This is an optimization exercise on Yosys and OpenROAD, whose aim is small area, not a production implementation. Function was checked by simulation only, so behaviour that the tests miss may differ from the original. Some runs may be left out. An edit can pass the tests and still lose a function that they never use. The clock cells of runs 4 to 7 come from the design's own scripts or RTL, not from TritonCTS. The flow treats the clock pin as an ideal source. Dropping or thinning the clock tree relies on that and would not hold on a real chip.

### flow/design.v
module SEG(
    input      [2:0] HEX,
    input      [3:0] num,
    output reg [6:0] HEX0_D,
    output reg [6:0] HEX1_D,
    output reg [6:0] HEX2_D,
    output reg [6:0] HEX3_D
);
    always @(*) begin
        HEX0_D = 7'b1111111;
        HEX1_D = 7'b1111111;
        HEX2_D = 7'b1111111;
        HEX3_D = 7'b1111111;
        case(HEX)
        0 : begin
            HEX1_D = 7'b1111111;
            HEX2_D = 7'b1111111;
            HEX3_D = 7'b1111111;
            case(num[3:0])
            4'h0 : HEX0_D = 7'b1000000;
            4'h1 : HEX0_D = 7'b1111001;
            4'h2 : HEX0_D = 7'b0100100;
            4'h3 : HEX0_D = 7'b0110000;
            4'h4 : HEX0_D = 7'b0011001;
            4'h5 : HEX0_D = 7'b0010010;
            4'h6 : HEX0_D = 7'b0000010;
            4'h7 : HEX0_D = 7'b1111000;
            4'h8 : HEX0_D = 7'b0000000;
            4'h9 : HEX0_D = 7'b0010000;
            4'hA : HEX0_D = 7'b0001000;
            4'hB : HEX0_D = 7'b0000011;
            4'hC : HEX0_D = 7'b1000110;
            4'hD : HEX0_D = 7'b0100001;
            4'hE : HEX0_D = 7'b0000110;
            4'hF : HEX0_D = 7'b0001110;
            endcase 
        end
        1 : begin
            HEX0_D = 7'b1111111;
            HEX2_D = 7'b1111111;
            HEX3_D = 7'b1111111;
            case(num[3:0])
            4'h0 : HEX1_D = 7'b1000000;
            4'h1 : HEX1_D = 7'b1111001;
            4'h2 : HEX1_D = 7'b0100100;
            4'h3 : HEX1_D = 7'b0110000;
            4'h4 : HEX1_D = 7'b0011001;
            4'h5 : HEX1_D = 7'b0010010;
            4'h6 : HEX1_D = 7'b0000010;
            4'h7 : HEX1_D = 7'b1111000;
            4'h8 : HEX1_D = 7'b0000000;
            4'h9 : HEX1_D = 7'b0010000;
            4'hA : HEX1_D = 7'b0001000;
            4'hB : HEX1_D = 7'b0000011;
            4'hC : HEX1_D = 7'b1000110;
            4'hD : HEX1_D = 7'b0100001;
            4'hE : HEX1_D = 7'b0000110;
            4'hF : HEX1_D = 7'b0001110;
            endcase 
        end
        2 : begin
            HEX0_D = 7'b1111111;
            HEX1_D = 7'b1111111;
            HEX3_D = 7'b1111111;
            case(num[3:0])
            4'h0 : HEX2_D = 7'b1000000;
            4'h1 : HEX2_D = 7'b1111001;
            4'h2 : HEX2_D = 7'b0100100;
            4'h3 : HEX2_D = 7'b0110000;
            4'h4 : HEX2_D = 7'b0011001;
            4'h5 : HEX2_D = 7'b0010010;
            4'h6 : HEX2_D = 7'b0000010;
            4'h7 : HEX2_D = 7'b1111000;
            4'h8 : HEX2_D = 7'b0000000;
            4'h9 : HEX2_D = 7'b0010000;
            4'hA : HEX2_D = 7'b0001000;
            4'hB : HEX2_D = 7'b0000011;
            4'hC : HEX2_D = 7'b1000110;
            4'hD : HEX2_D = 7'b0100001;
            4'hE : HEX2_D = 7'b0000110;
            4'hF : HEX2_D = 7'b0001110;
            endcase 
        end
        3 : begin
            HEX0_D = 7'b1111111;
            HEX1_D = 7'b1111111;
            HEX2_D = 7'b1111111;
            case(num[3:0])
            4'h0 : HEX3_D = 7'b1000000;
            4'h1 : HEX3_D = 7'b1111001;
            4'h2 : HEX3_D = 7'b0100100;
            4'h3 : HEX3_D = 7'b0110000;
            4'h4 : HEX3_D = 7'b0011001;
            4'h5 : HEX3_D = 7'b0010010;
            4'h6 : HEX3_D = 7'b0000010;
            4'h7 : HEX3_D = 7'b1111000;
            4'h8 : HEX3_D = 7'b0000000;
            4'h9 : HEX3_D = 7'b0010000;
            4'hA : HEX3_D = 7'b0001000;
            4'hB : HEX3_D = 7'b0000011;
            4'hC : HEX3_D = 7'b1000110;
            4'hD : HEX3_D = 7'b0100001;
            4'hE : HEX3_D = 7'b0000110;
            4'hF : HEX3_D = 7'b0001110;
            endcase 
        end
        default : ;
        endcase
    end
endmodule
module pulseKey (
    input       btn,
    input       clk,
    input       reset,
    output reg  keyPulse
);
    reg q_DFF, out;
    always @(posedge clk) begin
        if (reset) q_DFF <= 0;
        else       q_DFF <= btn;
    end
    always @(posedge clk) begin
        if (reset) keyPulse <= 0;
        else       keyPulse <= (q_DFF == 0) && (btn == 1);
    end
endmodule
module presclaer(
    input				CLK,
    input               rst,
    input      [31:0]	target,
	output reg [31:0]	cnt,
    output reg         	presclaerFlag,
	output reg			preCLK
);
	always @(posedge CLK) begin
        if (rst == 1) begin
            cnt <= 0;
            presclaerFlag <= 0;
        end
        else begin
            if(target > cnt) begin
                cnt <= cnt + 1;
                presclaerFlag <= 0;
            end
            else if (cnt >= target) begin
                cnt <= 0;
                presclaerFlag <= 1;
            end
        end
	end
	always @(posedge CLK) begin
		if (rst == 1) preCLK <= 0;
		else if (presclaerFlag == 1) preCLK <= preCLK ^ 1;
	end
endmodule
module lab7(
    input				CLOCK_50_2,
    input				RESET,
    input      [9:0]	SW,
    input 	   [9:0]    BUTTON,
    output          	presclaerFlag,
	output          	Alarm_flag,
	output reg [8:0]	smallSec,
	output reg [8:0]	sec,
	output reg [8:0]	min,
    output     [6:0] 	HEX0_D,
    output     [6:0] 	HEX1_D,
    output     [6:0] 	HEX2_D,
    output     [6:0] 	HEX3_D,
    output reg [9:0]    LEDG
);
	parameter target = 49;
	reg [10:0] Alr;
	reg [1:0] FSM_flag;
	reg [8:0] alr_sec, alr_min;
	reg [3:0] min_hex, secH_hex, secL_hex, smallSec_hex;
    wire [9:0] keyPulse;
    pulseKey i_pulseKey1(
        .btn        (BUTTON[1]),
        .clk        (CLOCK_50_2),
		.reset      (RESET),
        .keyPulse   (keyPulse[1])
    );
    pulseKey i_pulseKey2(
        .btn        (BUTTON[2]),
        .clk        (CLOCK_50_2),
		.reset      (RESET),
        .keyPulse   (keyPulse[2])
    );
	presclaer i_presclaer(
		.CLK			(CLOCK_50_2),
		.rst			(SW[9] | RESET),
		.target			(target),
		.cnt			(),
		.presclaerFlag	(presclaerFlag),
		.preCLK			()
	);
    SEG i_seg0(
        .HEX        (3'd0),
        .num        (smallSec_hex),
        .HEX0_D     (HEX0_D),
        .HEX1_D     (),
        .HEX2_D     (),
        .HEX3_D     ()
    );
    SEG i_seg1(
        .HEX        (3'd1),
        .num        (secL_hex),
        .HEX0_D     (),
        .HEX1_D     (HEX1_D),
        .HEX2_D     (),
        .HEX3_D     ()
    );
    SEG i_seg2(
        .HEX        (3'd2),
        .num        (secH_hex),
        .HEX0_D     (),
        .HEX1_D     (),
        .HEX2_D     (HEX2_D),
        .HEX3_D     ()
    );
    SEG i_seg3(
        .HEX        (3'd3),
        .num        (min_hex),
        .HEX0_D     (),
        .HEX1_D     (),
        .HEX2_D     (),
        .HEX3_D     (HEX3_D)
    );
	always @(posedge CLOCK_50_2) begin
		if (RESET) FSM_flag <= 3;
		else if (SW[8] == 1) FSM_flag <= 0;		 
		else if (SW[9] == 1) FSM_flag <= 1;	 
		else if ((min == alr_min) && (sec == alr_sec)) FSM_flag <= 2;
		else FSM_flag <= 3;
	end
	assign Alarm_flag = 1'b0;
	always @(posedge CLOCK_50_2) begin
		if (RESET) begin
			Alr = 11'h0;
			smallSec     <= 0;
			sec          <= 0;
			min          <= 0;
			alr_sec      <= 0;
			alr_min      <= 0;
			min_hex      <= 0;
			secH_hex     <= 0;
			secL_hex     <= 0;
			smallSec_hex <= 0;
		end
		else case (FSM_flag)
			0: begin
				Alr = 10'h0;
				if (keyPulse[2]) alr_min <= alr_min + 1;
				if (keyPulse[1]) alr_sec <= alr_sec + 1;
				if (alr_min >= 10) alr_min <= 0;
				if (alr_sec >= 60) alr_sec <= 0;
				min_hex		 <= alr_min;
				secH_hex	 <=	(alr_sec/10) % 10;
				secL_hex	 <=	alr_sec % 10;
			end
			1: begin
				Alr = 10'h0;
				if (keyPulse[2]) min <= min + 1;
				if (keyPulse[1]) sec <= sec + 1;
				if (min >= 10) min <= 0;
				if (sec >= 60) sec <= 0;
				min_hex		 <= min;
				secH_hex	 <=	(sec/10) % 10;
				secL_hex	 <=	sec % 10;
			end
			2 : begin
				Alr = 10'h3FF;
				sec <= alr_sec;
				min <= alr_min;
				min_hex		 <= min;
				secH_hex	 <=	(sec/10) % 10;
				secL_hex	 <=	sec % 10;
			end
			default: begin
				Alr = 10'h0;
				if (presclaerFlag == 1) smallSec <= smallSec + 1;
				if(smallSec >= 10) begin
					smallSec <= 0;
					sec <= sec + 1;
				end
				if (sec >= 60) begin
					sec <= 0;
					min <= min + 1;
				end
				if (min >= 10) min <= 0;
				min_hex		 <= min;
				secH_hex	 <=	(sec/10) % 10;
				secL_hex	 <=	sec % 10;
				smallSec_hex <=	smallSec;
			end
		endcase
		LEDG <= Alr[9:0];
	end
endmodule
### flow/run.sh
#!/bin/bash
# synth_recipe.tcl (not shown) runs the flow's synth.tcl, then flattens the netlist and writes it again
# the make line also repeats each setting of config.mk as NAME=value (left out here)
make -C /OpenROAD-flow-scripts/flow DESIGN_CONFIG=/design/flow/config.mk WORK_HOME=/design/flow/orfs CLKGATE_MAP_FILE= SYNTH_SCRIPT=/design/flow/synth_recipe.tcl finish
### flow/config.mk
export PLATFORM = sky130hd
export DESIGN_NAME = lab7
export DESIGN_NICKNAME = lab7
export VERILOG_FILES = /design/flow/design.v
export SDC_FILE = /design/flow/constraint.sdc
export NUM_CORES = 4
export LEC_CHECK = 0
export CAP_MARGIN = 20
export CORE_MARGIN = 2
export CORE_UTILIZATION = 40
export SLEW_MARGIN = 20
### flow/constraint.sdc
create_clock -name core_clock -period 8.0 [get_ports {CLOCK_50_2}]
set_input_delay 1.6000 -clock core_clock [delete_from_list [all_inputs] [get_ports {CLOCK_50_2}]]
set_output_delay 1.6000 -clock core_clock [all_outputs]
set_load 0.01 [all_outputs]
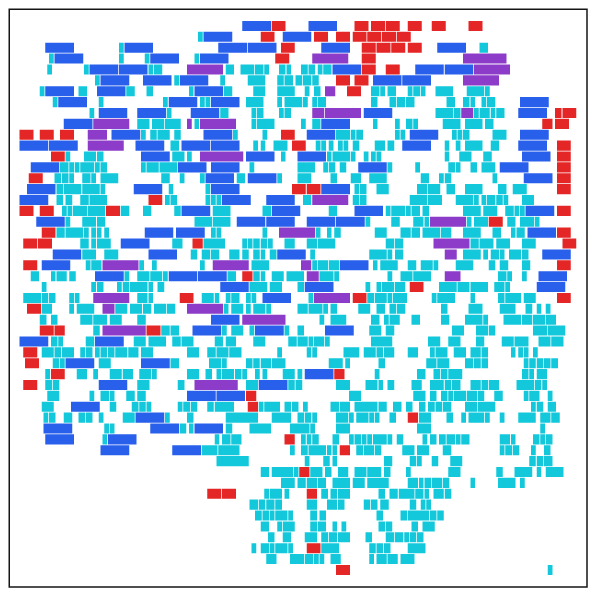
*Cell classes on the final placement, run 1*
Scale: 4 px per µm.
color	class	cells	share of their area
blue	sequential cells	117	26%
red	remaining buffers and delay cells	83	8.7%
purple	clock drivers and dummy loads	32	7.3%
cyan	remaining logic cells	836	58%
Core Rows: 51
post-layout util: 0.4886
post-route cell area: 9447 µm²
Core Box Area: 19,330 µm²

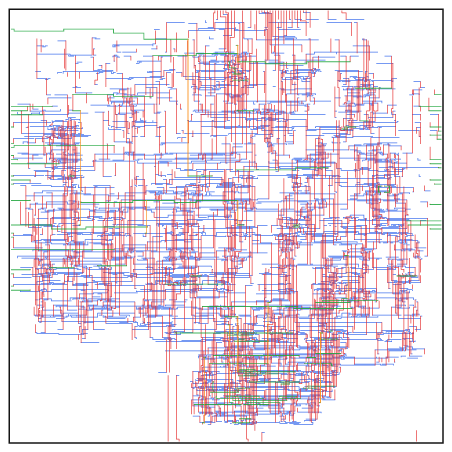
*Metal layers overlaid, run 1*
Scale: 3 px per µm.
color	layer	wire length
blue	M1	9,510 µm
red	M2	9,280 µm
orange	M4	232 µm
green	M3	1,040 µm
vias: 7,269
DR WL/cell: 15.06 µm
GRT Resource Usage Total: 0.1967
Routed WL: 20,070 µm

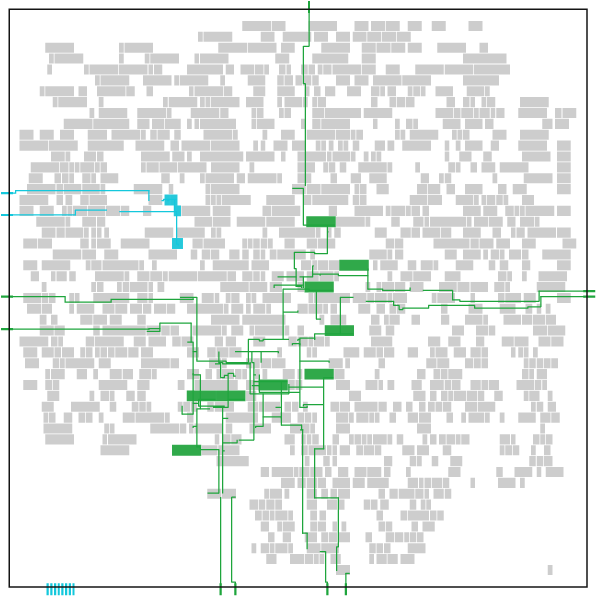
*I/O nets highlighted, run 1*
Scale: 4 px per µm.
color	port	direction	edge	end cells	buffers	wire
green	`sec`	output	4 bottom, 2 right, 2 left, 1 top	9	9	931 µm

==> flow_summary_export.csv, run 1 <==
group,metric,value,unit
run_status,status,"no timing/DRC/antenna violations",
clocking,hold_buffers,0,
floorplan,io_pins,89,
setup_path,r2r_slack,0.63,ns
synthesis,synth_compound_area_frac,0.2372,
placed_design,dp_hpwl,14360,µm
synthesis,synth.avg_cell_area,7.943,µm²
detailed_routing,ant_nets,0,
setup_path,critPathSlowestCell,"mux2_2",
synthesis,ys_seq_elements,117,
layout,multi_input_area_share,0.5423,
floorplan,die_y,144.1,µm
timing,finalClockSkew,0.01132,ns
layout,multiInputGateArea,5122,µm²
timing,relSlewSlack,0.4440,
setup_path,regToRegEndpoint,"HEX2_D[3]",
timing,worstMarginPinSlew,0.8339,ns
grt,overflow,0,
synthesis,synthAdderAreaFrac,0.08945,
flow_run,drv_cap,0,
layout,seq_cells,117,
detailed_routing,drtIter0Drc,378,
synthesis,synth.yosys.seq_area_share,0.2985,
synthesis,ys_types,93,
synthesis,synth_area_leaders,"dfxtp_1 (30%), ha_1 (8.3%), nor2_1 (5.0%)",
grt,antenna_found_initial,0,
timing,rsz0062_at_grt,"false",
setup_path,end_kind,"register",
layout,layout.cells.most_common,"dfxtp_1",
detailed_routing,firstDrtPassIters,5,
## run 1: layer usage
metal,routed length (µm),vias up,global-route usage,share of wire
li1,-,3677,-,-
met1,9509,3384,0.2599,0.47
met2,9284,184,0.3248,0.46
met3,1044,24,0.04603,0.052
met4,231,0,0.04799,0.012
met5,0,-,0,0
## run 1: flip-flops by register name, summed over array words and instances, names as in the netlist, 7 cells and up
register,count
HEX1_D,7
alr_sec,9
HEX3_D,7
i_presclaer.cnt,32
HEX2_D,7
sec,9
HEX0_D,7
alr_min,9
smallSec,9
min,9
## run 1: metrics by stage
| step | instance area (µm²) | std cells | setup WS [ns] | hold WS (ns) |
|---|---|---|---|---|
| detailed placement | 8773 | 1301 | 0.7245 | 0.3748 |
| CTS | 9437 | 1333 | 0.7030 | 0.3962 |
| finish | 9447 | 1333 | 0.6332 | 0.3891 |
| global route | 9447 | 1333 | 0.001635 | 0.4080 |
| global placement | 8773 | 1301 | 0.7803 | 0.3754 |
| floorplan | 7945 | 1014 | 1.193 | 0.3674 |
## run 1: timing repair
item / CTS / global route
gates resized for setup: 0 / 2
endpoints found under the hold margin: 0 / 0
setup endpoints to repair: 0 / 1
### The routed nets, run 1

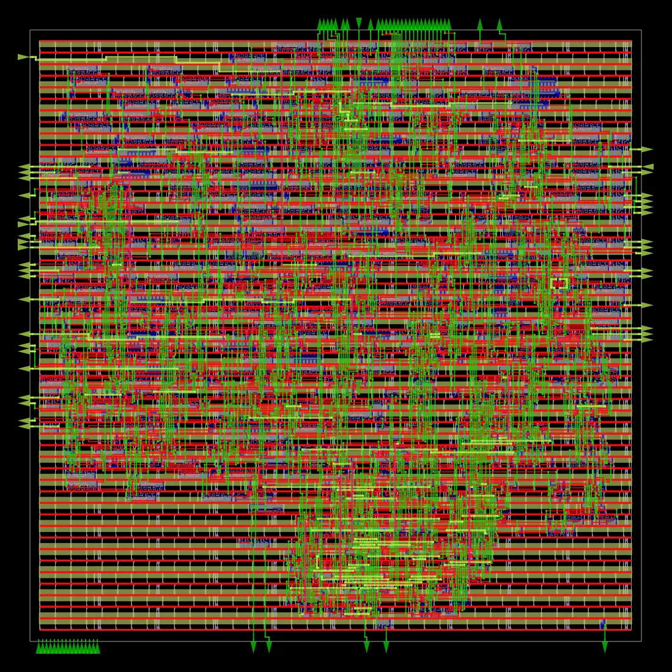

## Run 2: files that changed since run 1, shown whole
==> flow/design.v <==
module SEG(
    input  [3:0] num,
    output [6:0] seg
);
    assign seg[0] = (~num[3] & ~num[2] & ~num[1] & num[0]) | (num[2] & ~num[1] & ~num[0]);
    assign seg[1] = (num[2] & ~num[1] & num[0]) | (num[2] & num[1] & ~num[0]);
    assign seg[2] = (~num[3] & ~num[2] & num[1] & ~num[0]);
    assign seg[3] = (~num[3] & ~num[2] & ~num[1] & num[0]) | (num[3] & num[1]) | (num[2] & ~num[1] & ~num[0]) | (num[2] & num[1] & num[0]);
    assign seg[4] = (num[0]) | (num[2] & ~num[1]);
    assign seg[5] = (~num[3] & ~num[2] & num[0]) | (~num[3] & ~num[2] & num[1]) | (num[1] & num[0]);
    assign seg[6] = (~num[3] & ~num[2] & ~num[1]) | (num[2] & num[1] & num[0]);
endmodule
module DIV5(
    input  [4:0] h,
    output [5:0] q
);
    assign q[0] = ~((h[3] & ~h[2] & ~h[1] & h[0]) | (h[4] & ~h[2] & h[0]) | (h[4] & h[3] & ~h[2] & ~h[1]) | (h[4] & h[3] & h[0]) | (~h[4] & ~h[3] & ~h[1] & ~h[0]) | (h[4] & ~h[3] & h[2] & ~h[0]) | (h[3] & h[2] & h[1]) | (~h[4] & ~h[3] & h[2] & h[0]) | (~h[4] & h[3] & h[2] & ~h[0]) | (~h[4] & ~h[2] & h[1] & ~h[0]));
    assign q[1] = (~h[4] & h[3] & ~h[1] & ~h[0]) | (~h[4] & h[3] & h[2] & ~h[1]) | (h[4] & ~h[3] & ~h[2] & ~h[1] & h[0]) | (h[4] & h[3] & h[1] & h[0]) | (h[3] & h[2] & ~h[1] & ~h[0]) | (h[4] & ~h[3] & h[1] & ~h[0]) | (~h[4] & ~h[3] & ~h[2] & h[1]) | (~h[3] & h[2] & h[1] & h[0]);
    assign q[2] = (~h[4] & ~h[3] & h[2] & ~h[1] & ~h[0]) | (~h[4] & h[3] & ~h[2] & ~h[1] & h[0]) | (h[4] & h[3] & ~h[2] & ~h[1] & ~h[0]) | (h[4] & ~h[3] & ~h[2] & h[1] & h[0]) | (h[4] & h[3] & h[2] & h[0]) | (~h[4] & h[3] & h[2] & h[1] & ~h[0]);
    assign q[3] = ~((~h[4] & ~h[3] & ~h[2]) | (~h[4] & ~h[2] & h[1]) | (~h[4] & h[3] & h[2] & ~h[1]) | (h[4] & ~h[3] & h[2]) | (h[4] & h[3] & ~h[2] & ~h[1] & ~h[0]) | (~h[3] & h[2] & ~h[1] & ~h[0]) | (h[3] & h[2] & h[1] & ~h[0]));
    assign q[4] = (~h[4] & h[3] & h[1]) | (~h[4] & h[3] & h[2]) | (h[4] & ~h[3] & ~h[2]) | (h[3] & h[2] & h[1]);
    assign q[5] = ~((~h[4]) | (~h[3] & ~h[2]));
endmodule
module SEGT(
    input  [2:0] num,
    output [6:0] seg
);
    assign seg[0] = (~num[2] & ~num[1] & num[0]) | (num[2] & ~num[1] & ~num[0]);
    assign seg[1] = ~((~num[2]) | (~num[1] & ~num[0]));
    assign seg[2] = (~num[2] & num[1] & ~num[0]);
    assign seg[3] = (~num[2] & ~num[1] & num[0]) | (num[2] & ~num[1] & ~num[0]);
    assign seg[4] = (num[0]) | (num[2] & ~num[1]);
    assign seg[5] = ~((~num[1] & ~num[0]) | (num[2]));
    assign seg[6] = (~num[2] & ~num[1]);
endmodule
module SEGO(
    input  [3:0] num,
    output [6:0] seg
);
    assign seg[0] = (~num[3] & ~num[2] & ~num[1] & num[0]) | (num[2] & ~num[1] & ~num[0]);
    assign seg[1] = (num[2] & ~num[1] & num[0]) | (num[2] & num[1] & ~num[0]);
    assign seg[2] = (~num[2] & num[1] & ~num[0]);
    assign seg[3] = (~num[3] & ~num[2] & ~num[1] & num[0]) | (num[2] & ~num[1] & ~num[0]) | (num[2] & num[1] & num[0]);
    assign seg[4] = (num[0]) | (num[2] & ~num[1]);
    assign seg[5] = (~num[3] & ~num[2] & num[0]) | (~num[2] & num[1]) | (num[1] & num[0]);
    assign seg[6] = (~num[3] & ~num[2] & ~num[1]) | (num[2] & num[1] & num[0]);
endmodule
module SECSEG(
    input  [5:0]  num,
    output [13:0] seg
);
    wire [5:0] q;
    DIV5 i_div5(.h(num[5:1]), .q(q));
    SEGO i_ones(.num({q[2:0], num[0]}), .seg(seg[6:0]));
    SEGT i_tens(.num(q[5:3]), .seg(seg[13:7]));
endmodule
module pulseKey (
    input       btn,
    input       clk,
    input       reset,
    output reg  keyPulse
);
    reg q_DFF;
    always @(posedge clk) begin
        if (reset) begin
            q_DFF    <= 1'b0;
            keyPulse <= 1'b0;
        end else begin
            q_DFF    <= btn;
            keyPulse <= ~q_DFF & btn;
        end
    end
endmodule
module presclaer(
    input       CLK,
    input       rst,
    output      presclaerFlag
);
    reg  [5:0] cnt;
    assign presclaerFlag = cnt[5] & cnt[4] & cnt[1];
    always @(posedge CLK) begin
        if (rst)                cnt <= 6'd0;
        else if (presclaerFlag) cnt <= 6'd1;
        else                    cnt <= cnt + 6'd1;
    end
endmodule
module lab7(
    input               CLOCK_50_2,
    input               RESET,
    input      [9:0]    SW,
    input      [9:0]    BUTTON,
    output              presclaerFlag,
    output              Alarm_flag,
    output     [8:0]    smallSec,
    output     [8:0]    sec,
    output     [8:0]    min,
    output     [6:0]    HEX0_D,
    output     [6:0]    HEX1_D,
    output     [6:0]    HEX2_D,
    output     [6:0]    HEX3_D,
    output     [9:0]    LEDG
);
    localparam [1:0] M_COUNT = 2'd0, M_ASET = 2'd1, M_TSET = 2'd2, M_ALARM = 2'd3;
    wire kp1, kp2;
    pulseKey i_pulseKey1(.btn(BUTTON[1]), .clk(CLOCK_50_2), .reset(RESET), .keyPulse(kp1));
    pulseKey i_pulseKey2(.btn(BUTTON[2]), .clk(CLOCK_50_2), .reset(RESET), .keyPulse(kp2));
    wire tick;
    presclaer i_presclaer(.CLK(CLOCK_50_2), .rst(SW[9] | RESET), .presclaerFlag(tick));
    assign presclaerFlag = tick;
    reg [1:0] mode;
    reg [3:0] ss, m, am;
    reg [2:0] st, ast;       
    reg [3:0] so, aso;       
    reg [3:0] ss_d, m_d;     
    reg [2:0] st_d;
    reg [3:0] so_d;
    reg       led;
    wire aset  = (mode == M_ASET);
    wire cnt   = (mode == M_COUNT);
    wire alarm = (mode == M_ALARM);
    wire [3:0] srcm  = aset ? am  : m;
    wire [2:0] srcst = aset ? ast : st;
    wire [3:0] srcso = aset ? aso : so;
    wire ss_wrap = ss[3] & ss[1];
    wire m_wrap  = srcm[3] & srcm[1];
    wire s_wrap  = srcst[2] & srcst[1];
    wire o_wrap  = srcso[3] & srcso[0];
    wire inc_s = cnt ? ss_wrap : kp1;
    wire inc_m = cnt ? s_wrap  : kp2;
    wire [3:0] nm  = m_wrap ? 4'd0 : srcm + inc_m;
    wire [2:0] nst = s_wrap ? 3'd0 : srcst + (inc_s & o_wrap);
    wire [3:0] nso = s_wrap ? 4'd0 : (inc_s ? (o_wrap ? 4'd0 : srcso + 4'd1) : srcso);
    always @(posedge CLOCK_50_2) begin
        if (RESET) mode <= M_COUNT;
        else if (SW[8]) mode <= M_ASET;
        else if (SW[9]) mode <= M_TSET;
        else if (m == am && st == ast && so == aso) mode <= M_ALARM;
        else mode <= M_COUNT;
    end
    always @(posedge CLOCK_50_2) begin
        if (RESET) begin
            ss <= 0; m <= 0; am <= 0; st <= 0; so <= 0; ast <= 0; aso <= 0;
            ss_d <= 0; m_d <= 0; st_d <= 0; so_d <= 0; led <= 0;
        end else begin
            led  <= alarm;
            m_d  <= srcm;
            st_d <= srcst;
            so_d <= srcso;
            case (mode)
            M_ASET: begin
                am  <= nm;
                ast <= nst;
                aso <= nso;
            end
            M_ALARM: begin
                m  <= am;
                st <= ast;
                so <= aso;
            end
            default: begin
                m  <= nm;
                st <= nst;
                so <= nso;
            end
            endcase
            if (cnt) begin
                ss   <= ss_wrap ? 4'd0 : ss + tick;
                ss_d <= ss;
            end
        end
    end
    SEG  i_seg0(.num(ss_d), .seg(HEX0_D));
    SEGO i_seg1(.num(so_d), .seg(HEX1_D));
    SEGT i_seg2(.num(st_d), .seg(HEX2_D));
    SEG  i_seg3(.num(m_d),  .seg(HEX3_D));
    wire [4:0] half = {st, 2'b00} + st + so[3:1];
    assign sec        = {3'd0, half, so[0]};
    assign smallSec   = {5'd0, ss};
    assign min        = {5'd0, m};
    assign LEDG       = {10{led}};
    assign Alarm_flag = 1'b0;
endmodule
==> flow/config.mk <==
export PLATFORM = sky130hd
export DESIGN_NAME = lab7
export DESIGN_NICKNAME = lab7
export VERILOG_FILES = /design/flow/design.v
export SDC_FILE = /design/flow/constraint.sdc
export NUM_CORES = 4
export LEC_CHECK = 0
export ABC_AREA = 1
export CAP_MARGIN = 20
export CORE_MARGIN = 2
export CORE_UTILIZATION = 40
export SLEW_MARGIN = 20
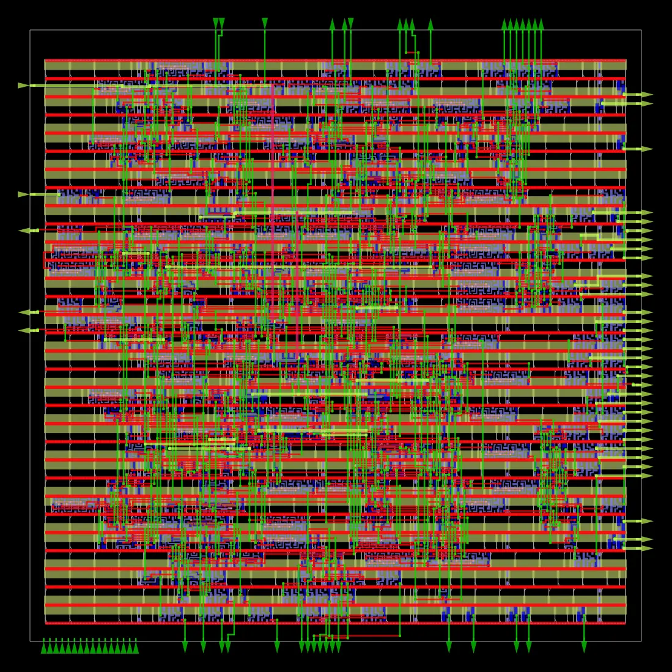
*The routed nets, run 2*
Routed WL: 6654 µm
WL met1: 3203 µm
vias: 2,714
highest routed layer: met4

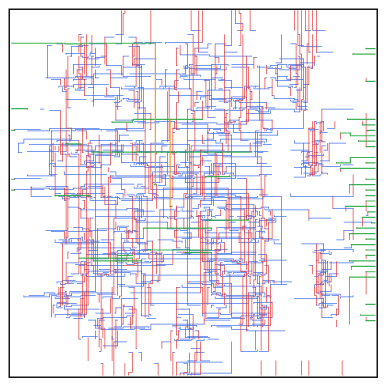
*Metal layers overlaid, run 2*
Scale: 4 px per µm.
color	layer	wire length
red	M2	3,050 µm
orange	M4	57.1 µm
green	M3	342 µm
blue	M1	3,200 µm
GRT Resource Usage Total: 0.1607
DR WL/cell: 11.59 µm

==> run 2 against run 1 <==
Effect of this change: critical endpoint is now sec[4]; first-iteration DRC count shrank 69%; highest routed layer unchanged; clock-buffer cell count fell by 13.
==> flow_summary_export.csv, run 2 <==
group,metric,value,unit
run_status,status,"no timing/DRC/antenna violations",
floorplan,core-area,7331,µm²
placed_design,dpl_cell_area,3573,µm²
clocking,cts_resized,0,
layout,multiInputGateArea,1540,µm²
timing,worstMarginPinSlew,0.6382,ns
layout,seq_cells,54,
synthesis,synth.avg_cell_area,7.042,µm²
synthesis,synth_area_leaders,"dfxtp_1 (35%), nand2_1 (9.5%), inv_1 (7.5%)",
layout,largest_reg_flops,6,
layout,final_design_area_no_fill,3656,µm²
setup_path,end_kind,"primary output",
clocking,hold_buffers,0,
layout,final_util,0.4987,
detailed_routing,firstDrtPassIters,4,
detailed_routing,ant_nets,0,
layout,multi_input_area_share,0.4213,
timing,relSlewSlack,0.5735,
placed_design,pre_cts_ws,4.269,ns
layout,layout.cells.most_common,"nand2_1",
layout,finalNonFillerCells,574,
layout,mostFrequentLayoutCells,"nand2_1 (78), inv_1 (61), clkdlybuf4s50_1 (58), dfxtp_1 (54), nor2_1 (45)",
grt,antenna_found_initial,0,
flow_run,drv_cap,0,
synthesis,ys_seq_elements,54,
clocking,clk_latency,0.30,ns
synthesis,synth.yosys.seq_area_share,0.3521,
grt,grt_max_degree,38,
detailed_routing,drtIter0Drc,119,
layout,seqAreaFraction,0.2957,
synthesis,ys_types,37,
timing,finalClockSkew,0.007457,ns
placed_design,dp_hpwl,4850,µm
floorplan,die_y,91.62,µm
timing,setup_ws,3.964,ns
floorplan,rows,31,
timing,hold_slack,0.3967,ns
placed_design,place_inst,568,
setup_path,r2r_slack,5.01,ns
grt,overflow,0,
layout,regMostFlops,"i_presclaer.cnt",
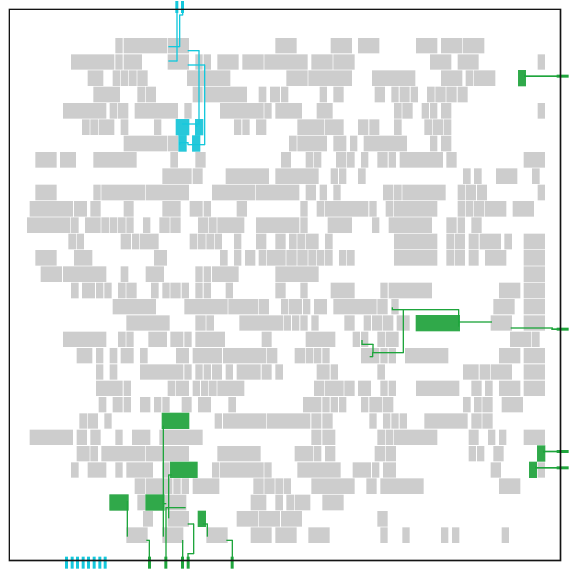
*I/O nets highlighted, run 2*
Scale: 6 px per µm.
color	port	direction	edge	end cells	buffers	wire
green	`sec`	output	5 bottom, 4 right	9	6	121 µm

run 2: cell count changes in the layout (fill, tap and decap cells not counted), moves of 22 or more:
| cell | before | now |
|---|---|---|
| a21oi_1 | 63 | 23 |
| dfxtp_1 | 117 | 54 |
| ha_1 | 51 | 12 |
| mux2i_1 | 23 | 0 |
| nor2_1 | 105 | 45 |
| nor3_1 | 28 | 6 |
run 2: worst max-delay path: stages (launching register included):
cell             delay (ns)
dfxtp_1                0.39
fa_1                   0.56
inv_1                  0.07
fa_1                   0.43
xnor2_1                0.14
clkdlybuf4s50_1        0.55
run 2: per-layer routing:
| metal | GRT usage | vias to the layer above | part of all wire |
|---|---|---|---|
| li1 | - | 1439 | - |
| met1 | 0.2135 | 1203 | 0.48 |
| met2 | 0.2665 | 68 | 0.46 |
| met3 | 0.02958 | 4 | 0.051 |
| met4 | 0.04545 | 0 | 0.0086 |
| met5 | 0 | - | 0 |
run 2: kinds of logic (layout without fill, tap and decap cells):
group           count (synthesis)  count (layout)  synth area share
compound gates                 79              79            0.1418
simple gates                  172             172            0.2437
other cells                     1              14          0.001221
xor+xnor                       13              13           0.03708
flops                          54              54            0.3521
buf+inv                       103             129            0.1622
fa+ha+maj                      14              14           0.06194
### Cell classes on the final placement, run 2

Scale: 6 px per µm.
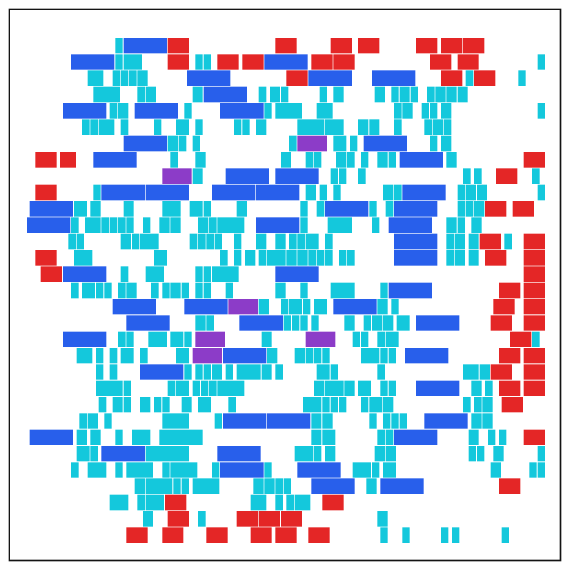

## Run 3: what changed since run 2
==> flow/flow/run.sh (new file) <==
#!/bin/bash
# Standard ORFS flow, except that the port buffers are buf_1 cells.
set -euo pipefail
bash standard.sh BUFFER_PORTS_ARGS="-buffer_cell sky130_fd_sc_hd__buf_1" finish > flow.log 2>&1
==> flow/standard.sh (new file) <==
#!/bin/bash
# synth_recipe.tcl (not shown) runs the flow's synth.tcl, then flattens the netlist and writes it again
# the make line also repeats each setting of config.mk as NAME=value (left out here)
make -C /OpenROAD-flow-scripts/flow DESIGN_CONFIG=/design/flow/config.mk WORK_HOME=/design/flow/orfs CLKGATE_MAP_FILE= SYNTH_SCRIPT=/design/flow/synth_recipe.tcl "${@:-finish}"
removed: flow/run.sh
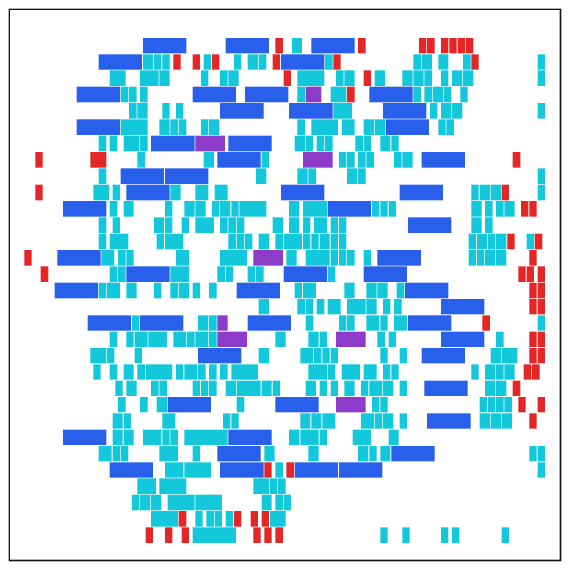
*Cell classes on the final placement, run 3*
Scale: 6 px per µm.
color	class	cells	share of their area
blue	sequential cells	54	34%
cyan	remaining logic cells	356	56%
purple	clock drivers and dummy loads	8	3.0%
red	remaining buffers and delay cells	59	7.1%

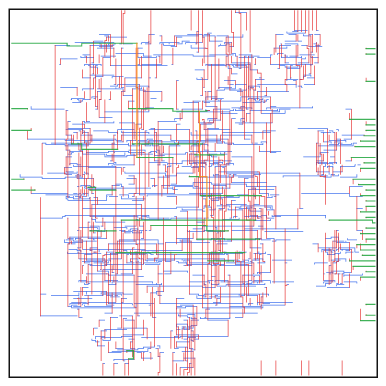
*Metal layers overlaid, run 3*
Scale: 4 px per µm.
color	layer	wire length
orange	M4	59.0 µm
red	M2	2,890 µm
blue	M1	3,040 µm
green	M3	386 µm

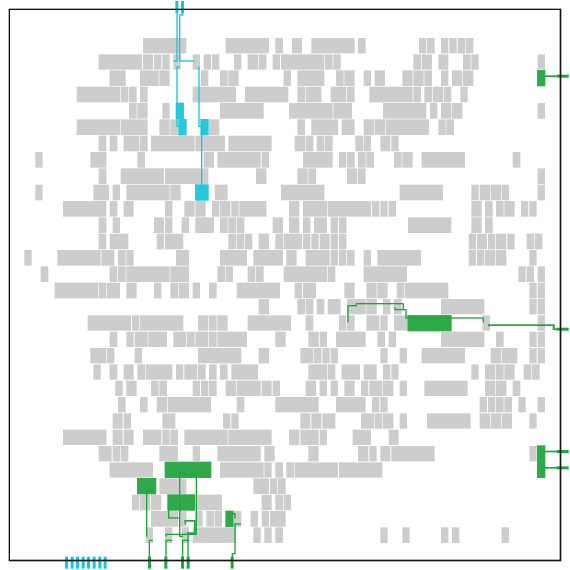
*I/O nets highlighted, run 3*
Scale: 6 px per µm.
color	port	direction	edge	end cells	buffers	wire
green	`sec`	output	5 bottom, 4 right	9	6	120 µm

==> run 3 against run 2 <==
Effect of this change: synthesized area unchanged; still clean on timing, DRC and antenna; critical path depth did not move; critical endpoint unchanged; clock-buffer cell count unchanged; clock skew grew 0.0015 ns; maximum frequency rose by 8.5%; global-route usage down 0.95 points; wire length is 4.2% lower; core utilization fell by 4.8 points.
==> flow_summary_export.csv, run 3 <==
group,metric,value,unit
synthesis,synth.avg_cell_area,7.042,µm²
layout,seqAreaFraction,0.3270,
clocking,cts_resized,0,
floorplan,die_y,91.62,µm
detailed_routing,top_layer_used,"met4",
layout,final_util,0.4509,
grt,track_usage,0.1512,
detailed_routing,dr_wl_met3,386,µm
run_status,status,"no timing/DRC/antenna violations",
layout,regMostFlops,"i_presclaer.cnt",
timing,relSlewSlack,0.5949,
setup_path,end_kind,"primary output",
grt,grtUsageMet3,0.02958,
detailed_routing,ant_nets,0,
detailed_routing,wl_per_cell,11.07,µm
grt,use_met1,0.2019,
grt,met2_usage,0.2512,
synthesis,synth_mux_area_frac,0,
placed_design,dp_hpwl,4665,µm
synthesis,synth_compound_area_frac,0.1418,
synthesis,synth_top_family_by_area,"simple AND/OR/NAND/NOR gates",
synthesis,synth_xor_area_frac,0.03708,
setup_path,r2r_slack,5.09,ns
placed_design,dpl_cell_area,3211,µm²
timing,rsz0062_at_grt,"false",
synthesis,synth.yosys.seq_area_share,0.3521,
grt,grt_max_degree,38,
detailed_routing,dr_wl_met2,2894,µm
synthesis,synth_simple_gate_area_frac,0.2437,
clocking,hold_buffers,0,
layout,layout.cells.most_common,"nand2_1",
floorplan,io_pins,89,
[run 3: changes by cell type in the layout (fill, tap and decap cells not counted), sizes merged]
cell,previous run,this run
buf,1,59
clkinv,1,2
clkdlybuf4s50,58,0
clkinvlp,0,1
[run 3: through the flow]
| stage | instances | hold slack [ns] | setup WS [ns] |
|---|---|---|---|
| after floorplan | 449 | 0.3728 | 4.790 |
| after global placement | 568 | 0.3813 | 4.683 |
| after detailed placement | 568 | 0.3833 | 4.621 |
| after CTS | 576 | 0.3977 | 4.262 |
| after global routing | 576 | 0.4049 | 4.141 |
| final | 576 | 0.3931 | 4.281 |
[run 3: worst max-delay path, cell delays in order (launching register included)]
cell and delay, ns:
dfxtp_1 0.39, fa_1 0.57, inv_1 0.07, fa_1 0.44
xnor2_1 0.17, buf_1 0.17
[run 3: cell families (layout without fill, tap and decap cells)]
family | after synthesis | in the layout
AND/OR/NAND/NOR | 172 | 172
buffers and inverters | 103 | 131
AO/OA/AOI/OAI | 79 | 79
flip-flops | 54 | 54
adder cells (fa/ha/maj) | 14 | 14
XOR/XNOR | 13 | 13
other | 1 | 14
### Signal wires on met2, run 3

Scale: 6 px per µm.
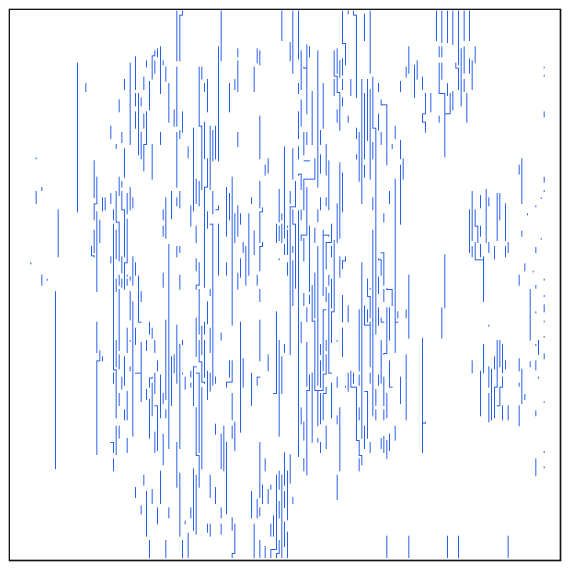

==> run 4: a larger rewrite; changed files in full <==
==> flow/design.v <==
module SEG(
    input  [3:0] num,
    output [6:0] seg
);
    assign seg[0] = (~num[3] & ~num[2] & ~num[1] & num[0]) | (num[2] & ~num[1] & ~num[0]);
    assign seg[1] = (num[2] & ~num[1] & num[0]) | (num[2] & num[1] & ~num[0]);
    assign seg[2] = (~num[3] & ~num[2] & num[1] & ~num[0]);
    assign seg[3] = (~num[3] & ~num[2] & ~num[1] & num[0]) | (num[3] & num[1]) | (num[2] & ~num[1] & ~num[0]) | (num[2] & num[1] & num[0]);
    assign seg[4] = (num[0]) | (num[2] & ~num[1]);
    assign seg[5] = (~num[3] & ~num[2] & num[0]) | (~num[3] & ~num[2] & num[1]) | (num[1] & num[0]);
    assign seg[6] = (~num[3] & ~num[2] & ~num[1]) | (num[2] & num[1] & num[0]);
endmodule
module SEGO(
    input  [3:0] num,
    output [6:0] seg
);
    assign seg[0] = (~num[3] & ~num[2] & ~num[1] & num[0]) | (num[2] & ~num[1] & ~num[0]);
    assign seg[1] = (num[2] & ~num[1] & num[0]) | (num[2] & num[1] & ~num[0]);
    assign seg[2] = (~num[2] & num[1] & ~num[0]);
    assign seg[3] = (~num[3] & ~num[2] & ~num[1] & num[0]) | (num[2] & ~num[1] & ~num[0]) | (num[2] & num[1] & num[0]);
    assign seg[4] = (num[0]) | (num[2] & ~num[1]);
    assign seg[5] = (~num[3] & ~num[2] & num[0]) | (~num[2] & num[1]) | (num[1] & num[0]);
    assign seg[6] = (~num[3] & ~num[2] & ~num[1]) | (num[2] & num[1] & num[0]);
endmodule
module SEGT(
    input  [2:0] num,
    output [6:0] seg
);
    assign seg[0] = (~num[2] & ~num[1] & num[0]) | (num[2] & ~num[1] & ~num[0]);
    assign seg[1] = ~((~num[2]) | (~num[1] & ~num[0]));
    assign seg[2] = (~num[2] & num[1] & ~num[0]);
    assign seg[3] = (~num[2] & ~num[1] & num[0]) | (num[2] & ~num[1] & ~num[0]);
    assign seg[4] = (num[0]) | (num[2] & ~num[1]);
    assign seg[5] = ~((~num[1] & ~num[0]) | (num[2]));
    assign seg[6] = (~num[2] & ~num[1]);
endmodule
module SECSEG(
    input  [5:0]  num,
    output [13:0] seg
);
    wire [5:0] tens = num / 10;
    wire [5:0] ones = num % 10;
    SEGO i_ones(.num(ones[3:0]), .seg(seg[6:0]));
    SEGT i_tens(.num(tens[2:0]), .seg(seg[13:7]));
endmodule
module pulseKey (
    input       btn,
    input       clk,
    input       reset,
    output reg  keyPulse
);
    reg q_DFF;
    always @(posedge clk) begin
        if (reset) begin
            q_DFF    <= 1'b0;
            keyPulse <= 1'b0;
        end else begin
            q_DFF    <= btn;
            keyPulse <= ~q_DFF & btn;
        end
    end
endmodule
module presclaer(
    input       CLK,
    input       rst,
    output      presclaerFlag
);
    reg  [5:0] cnt;
    assign presclaerFlag = cnt[5] & cnt[4] & cnt[1];
    always @(posedge CLK) begin
        if (rst)                cnt <= 6'd0;
        else if (presclaerFlag) cnt <= 6'd1;
        else                    cnt <= cnt + 6'd1;
    end
endmodule
module lab7(
    input               CLOCK_50_2,
    input               RESET,
    input      [9:0]    SW,
    input      [9:0]    BUTTON,
    output              presclaerFlag,
    output              Alarm_flag,
    output     [8:0]    smallSec,
    output     [8:0]    sec,
    output     [8:0]    min,
    output     [6:0]    HEX0_D,
    output     [6:0]    HEX1_D,
    output     [6:0]    HEX2_D,
    output     [6:0]    HEX3_D,
    output     [9:0]    LEDG
);
    localparam [1:0] M_COUNT = 2'd0, M_ASET = 2'd1, M_TSET = 2'd2, M_ALARM = 2'd3;
    wire kp1, kp2;
    pulseKey i_pulseKey1(.btn(BUTTON[1]), .clk(CLOCK_50_2), .reset(RESET), .keyPulse(kp1));
    pulseKey i_pulseKey2(.btn(BUTTON[2]), .clk(CLOCK_50_2), .reset(RESET), .keyPulse(kp2));
    wire tick;
    presclaer i_presclaer(.CLK(CLOCK_50_2), .rst(SW[9] | RESET), .presclaerFlag(tick));
    assign presclaerFlag = tick;
    reg [1:0] mode;
    reg [3:0] ss, m, am;
    reg [5:0] s, as;
    reg [3:0] ss_d, m_d;     
    reg [5:0] s_d;
    reg       led;
    wire nr    = ~RESET;
    wire aset  = (mode == M_ASET);
    wire cnt   = (mode == M_COUNT);
    wire alarm = (mode == M_ALARM);
    wire sel_a = aset & nr;
    wire sel_t = ~aset & nr;
    wire [3:0] srcm = ({4{sel_a}} & am) | ({4{sel_t}} & m);
    wire [5:0] srcs = ({6{sel_a}} & as) | ({6{sel_t}} & s);
    wire ss_wrap = ss[3] & ss[1];
    wire m_wrap  = srcm[3] & srcm[1];
    wire s_wrap  = srcs[5] & srcs[4] & srcs[3] & srcs[2];
    wire inc_s = nr & (cnt ? ss_wrap : kp1);
    wire inc_m = nr & (cnt ? s_wrap  : kp2);
    wire [3:0] nm = m_wrap ? 4'd0 : srcm + inc_m;
    wire [5:0] ns = s_wrap ? 6'd0 : srcs + inc_s;
    wire hold_t  = aset & nr;        
    wire load_t  = alarm & nr;       
    wire step_a  = aset | RESET;     
    wire ss_clr  = RESET | (cnt & ss_wrap);
    wire ss_inc  = cnt & tick;
    wire ssd_new = cnt & nr;
    wire ssd_old = ~cnt & nr;
    always @(posedge CLOCK_50_2) begin
        if (RESET) mode <= M_COUNT;
        else if (SW[8]) mode <= M_ASET;
        else if (SW[9]) mode <= M_TSET;
        else if (m == am && s == as) mode <= M_ALARM;
        else mode <= M_COUNT;
    end
    always @(posedge CLOCK_50_2) begin
        led  <= alarm & nr;
        m_d  <= srcm;
        s_d  <= srcs;
        m    <= hold_t ? m : (load_t ? am : nm);
        s    <= hold_t ? s : (load_t ? as : ns);
        am   <= step_a ? nm : am;
        as   <= step_a ? ns : as;
        ss   <= ss_clr ? 4'd0 : ss + ss_inc;
        ss_d <= ({4{ssd_new}} & ss) | ({4{ssd_old}} & ss_d);
    end
    SEG    i_seg0(.num(ss_d), .seg(HEX0_D));
    SECSEG i_seg12(.num(s_d), .seg({HEX2_D, HEX1_D}));
    SEG    i_seg3(.num(m_d),  .seg(HEX3_D));
    assign smallSec   = {5'd0, ss};
    assign sec        = {3'd0, s};
    assign min        = {5'd0, m};
    assign LEDG       = {10{led}};
    assign Alarm_flag = 1'b0;
endmodule
==> flow/flow/run.sh <==
#!/bin/bash
# Standard ORFS flow with these changes:
#  - the combinational logic of the standard synthesis is re-mapped for area
#    (flip-flops untouched, see resyn.tcl);
#  - port buffers are buf_1 cells; the constant outputs share one tie cell;
#  - the clock tree is one clock buffer (clkbuf.tcl) instead of TritonCTS's
#    H-tree; the rest of the CTS step (timing repair) is unchanged.
set -euo pipefail
HERE=$(pwd)
R=$HERE/orfs/results/$FLOW_PLATFORM/lab7/base
ARGS=(BUFFER_PORTS_ARGS="-buffer_cell sky130_fd_sc_hd__buf_1" SKIP_REPAIR_TIE_FANOUT=1)

bash standard.sh synth > synth.log 2>&1
export LIB=$FLOW_HOME/platforms/sky130hd/lib/sky130_fd_sc_hd__tt_025C_1v80.lib
export DONT_USE=$(grep -A40 "DONT_USE_CELLS" $FLOW_HOME/platforms/sky130hd/config.mk | grep -o "sky130_fd_sc_hd__[a-z0-9_]*" | sed 's/^/-dont_use /' | tr '\n' ' ')
export IN=$R/1_2_yosys.std.v OUT=$R/1_2_yosys.v ABCS=$HERE/flow/resyn.abc
cp $R/1_2_yosys.v $IN
yosys -c flow/resyn.tcl > resyn.log 2>&1
rm -f $R/1_synth.odb $R/1_synth.sdc

bash standard.sh "${ARGS[@]}" place > place.log 2>&1

rm -rf scripts_x; cp -r $FLOW_HOME/scripts scripts_x
grep -q '^log_cmd clock_tree_synthesis {\*}$cts_args$' scripts_x/cts.tcl
sed -i 's|^log_cmd clock_tree_synthesis {\*}$cts_args$|source $::env(CLKBUF_TCL)|' scripts_x/cts.tcl
export CLKBUF_TCL=$HERE/flow/clkbuf.tcl CLK_NET=CLOCK_50_2 CLK_BUF=${CLK_BUF:-sky130_fd_sc_hd__clkbuf_8} CLK_NCLUSTER=${CLK_NCLUSTER:-3}
bash standard.sh "${ARGS[@]}" SCRIPTS_DIR=$HERE/scripts_x cts > cts.log 2>&1

bash standard.sh "${ARGS[@]}" finish > finish.log 2>&1
==> flow/flow/clkbuf.tcl <==
# Clock tree for a small design: the flip-flops are split by position into
# CLK_NCLUSTER groups (k-means), and each group gets one clock buffer at its
# centre, driven straight from the clock port. Every register is one buffer
# away from the port, so no register's clock is delayed on purpose.
set block [ord::get_db_block]
set dbu [$block getDbUnitsPerMicron]
set k $::env(CLK_NCLUSTER)
set pins {}
set xs {}
set ys {}
foreach p [get_pins -of_objects [get_nets $::env(CLK_NET)]] {
  if {[get_property $p direction] != "input"} { continue }
  set bb [[[sta::sta_to_db_pin $p] getInst] getBBox]
  lappend pins $p
  lappend xs [expr {([$bb xMin] + [$bb xMax]) / 2.0 / $dbu}]
  lappend ys [expr {([$bb yMin] + [$bb yMax]) / 2.0 / $dbu}]
}
set n [llength $pins]
# k-means, seeded with points spread along x
set order [lsort -real -indices $xs]
set cx {}; set cy {}
for {set c 0} {$c < $k} {incr c} {
  set i [lindex $order [expr {int(($c + 0.5) * $n / $k)}]]
  lappend cx [lindex $xs $i]; lappend cy [lindex $ys $i]
}
for {set it 0} {$it < 50} {incr it} {
  set assign {}
  for {set i 0} {$i < $n} {incr i} {
    set best 0; set bd 1e30
    for {set c 0} {$c < $k} {incr c} {
      set d [expr {pow([lindex $xs $i] - [lindex $cx $c], 2) + pow([lindex $ys $i] - [lindex $cy $c], 2)}]
      if {$d < $bd} { set bd $d; set best $c }
    }
    lappend assign $best
  }
  for {set c 0} {$c < $k} {incr c} {
    set sx 0; set sy 0; set m 0
    for {set i 0} {$i < $n} {incr i} {
      if {[lindex $assign $i] == $c} {
        set sx [expr {$sx + [lindex $xs $i]}]; set sy [expr {$sy + [lindex $ys $i]}]; incr m
      }
    }
    if {$m > 0} { lset cx $c [expr {$sx / $m}]; lset cy $c [expr {$sy / $m}] }
  }
}
for {set c 0} {$c < $k} {incr c} {
  set loads {}
  for {set i 0} {$i < $n} {incr i} {
    if {[lindex $assign $i] == $c} { lappend loads [lindex $pins $i] }
  }
  if {[llength $loads] == 0} { continue }
  puts "clock buffer $c: $::env(CLK_BUF), [llength $loads] sinks at [lindex $cx $c] [lindex $cy $c]"
  insert_buffer -buffer_cell $::env(CLK_BUF) -net $::env(CLK_NET) -load_pins $loads \
    -location [list [lindex $cx $c] [lindex $cy $c]] -buffer_name clkbuf_root_$c -net_name clknet_root_$c
}
set port_net [$block findNet $::env(CLK_NET)]
$port_net setSigType CLOCK
set nport 0
foreach it [$port_net getITerms] {
  incr nport
  [[[$it getInst] findITerm X] getNet] setSigType CLOCK
}
puts "clock port drives $nport cell pins"
if {$nport > 4} { error "clock port drives more than 4 cell pins" }
global_connect
set_propagated_clock [all_clocks]
==> flow/flow/resyn.abc <==
strash
&get -n
&deepsyn -T 30
&dch -f
&nf -R 1000
&put
dnsize -c
==> flow/flow/resyn.tcl <==
# Re-map the combinational logic of the standard synthesis for area.
# The flip-flops are kept as black boxes, so their instances and names stay
# exactly as the standard synthesis made them.
yosys read_liberty -ignore_miss_func $::env(LIB)
yosys blackbox sky130_fd_sc_hd__*df* sky130_fd_sc_hd__dl* sky130_fd_sc_hd__conb_1
yosys read_verilog $::env(IN)
yosys hierarchy -top $::env(FLOW_TOP)
yosys flatten
yosys opt_clean
yosys abc -script $::env(ABCS) -liberty $::env(LIB) {*}$::env(DONT_USE)
yosys opt_clean -purge
yosys setattr -mod -unset blackbox
yosys stat -liberty $::env(LIB)
yosys write_verilog -noattr -noexpr -nohex -nodec $::env(OUT)
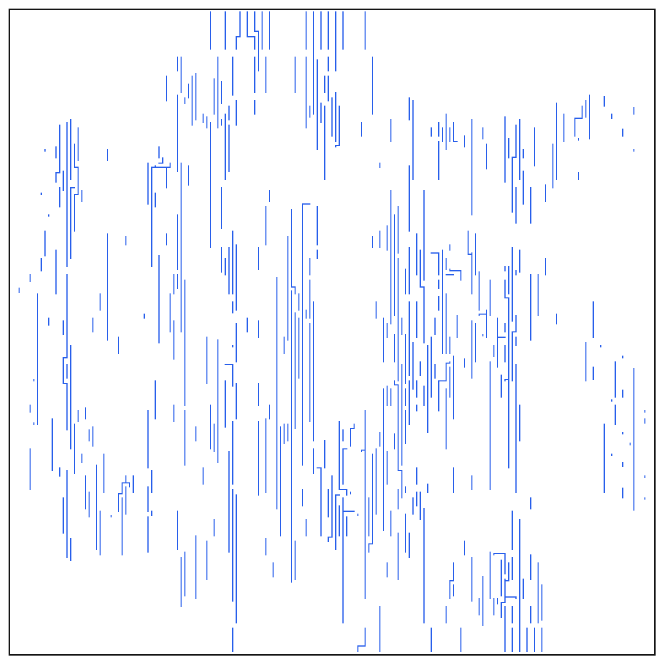
*Signal wires on met2, run 4*
Scale: 8 px per µm.
nets with wire on the layer	273
longest straight run	36.4 µm
share of all routed wire	43%
GR Util met2: 0.2350
vias: 1,972
Routed WL: 4700 µm

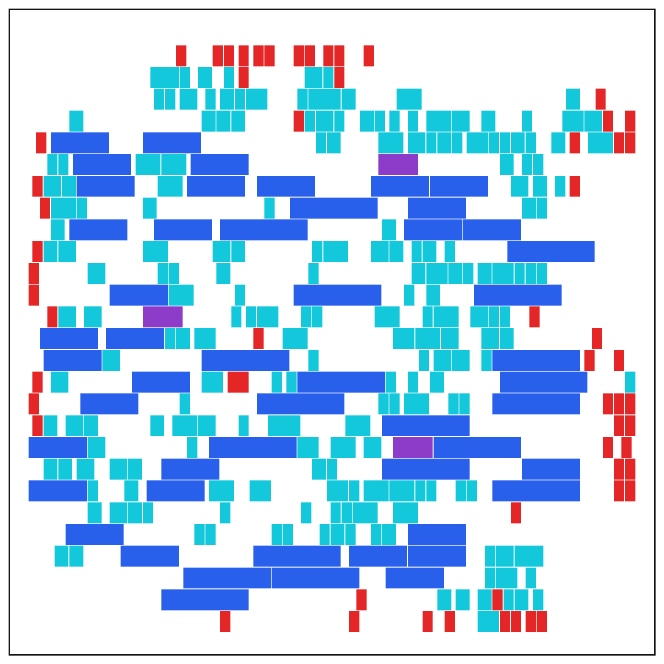
*Cell classes on the final placement, run 4*
Scale: 8 px per µm.
color	class	cells	share of their area
purple	clock-net drivers	3	1.6%
red	remaining buffers and delay cells	59	8.6%
blue	sequential cells	51	47%
cyan	remaining logic cells	209	43%

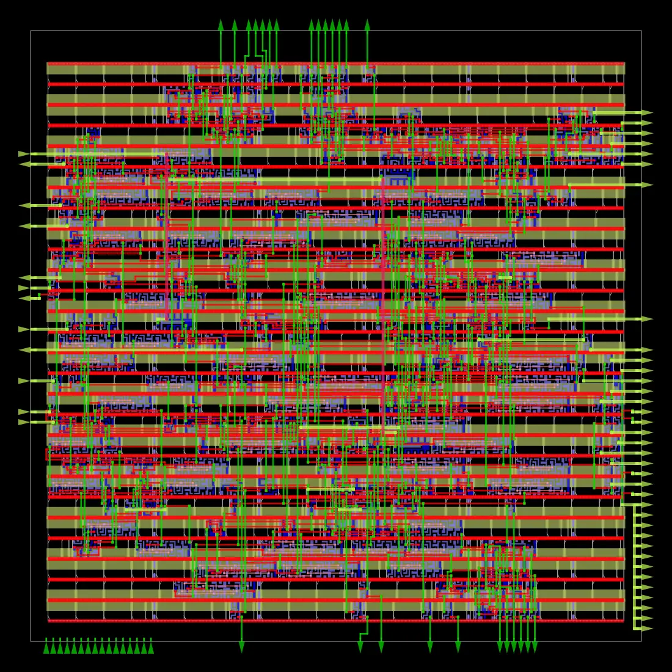
*The routed nets, run 4*
WL met1: 2365 µm
met2 WL post-DR: 2009 µm
met3 wire length: 269 µm

==> run 4 against run 3 <==
Effect of this change: hold slack lost 0.0061 ns; sequential share of layout area rose by 13 points; maximum frequency shrank 30%; design area shrank 18%; via count shrank 28%; wire length decreased by 26%; core utilization increased by 3.3 points; cell count decreased by 32%; critical path type is now in -> reg; highest routed layer unchanged.
==> flow_summary_export.csv, run 4 <==
group,metric,value,unit
run_status,status,"no timing/DRC/antenna violations",
detailed_routing,top_layer_used,"met4",
grt,track_usage,0.1522,
timing,rsz0062_at_grt,"false",
grt,grt_max_degree,20,
floorplan,io_pins,89,
floorplan,rows,27,
clocking,clk_latency,0.16,ns
synthesis,synth.avg_cell_area,9.009,µm²
clocking,hold_buffers,0,
floorplan,die_y,80.52,µm
setup_path,critPathSlowestCell,"clkinv_1",
timing,setup_ws,2.704,ns
layout,mostFrequentLayoutCells,"buf_1 (58), nor2_1 (38), dfxtp_1 (31), nand2_1 (27), a21oi_1 (26)",
clocking,cts_resized,0,
placed_design,dp_hpwl,3569,µm
timing,hold_slack,0.3870,ns
flow_run,drv_cap,0,
setup_path,regToRegEndpoint,"m[2]",
setup_path,end_kind,"register",
setup_path,cp_cell_sequence,"buf_1 -> nor3b_1 -> buf_4 -> nor2_1 -> clkinv_1 -> o22ai_1 -> nand3_1 -> nor2_1 -> a22o_1 -> nand2_1 -> nor2_1 -> xnor2_1 -> nor2_1 -> nand2_1 -> nand2_1",
grt,grtUsageMet3,0.01236,
layout,layout.cells.most_common,"buf_1",
detailed_routing,drtIter0Drc,102,
grt,antenna_found_initial,0,
grt,use_met1,0.2396,
==> run 4: worst max-delay path: cells and delay by family <==
| family | cells | cell delay [ns] |
|---|---|---|
| buffers and inverters | 3 | 1.16 |
| AOI/OAI and AO/OA | 2 | 0.75 |
| xor gates and xnor gates | 1 | 0.15 |
| and+or+nand+nor | 9 | 1.55 |
==> run 4: layout make-up, clock buffers not listed <==
cell class,count,area [µm²]
fill,562,2875
sequential,51,1221
multi-input combinational,188,1042
timing repair buffer,59,225.2
tap,72,90.09
inverter,21,78.83
==> run 4: worst max path at each step <==
stage | start | end | slack [ns] | cells after the start
final | RESET | m[2] | 2.70 | 15
after global routing | RESET | m[2] | 2.19 | 15
after CTS | RESET | m[2] | 2.65 | 15
after detailed placement | RESET | m[2] | 2.47 | 15
after global placement | RESET | m[2] | 2.54 | 15
after floorplan | RESET | m[2] | 3.46 | 12
==> run 4: per-stage QoR <==
step / cells / cell area, µm² / util
detailed placement: 391 / 2658 / 0.4768
global route: 394 / 2699 / 0.4842
CTS: 394 / 2699 / 0.4842
floorplan: 260 / 2342 / -
finish: 394 / 2699 / 0.4842
global placement: 391 / 2658 / 0.4768
### I/O nets highlighted, run 4

Scale: 8 px per µm.
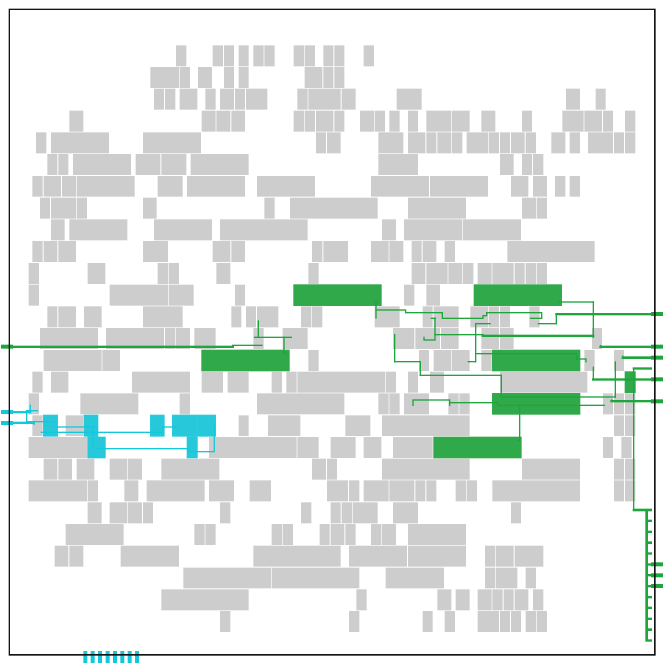

## Run 5: what changed since run 4
--- a/flow/design.v
+++ b/flow/design.v
@@ -111,19 +111,27 @@
     wire [3:0] srcm = ({4{sel_a}} & am) | ({4{sel_t}} & m);
     wire [5:0] srcs = ({6{sel_a}} & as) | ({6{sel_t}} & s);
     wire ss_wrap = ss[3] & ss[1];
-    wire m_wrap  = srcm[3] & srcm[1];
-    wire s_wrap  = srcs[5] & srcs[4] & srcs[3] & srcs[2];
-    wire inc_s = nr & (cnt ? ss_wrap : kp1);
-    wire inc_m = nr & (cnt ? s_wrap  : kp2);
-    wire [3:0] nm = m_wrap ? 4'd0 : srcm + inc_m;
-    wire [5:0] ns = s_wrap ? 6'd0 : srcs + inc_s;
-    wire hold_t  = aset & nr;        
+    wire m_wrap  = m[3] & m[1];
+    wire s_wrap  = s[5] & s[4] & s[3] & s[2];
+    wire am_wrap = am[3] & am[1];
+    wire as_wrap = as[5] & as[4] & as[3] & as[2];
+    wire tset    = (mode == M_TSET);
+    wire step_t  = tset | cnt;
+    wire inc_s   = nr & (cnt ? ss_wrap : tset & kp1);
+    wire inc_m   = nr & (cnt ? s_wrap  : tset & kp2);
+    wire clr_s   = RESET | (step_t & s_wrap);
+    wire clr_m   = RESET | (step_t & m_wrap);
+    wire inc_as  = nr & aset & kp1;
+    wire inc_am  = nr & aset & kp2;
+    wire clr_as  = RESET | (aset & as_wrap);
+    wire clr_am  = RESET | (aset & am_wrap);
     wire load_t  = alarm & nr;       
-    wire step_a  = aset | RESET;     
     wire ss_clr  = RESET | (cnt & ss_wrap);
     wire ss_inc  = cnt & tick;
     wire ssd_new = cnt & nr;
     wire ssd_old = ~cnt & nr;
+    wire [3:0] nm = clr_m ? 4'd0 : m + inc_m;
+    wire [5:0] ns = clr_s ? 6'd0 : s + inc_s;
     always @(posedge CLOCK_50_2) begin
         if (RESET) mode <= M_COUNT;
         else if (SW[8]) mode <= M_ASET;
@@ -135,10 +143,10 @@
         led  <= alarm & nr;
         m_d  <= srcm;
         s_d  <= srcs;
-        m    <= hold_t ? m : (load_t ? am : nm);
-        s    <= hold_t ? s : (load_t ? as : ns);
-        am   <= step_a ? nm : am;
-        as   <= step_a ? ns : as;
+        m    <= load_t ? am : nm;
+        s    <= load_t ? as : ns;
+        am   <= clr_am ? 4'd0 : am + inc_am;
+        as   <= clr_as ? 6'd0 : as + inc_as;
         ss   <= ss_clr ? 4'd0 : ss + ss_inc;
         ss_d <= ({4{ssd_new}} & ss) | ({4{ssd_old}} & ss_d);
     end
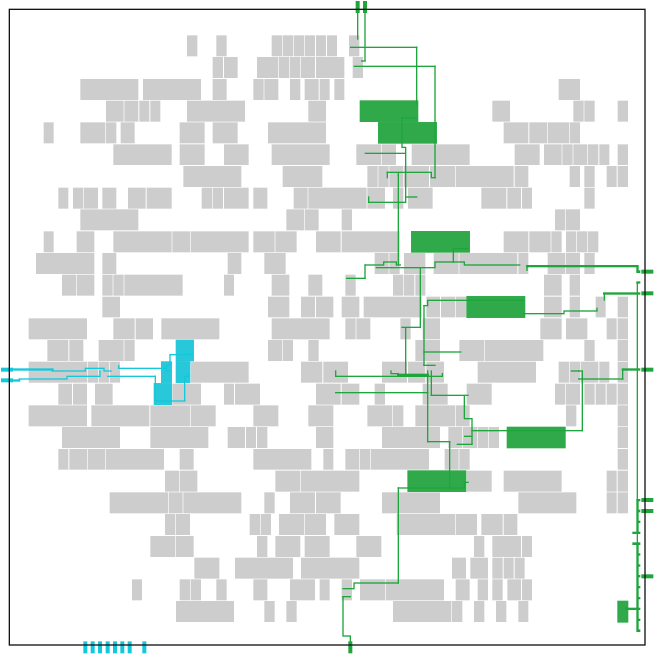
*I/O nets highlighted, run 5*
Scale: 8 px per µm.
color	port	direction	edge	end cells	buffers	wire
green	`sec`	output	6 right, 2 top, 1 bottom	7	6	379 µm

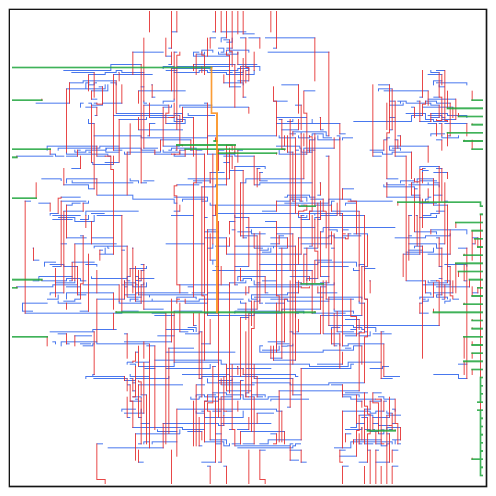
*Metal layers overlaid, run 5*
Scale: 6 px per µm.
color	layer	wire length
green	M3	246 µm
red	M2	2,430 µm
blue	M1	2,360 µm
orange	M4	41.7 µm

==> run 5 against run 4 <==
Effect of this change: register-to-register slack better by 1.6 ns; largest cell class is now multi-input combinational cells; highest routed layer unchanged; still clean on timing, DRC and antenna; critical path depth rose by 1; hold slack about the same.
==> flow_summary_export.csv, run 5 <==
group,metric,value,unit
run_status,status,"no timing/DRC/antenna violations",
floorplan,rows,27,
timing,finalClockSkew,0.01006,ns
clocking,clk_latency,0.16,ns
layout,mostFrequentLayoutCells,"buf_1 (58), dfxtp_1 (51), nor2_1 (34), nand2_1 (26), a21oi_1 (21)",
setup_path,critPathSlowestCell,"dfxtp_1",
detailed_routing,dr_wl_met2,2425,µm
setup_path,cp_num_buf_inv,1,
setup_path,worstSetupPathDepth,16,
layout,final_design_area_no_fill,2631,µm²
grt,grtUsageMet3,0.01136,
detailed_routing,ant_nets,0,
setup_path,end_kind,"primary output",
synthesis,synth.avg_cell_area,8.491,µm²
detailed_routing,top_layer_used,"met4",
detailed_routing,vias,2132,
grt,grt_max_degree,19,
floorplan,die_y,79.29,µm
floorplan,io_pins,89,
setup_path,r2r_slack,5.80,ns
placed_design,pre_cts_ws,3.674,ns
grt,use_met1,0.2161,
timing,setup_ws,3.454,ns
setup_path,regToRegEndpoint,"s[4]",
setup_path,cp_slowest_stage_delay,0.35,ns
flow_run,drv_cap,0,
detailed_routing,firstDrtPassIters,4,
setup_path,worst_setup_path_endpoint,"HEX1_D[1]",
detailed_routing,drt_wl_total,5072,µm
setup_path,cp_cell_sequence,"nand2b_1 -> nor2_1 -> nor3_1 -> nor2_1 -> nor2_1 -> o22ai_1 -> o31ai_1 -> o21ai_0 -> nand2_1 -> xor2_1 -> nand2b_1 -> nand2b_1 -> a21boi_0 -> o21bai_1 -> nor2_1 -> buf_1",
grt,overflow,0,
grt,antenna_found_initial,0,
grt,met2_usage,0.2847,
detailed_routing,met1Wirelength,2359,µm
timing,worstMarginPinSlew,0.7167,ns
clocking,hold_buffers,0,
detailed_routing,drtIter0Drc,93,
grt,grt_busiest_layer,"met2",
clocking,cts_resized,0,
floorplan,core-area,5507,µm²
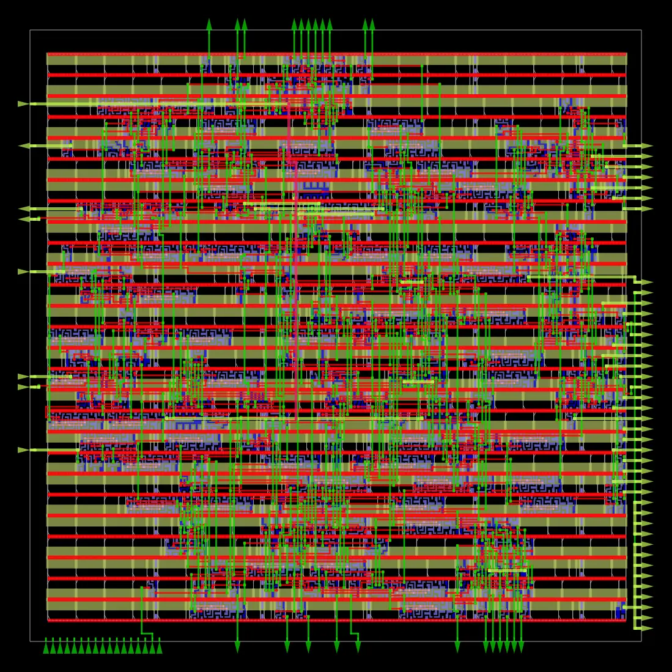
*The routed nets, run 5*
met3 wire length: 246 µm
DR WL/cell: 12.62 µm
GRT Resource Usage Total: 0.1578

==> run 5: how the worst min path moves through the flow <==
stage | from | to | slack [ns] | cells after the start
2_1_floorplan | i_pulseKey1.q_DFF | i_pulseKey1.keyPulse | 0.37 | 1
3_3_place_gp | i_pulseKey2.q_DFF | i_pulseKey2.keyPulse | 0.37 | 1
3_5_place_dp | i_pulseKey1.q_DFF | i_pulseKey1.keyPulse | 0.37 | 1
4_1_cts | i_pulseKey1.q_DFF | i_pulseKey1.keyPulse | 0.39 | 1
5_1_grt | i_pulseKey2.q_DFF | i_pulseKey2.keyPulse | 0.40 | 1
6_report | i_pulseKey1.q_DFF | i_pulseKey1.keyPulse | 0.39 | 1
==> run 5: per-stage QoR <==
step | hold WS, ns | cells | util
6_report | 0.3868 | 402 | 0.4778
5_1_grt | 0.3995 | 402 | 0.4778
4_1_cts | 0.3874 | 402 | 0.4778
3_5_place_dp | 0.3711 | 399 | 0.4703
3_3_place_gp | 0.3712 | 399 | 0.4703
2_1_floorplan | 0.3674 | 267 | -
==> run 5: layout make-up, clock buffers not listed <==
type                       instances  area (µm²)
multi-input combinational        204        1201
timing repair buffer              60       232.7
sequential                        51        1021
tap                               72       90.09
inverter                          12       45.04
fill                             551        2875
### Signal wires on met2, run 5

Scale: 8 px per µm.
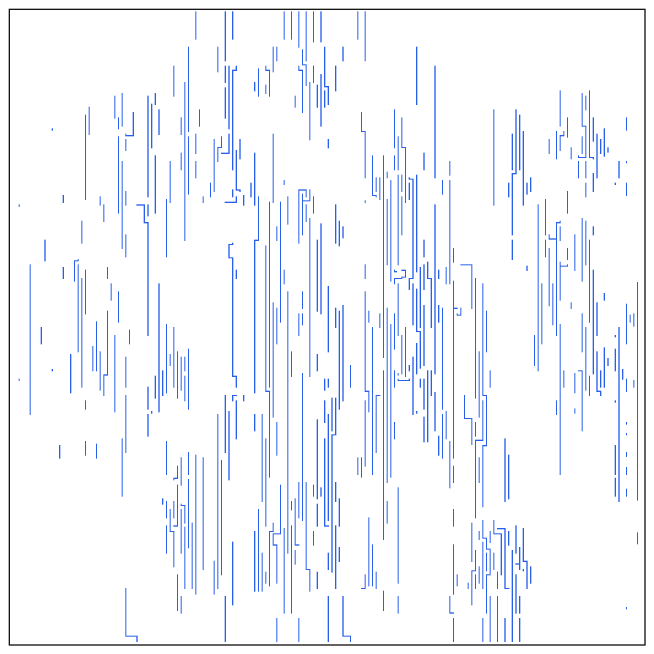

## Run 6: what changed since run 5
--- a/flow/design.v
+++ b/flow/design.v
@@ -89,7 +89,7 @@
     output     [6:0]    HEX3_D,
     output     [9:0]    LEDG
 );
-    localparam [1:0] M_COUNT = 2'd0, M_ASET = 2'd1, M_TSET = 2'd2, M_ALARM = 2'd3;
+    localparam [1:0] M_COUNT = 2'd0, M_ASET = 2'd1, M_TSET = 2'd3, M_ALARM = 2'd2;
     wire kp1, kp2;
     pulseKey i_pulseKey1(.btn(BUTTON[1]), .clk(CLOCK_50_2), .reset(RESET), .keyPulse(kp1));
     pulseKey i_pulseKey2(.btn(BUTTON[2]), .clk(CLOCK_50_2), .reset(RESET), .keyPulse(kp2));
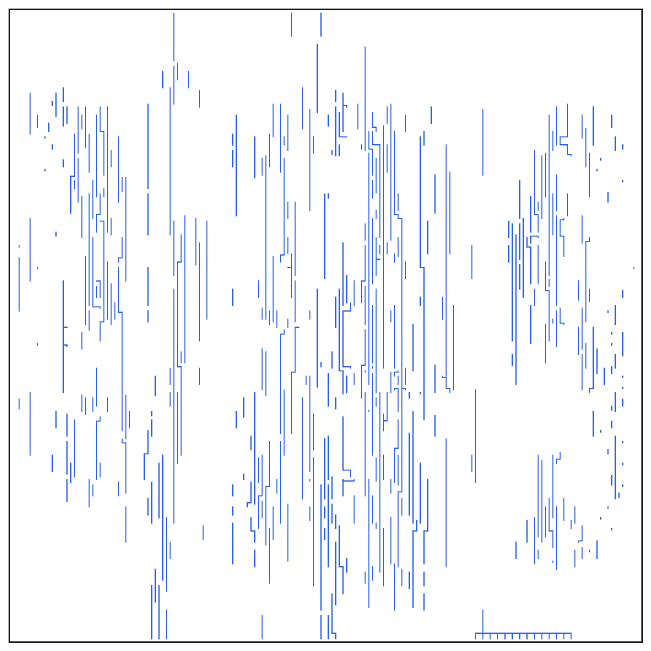
*Signal wires on met2, run 6*
Scale: 8 px per µm.
main direction	vertical
longest straight run	34.2 µm
wire length on this layer	2,150 µm
nets with wire on the layer	278
share of all routed wire	45%

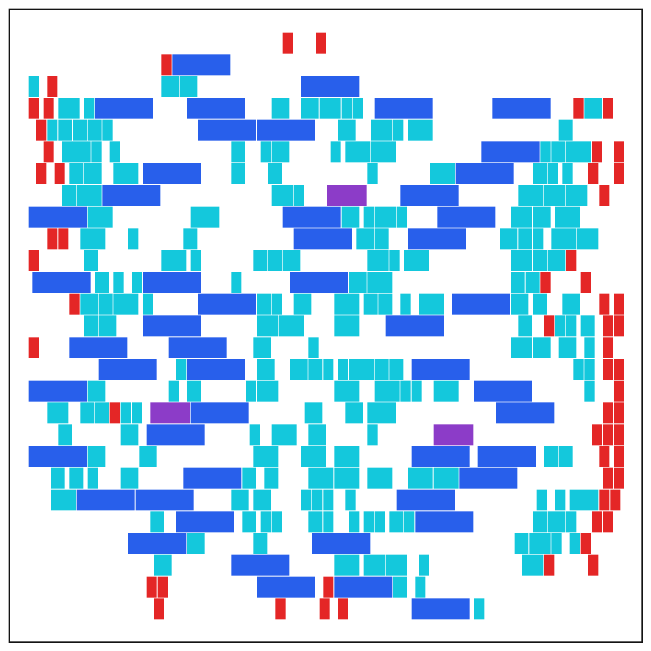
*Cell classes on the final placement, run 6*
Scale: 8 px per µm.
color	class	cells	share of their area
purple	clock-net drivers	3	1.6%
blue	sequential cells	51	41%
cyan	remaining logic cells	212	49%
red	remaining buffers and delay cells	58	8.7%

==> run 6 against run 5 <==
Effect of this change: core utilization is 0.37 points lower; via count down 1.9%; die area decreased by 0.89%; hold slack better by 0.00092 ns; clock skew up 0.0081 ns; critical endpoint unchanged.
==> flow_summary_export.csv, run 6 <==
group,metric,value,unit
layout,mostFrequentLayoutCells,"buf_1 (58), dfxtp_1 (51), nor2_1 (28), nand2_1 (28), a21oi_1 (22)",
setup_path,cp_top_family,"simple AND/OR/NAND/NOR gates",
layout,fillerInstances,567,
layout,inv_count,9,
synthesis,synth.avg_cell_area,8.540,µm²
floorplan,num_tap_cells,72,
layout,finalNonFillerCells,396,
timing,worstMarginPinSlew,1.009,ns
detailed_routing,vias,2092,
layout,layout.cells.most_common,"buf_1",
detailed_routing,ant_nets,0,
floorplan,rows,27,
clocking,clkTransAtPathRegs,0.10,ns
floorplan,core-area,5473,µm²
layout,largest_class,"multi-input combinational cells",
setup_path,critPathSlowestCell,"or3_1",
floorplan,io_pins,89,
setup_path,crit_top_cell,"nor2b_1",
grt,antenna_found_initial,0,
setup_path,worstSetupPathDepth,14,
detailed_routing,top_layer_used,"met4",
run_status,status,"no timing/DRC/antenna violations",
flow_run,drv_cap,0,
grt,track_usage,0.1481,
layout,area.sequential,1021,µm²
setup_path,cp_num_buf_inv,1,
setup_path,end_kind,"primary output",
clocking,clk_latency,0.16,ns
setup_path,cp_slowest_stage_delay,0.42,ns
clocking,cts_resized,0,
grt,overflow,0,
placed_design,dp_hpwl,3644,µm
timing,finalClockSkew,0.01814,ns
grt,grt_max_degree,20,
timing,rsz0062_at_grt,"false",
layout,multi_input_area_share,0.4590,
placed_design,place_inst,393,
clocking,hold_buffers,0,
detailed_routing,firstDrtPassIters,4,
setup_path,cp_cell_sequence,"nor2b_1 -> a21oi_1 -> nand2_1 -> o21ai_0 -> a21oi_1 -> nand3b_1 -> o211ai_1 -> nor2b_1 -> xnor2_1 -> or3_1 -> a21boi_0 -> a31o_1 -> nor2b_1 -> buf_1",
layout,seqAreaFraction,0.3934,
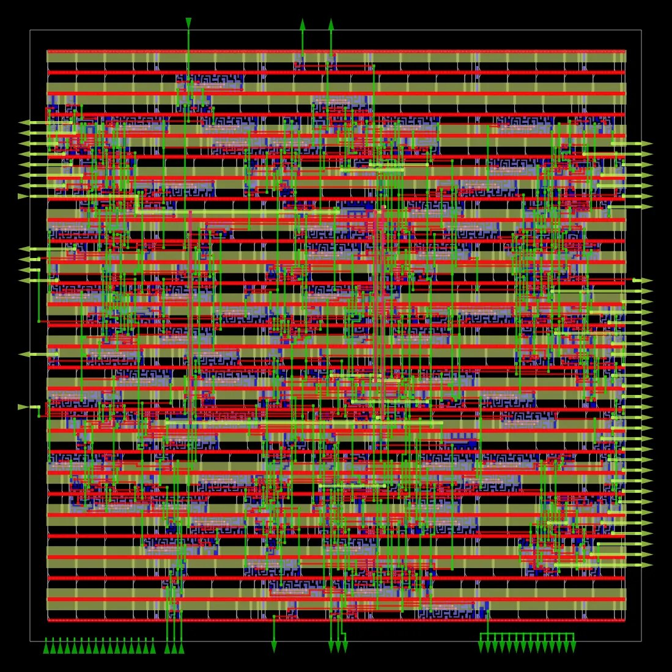
*The routed nets, run 6*
met2 WL post-DR: 2145 µm
DR WL/cell: 12.02 µm
WL met1: 2224 µm
met3 wire length: 313 µm
Routed WL: 4759 µm

==> run 6: final timing paths <==
kind	start	end	slack, ns
setup / recovery	s_d[5]	HEX1_D[1]	3.34
hold reg to reg	i_pulseKey2.q_DFF	i_pulseKey2.keyPulse	0.39
setup reg to reg	mode[0]	as[4]	5.34
hold / removal	i_pulseKey2.q_DFF	i_pulseKey2.keyPulse	0.39
==> run 6: metal layers <==
| layer | up-vias | GRT usage |
|---|---|---|
| met5 | - | 0 |
| met4 | 0 | 0.02241 |
| met3 | 6 | 0.01477 |
| met2 | 68 | 0.2667 |
| met1 | 946 | 0.1964 |
| li1 | 1072 | - |
==> run 6: per-stage QoR <==
stage / util / cell area [µm²] / worst slack [ns] / hold WS, ns
floorplan: - / 2246 / 3.642 / 0.3674
global placement: 0.4666 / 2554 / 3.540 / 0.3714
detailed placement: 0.4666 / 2554 / 3.520 / 0.3729
CTS: 0.4742 / 2595 / 3.321 / 0.3892
global route: 0.4742 / 2595 / 3.042 / 0.4057
finish: 0.4742 / 2595 / 3.337 / 0.3877
### Metal layers overlaid, run 6

Scale: 6 px per µm.
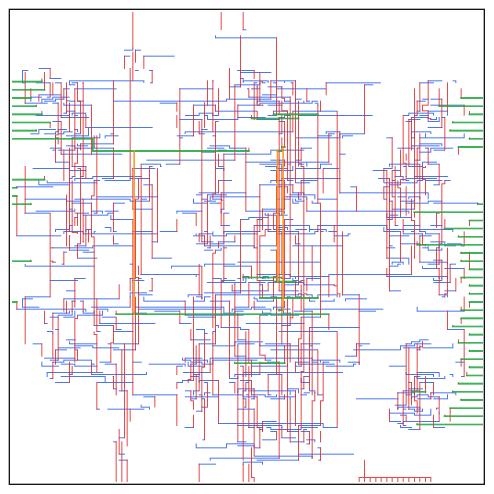

## Run 7: what changed since run 6
--- a/flow/flow/run.sh
+++ b/flow/flow/run.sh
@@ -1,7 +1,7 @@
 #!/bin/bash
 # Standard ORFS flow with these changes:
 #  - the combinational logic of the standard synthesis is re-mapped for area
-#    (flip-flops untouched, see resyn.tcl);
+#    (flip-flops untouched, see resyn.tcl), the smallest of NSEED ABC runs;
 #  - port buffers are buf_1 cells; the constant outputs share one tie cell;
 #  - the clock tree is one clock buffer (clkbuf.tcl) instead of TritonCTS's
 #    H-tree; the rest of the CTS step (timing repair) is unchanged.
@@ -13,9 +13,23 @@
 bash standard.sh synth > synth.log 2>&1
 export LIB=$FLOW_HOME/platforms/sky130hd/lib/sky130_fd_sc_hd__tt_025C_1v80.lib
 export DONT_USE=$(grep -A40 "DONT_USE_CELLS" $FLOW_HOME/platforms/sky130hd/config.mk | grep -o "sky130_fd_sc_hd__[a-z0-9_]*" | sed 's/^/-dont_use /' | tr '\n' ' ')
-export IN=$R/1_2_yosys.std.v OUT=$R/1_2_yosys.v ABCS=$HERE/flow/resyn.abc
-cp $R/1_2_yosys.v $IN
-yosys -c flow/resyn.tcl > resyn.log 2>&1
+# resyn.abc with deepsyn random seeds 0..NSEED-1, 4 at a time; keep the smallest
+cp $R/1_2_yosys.v $R/1_2_yosys.std.v
+NSEED=${NSEED:-32}
+mkdir -p resyn
+for ((i = 0; i < NSEED; i++)); do
+  sed "s/&deepsyn -J 200 -T 60/\\&deepsyn -J 200 -T 60 -S $i/" flow/resyn.abc > resyn/s$i.abc
+  IN=$R/1_2_yosys.std.v OUT=$HERE/resyn/s$i.v ABCS=$HERE/resyn/s$i.abc \
+    yosys -c flow/resyn.tcl > resyn/s$i.log 2>&1 &
+  if (( (i + 1) % 4 == 0 )); then wait || true; fi
+done
+wait || true
+best=$(for ((i = 0; i < NSEED; i++)); do
+  a=$(grep -o "Chip area for module '\\\\lab7': [0-9.]*" resyn/s$i.v.stat | awk '{print $NF}')
+  [[ -n "$a" ]] && echo "$a $i"
+done | sort -n | tee resyn/areas.txt | head -1 | awk '{print $2}')
+echo "best seed: $best" >> resyn/areas.txt
+cp resyn/s$best.v $R/1_2_yosys.v
 rm -f $R/1_synth.odb $R/1_synth.sdc
 
 bash standard.sh "${ARGS[@]}" place > place.log 2>&1
==> flow/flow/resyn.abc (replaced) <==
strash
&get -n
&deepsyn -J 200 -T 60
&dch -f
&nf -R 1000
&put
dnsize -c
--- a/flow/flow/resyn.tcl
+++ b/flow/flow/resyn.tcl
@@ -10,5 +10,5 @@
 yosys abc -script $::env(ABCS) -liberty $::env(LIB) {*}$::env(DONT_USE)
 yosys opt_clean -purge
 yosys setattr -mod -unset blackbox
-yosys stat -liberty $::env(LIB)
+yosys tee -o $::env(OUT).stat stat -liberty $::env(LIB)
 yosys write_verilog -noattr -noexpr -nohex -nodec $::env(OUT)
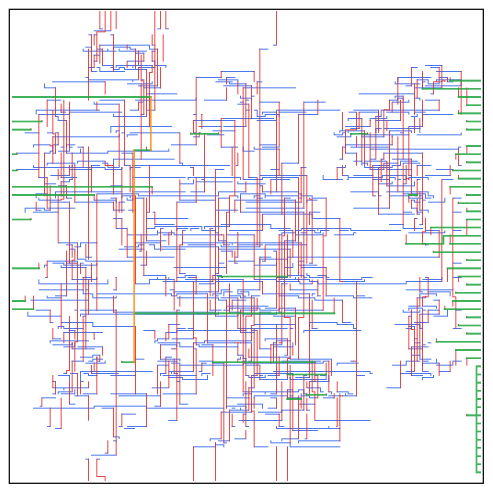
*Metal layers overlaid, run 7*
Scale: 6 px per µm.
color	layer	wire length
green	M3	342 µm
orange	M4	44.2 µm
blue	M1	2,480 µm
red	M2	2,060 µm
GRT Resource Usage Total: 0.1519
vias: 2,094
Routed WL: 4927 µm
DR WL/cell: 12.44 µm

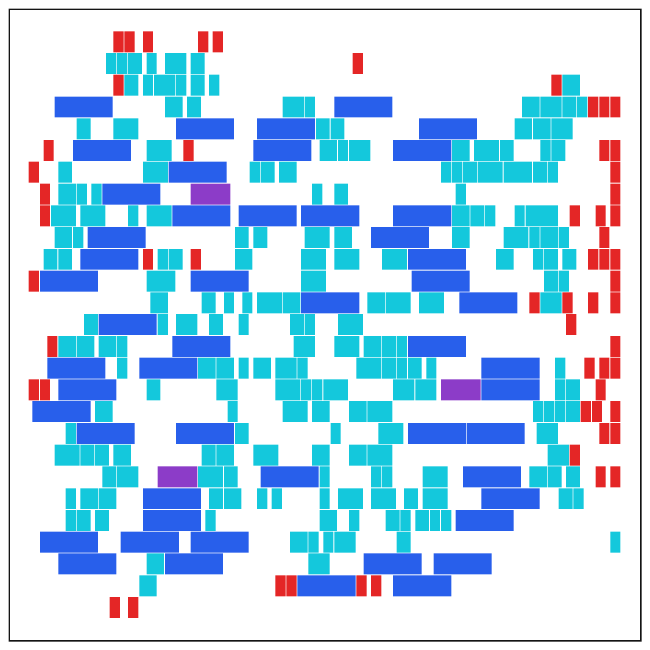
*Cell classes on the final placement, run 7*
Scale: 8 px per µm.
color	class	cells	share of their area
purple	clock-net drivers	3	1.7%
blue	sequential cells	51	41%
cyan	remaining logic cells	212	49%
red	remaining buffers and delay cells	58	8.7%

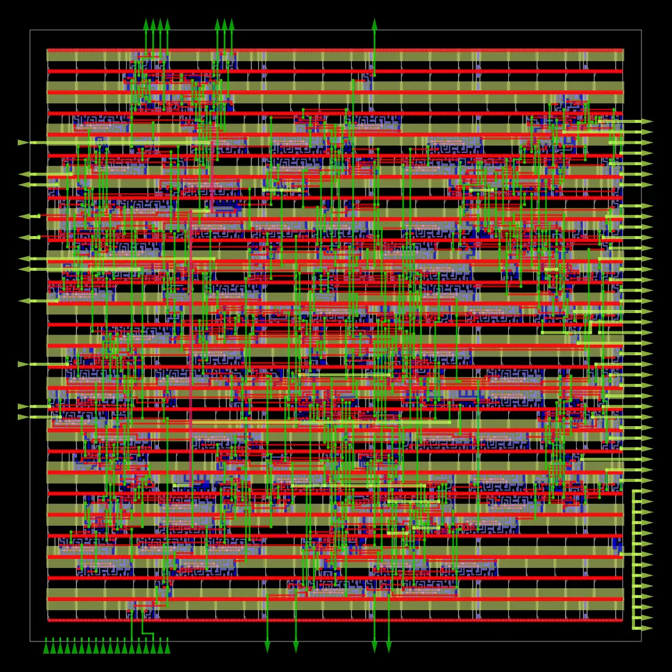
*The routed nets, run 7*
met2 WL post-DR: 2064 µm
met3 wire length: 342 µm
WL met1: 2476 µm

==> run 7 against run 6 <==
Effect of this change: cell count is the same; critical path type unchanged; core utilization grew 0.11 points; still clean on timing, DRC and antenna; setup slack gained 0.48 ns.
==> flow_summary_export.csv, run 7 <==
group,metric,value,unit
run_status,status,"no timing/DRC/antenna violations",
timing,finalClockSkew,0.01185,ns
timing,setup_ws,3.818,ns
layout,fillerInstances,552,
clocking,cts_resized,0,
floorplan,io_pins,89,
setup_path,r2r_slack,6.02,ns
placed_design,dpl_cell_area,2544,µm²
synthesis,synth.avg_cell_area,8.501,µm²
grt,antenna_found_initial,0,
setup_path,crit_top_cell,"nor2_1",
placed_design,place_inst,393,
layout,layout.cells.most_common,"buf_1",
layout,multiInputGateArea,1192,µm²
layout,mostFrequentLayoutCells,"buf_1 (58), dfxtp_1 (51), nor2_1 (34), nand2_1 (25), a21oi_1 (22)",
layout,drive_gt1_frac,0.009259,
placed_design,pre_cts_ws,4.075,ns
floorplan,die_x,78.77,µm
clocking,hold_buffers,0,
layout,area.sequential,1021,µm²
detailed_routing,drtIter0Drc,108,
worst_hold_path,holdPathEnd,"i_pulseKey1.keyPulse",
setup_path,cp_num_buf_inv,1,
floorplan,die_y,78.77,µm
detailed_routing,ant_nets,0,
layout,finalNonFillerCells,396,
floorplan,rows,27,
setup_path,cp_cell_sequence,"nor2_1 -> nor2_1 -> a21oi_1 -> and3b_1 -> a41o_1 -> a211o_1 -> or2_0 -> a21boi_0 -> a21oi_1 -> nor2_1 -> buf_1",
setup_path,end_kind,"primary output",
timing,fmax,239.1,MHz
worst_hold_path,min_from,"i_pulseKey1.q_DFF",
timing,rsz0062_at_grt,"false",
setup_path,regToRegEndpoint,"as[4]",
setup_path,cp_top_family,"compound AO/OA/AOI/OAI gates",
timing,relSlewSlack,0.5072,
floorplan,core-area,5439,µm²
detailed_routing,firstDrtPassIters,4,
layout,final_design_area_no_fill,2585,µm²
setup_path,crit_type,"reg -> out",
layout,final_util,0.4753,
clocking,clkTransAtPathRegs,0.11,ns
clocking,clk_latency,0.16,ns
grt,grt_max_degree,20,
timing,setup_viol,0,
detailed_routing,vias_per_cell,5.288,
timing,worstMarginPinSlew,0.7365,ns
worst_hold_path,hold_class,"reg -> reg",
setup_path,critPathSlowestCell,"dfxtp_1",
flow_run,drv_cap,0,
timing,hold_slack,0.3861,ns
grt,overflow,0,
setup_path,timing.rr.start,"mode[0]",
setup_path,cp_slowest_stage_delay,0.47,ns
setup_path,cp_data_arrival_time,2.58,ns
worst_hold_path,hold_path_depth,1,
placed_design,dp_hpwl,3661,µm
run 7: worst max path at each step:
stage,to,slack (ns),depth (start not counted),from
4_1_cts,HEX1_D[6],3.86,11,s_d[5]
3_3_place_gp,HEX1_D[6],4.10,11,s_d[5]
2_1_floorplan,HEX1_D[6],3.99,10,s_d[4]
6_report,HEX1_D[6],3.82,11,s_d[5]
3_5_place_dp,HEX1_D[6],4.07,11,s_d[5]
5_1_grt,HEX1_D[6],3.61,11,s_d[5]
run 7: layout make-up, clock buffers not listed:
cell class	instances	share of cell area
inverters	6	0.008712
multi-input cells	206	0.4613
well taps	72	0.03485
flip-flops and latches	51	0.3950
repair buffers	58	0.08422
run 7: layer usage:
metal | track usage | share of wire | vias to the layer above
met5 | 0 | 0 | -
met1 | 0.2172 | 0.50 | 938
met4 | 0.01579 | 0.0089 | 0
met2 | 0.2556 | 0.42 | 67
li1 | - | - | 1084
met3 | 0.01705 | 0.069 | 5

==> gallery <==
Signal wires on met2.
panel A
Scale: 8 px per µm.
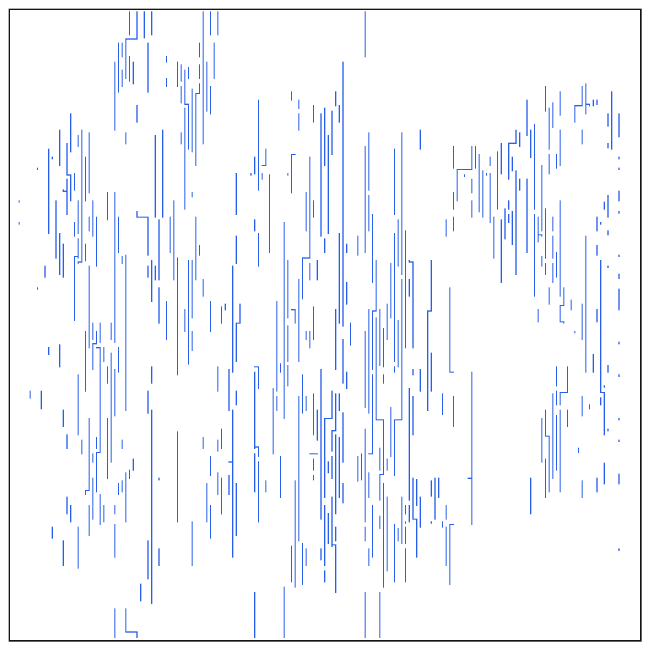
panel B
Scale: 4 px per µm.
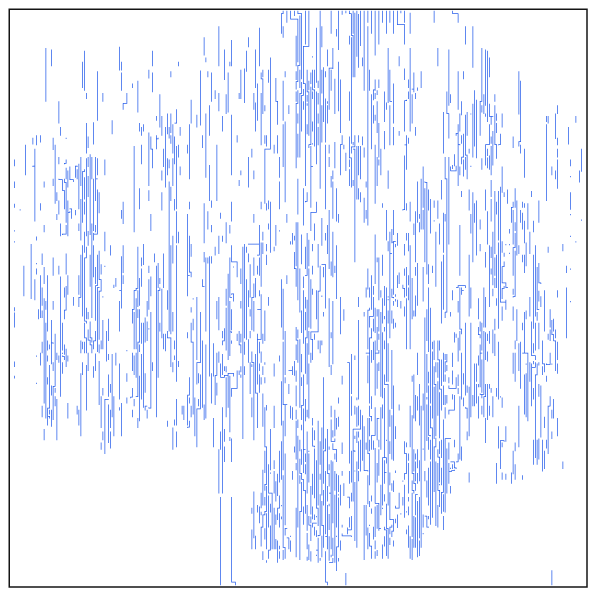
panel C
Scale: 6 px per µm.
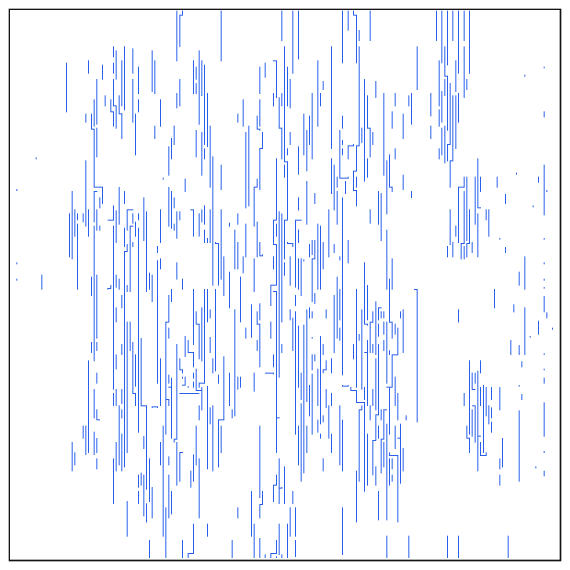
For run 7, see panel A.
For run 2, see panel C.
For run 1, see panel B.
- smallest die: panel A

what the ideal ports hide:
In the flow no input, the clock included, has a driving cell. The finished layouts below were timed again as built, in two steps.
Step 1 (the two cells are an assumption about what drives the block):
set clk [get_ports {CLOCK_50_2}]
set_driving_cell -lib_cell sky130_fd_sc_hd__clkbuf_16 $clk
set_driving_cell -lib_cell sky130_fd_sc_hd__buf_2 [delete_from_list [all_inputs] $clk]
Step 2 times the ports against the registers' clock, not the clock port: input delays grow and output delays shrink by t, the midpoint of the rising clock arrivals with the driver on.
Three values: ideal, step 1, step 2; two values: the first two.
run | shift t [ns] | setup slack, ns | worst data-port slew with drivers (ns)
run 1 | 0.451 | 0.633 / 0.633 / 0.633 | 0.05
run 2 | 0.327 | 3.964 / 3.935 / 4.262 | 0.03
run 3 | 0.334 | 4.281 / 4.251 / 4.584 | 0.03
run 4 | 0.198 | 2.704 / 2.731 / 2.533 | 0.03
run 5 | 0.205 | 3.454 / 3.406 / 3.611 | 0.03
run 6 | 0.201 | 3.337 / 3.289 / 3.489 | 0.03
run 7 | 0.202 | 3.818 / 3.771 / 3.973 | 0.03
After both steps every run listed still meets setup and hold. For run 4, which loses most, drivers alone change the setup slack by +0.027 ns; drivers and shift together by -0.171 ns.
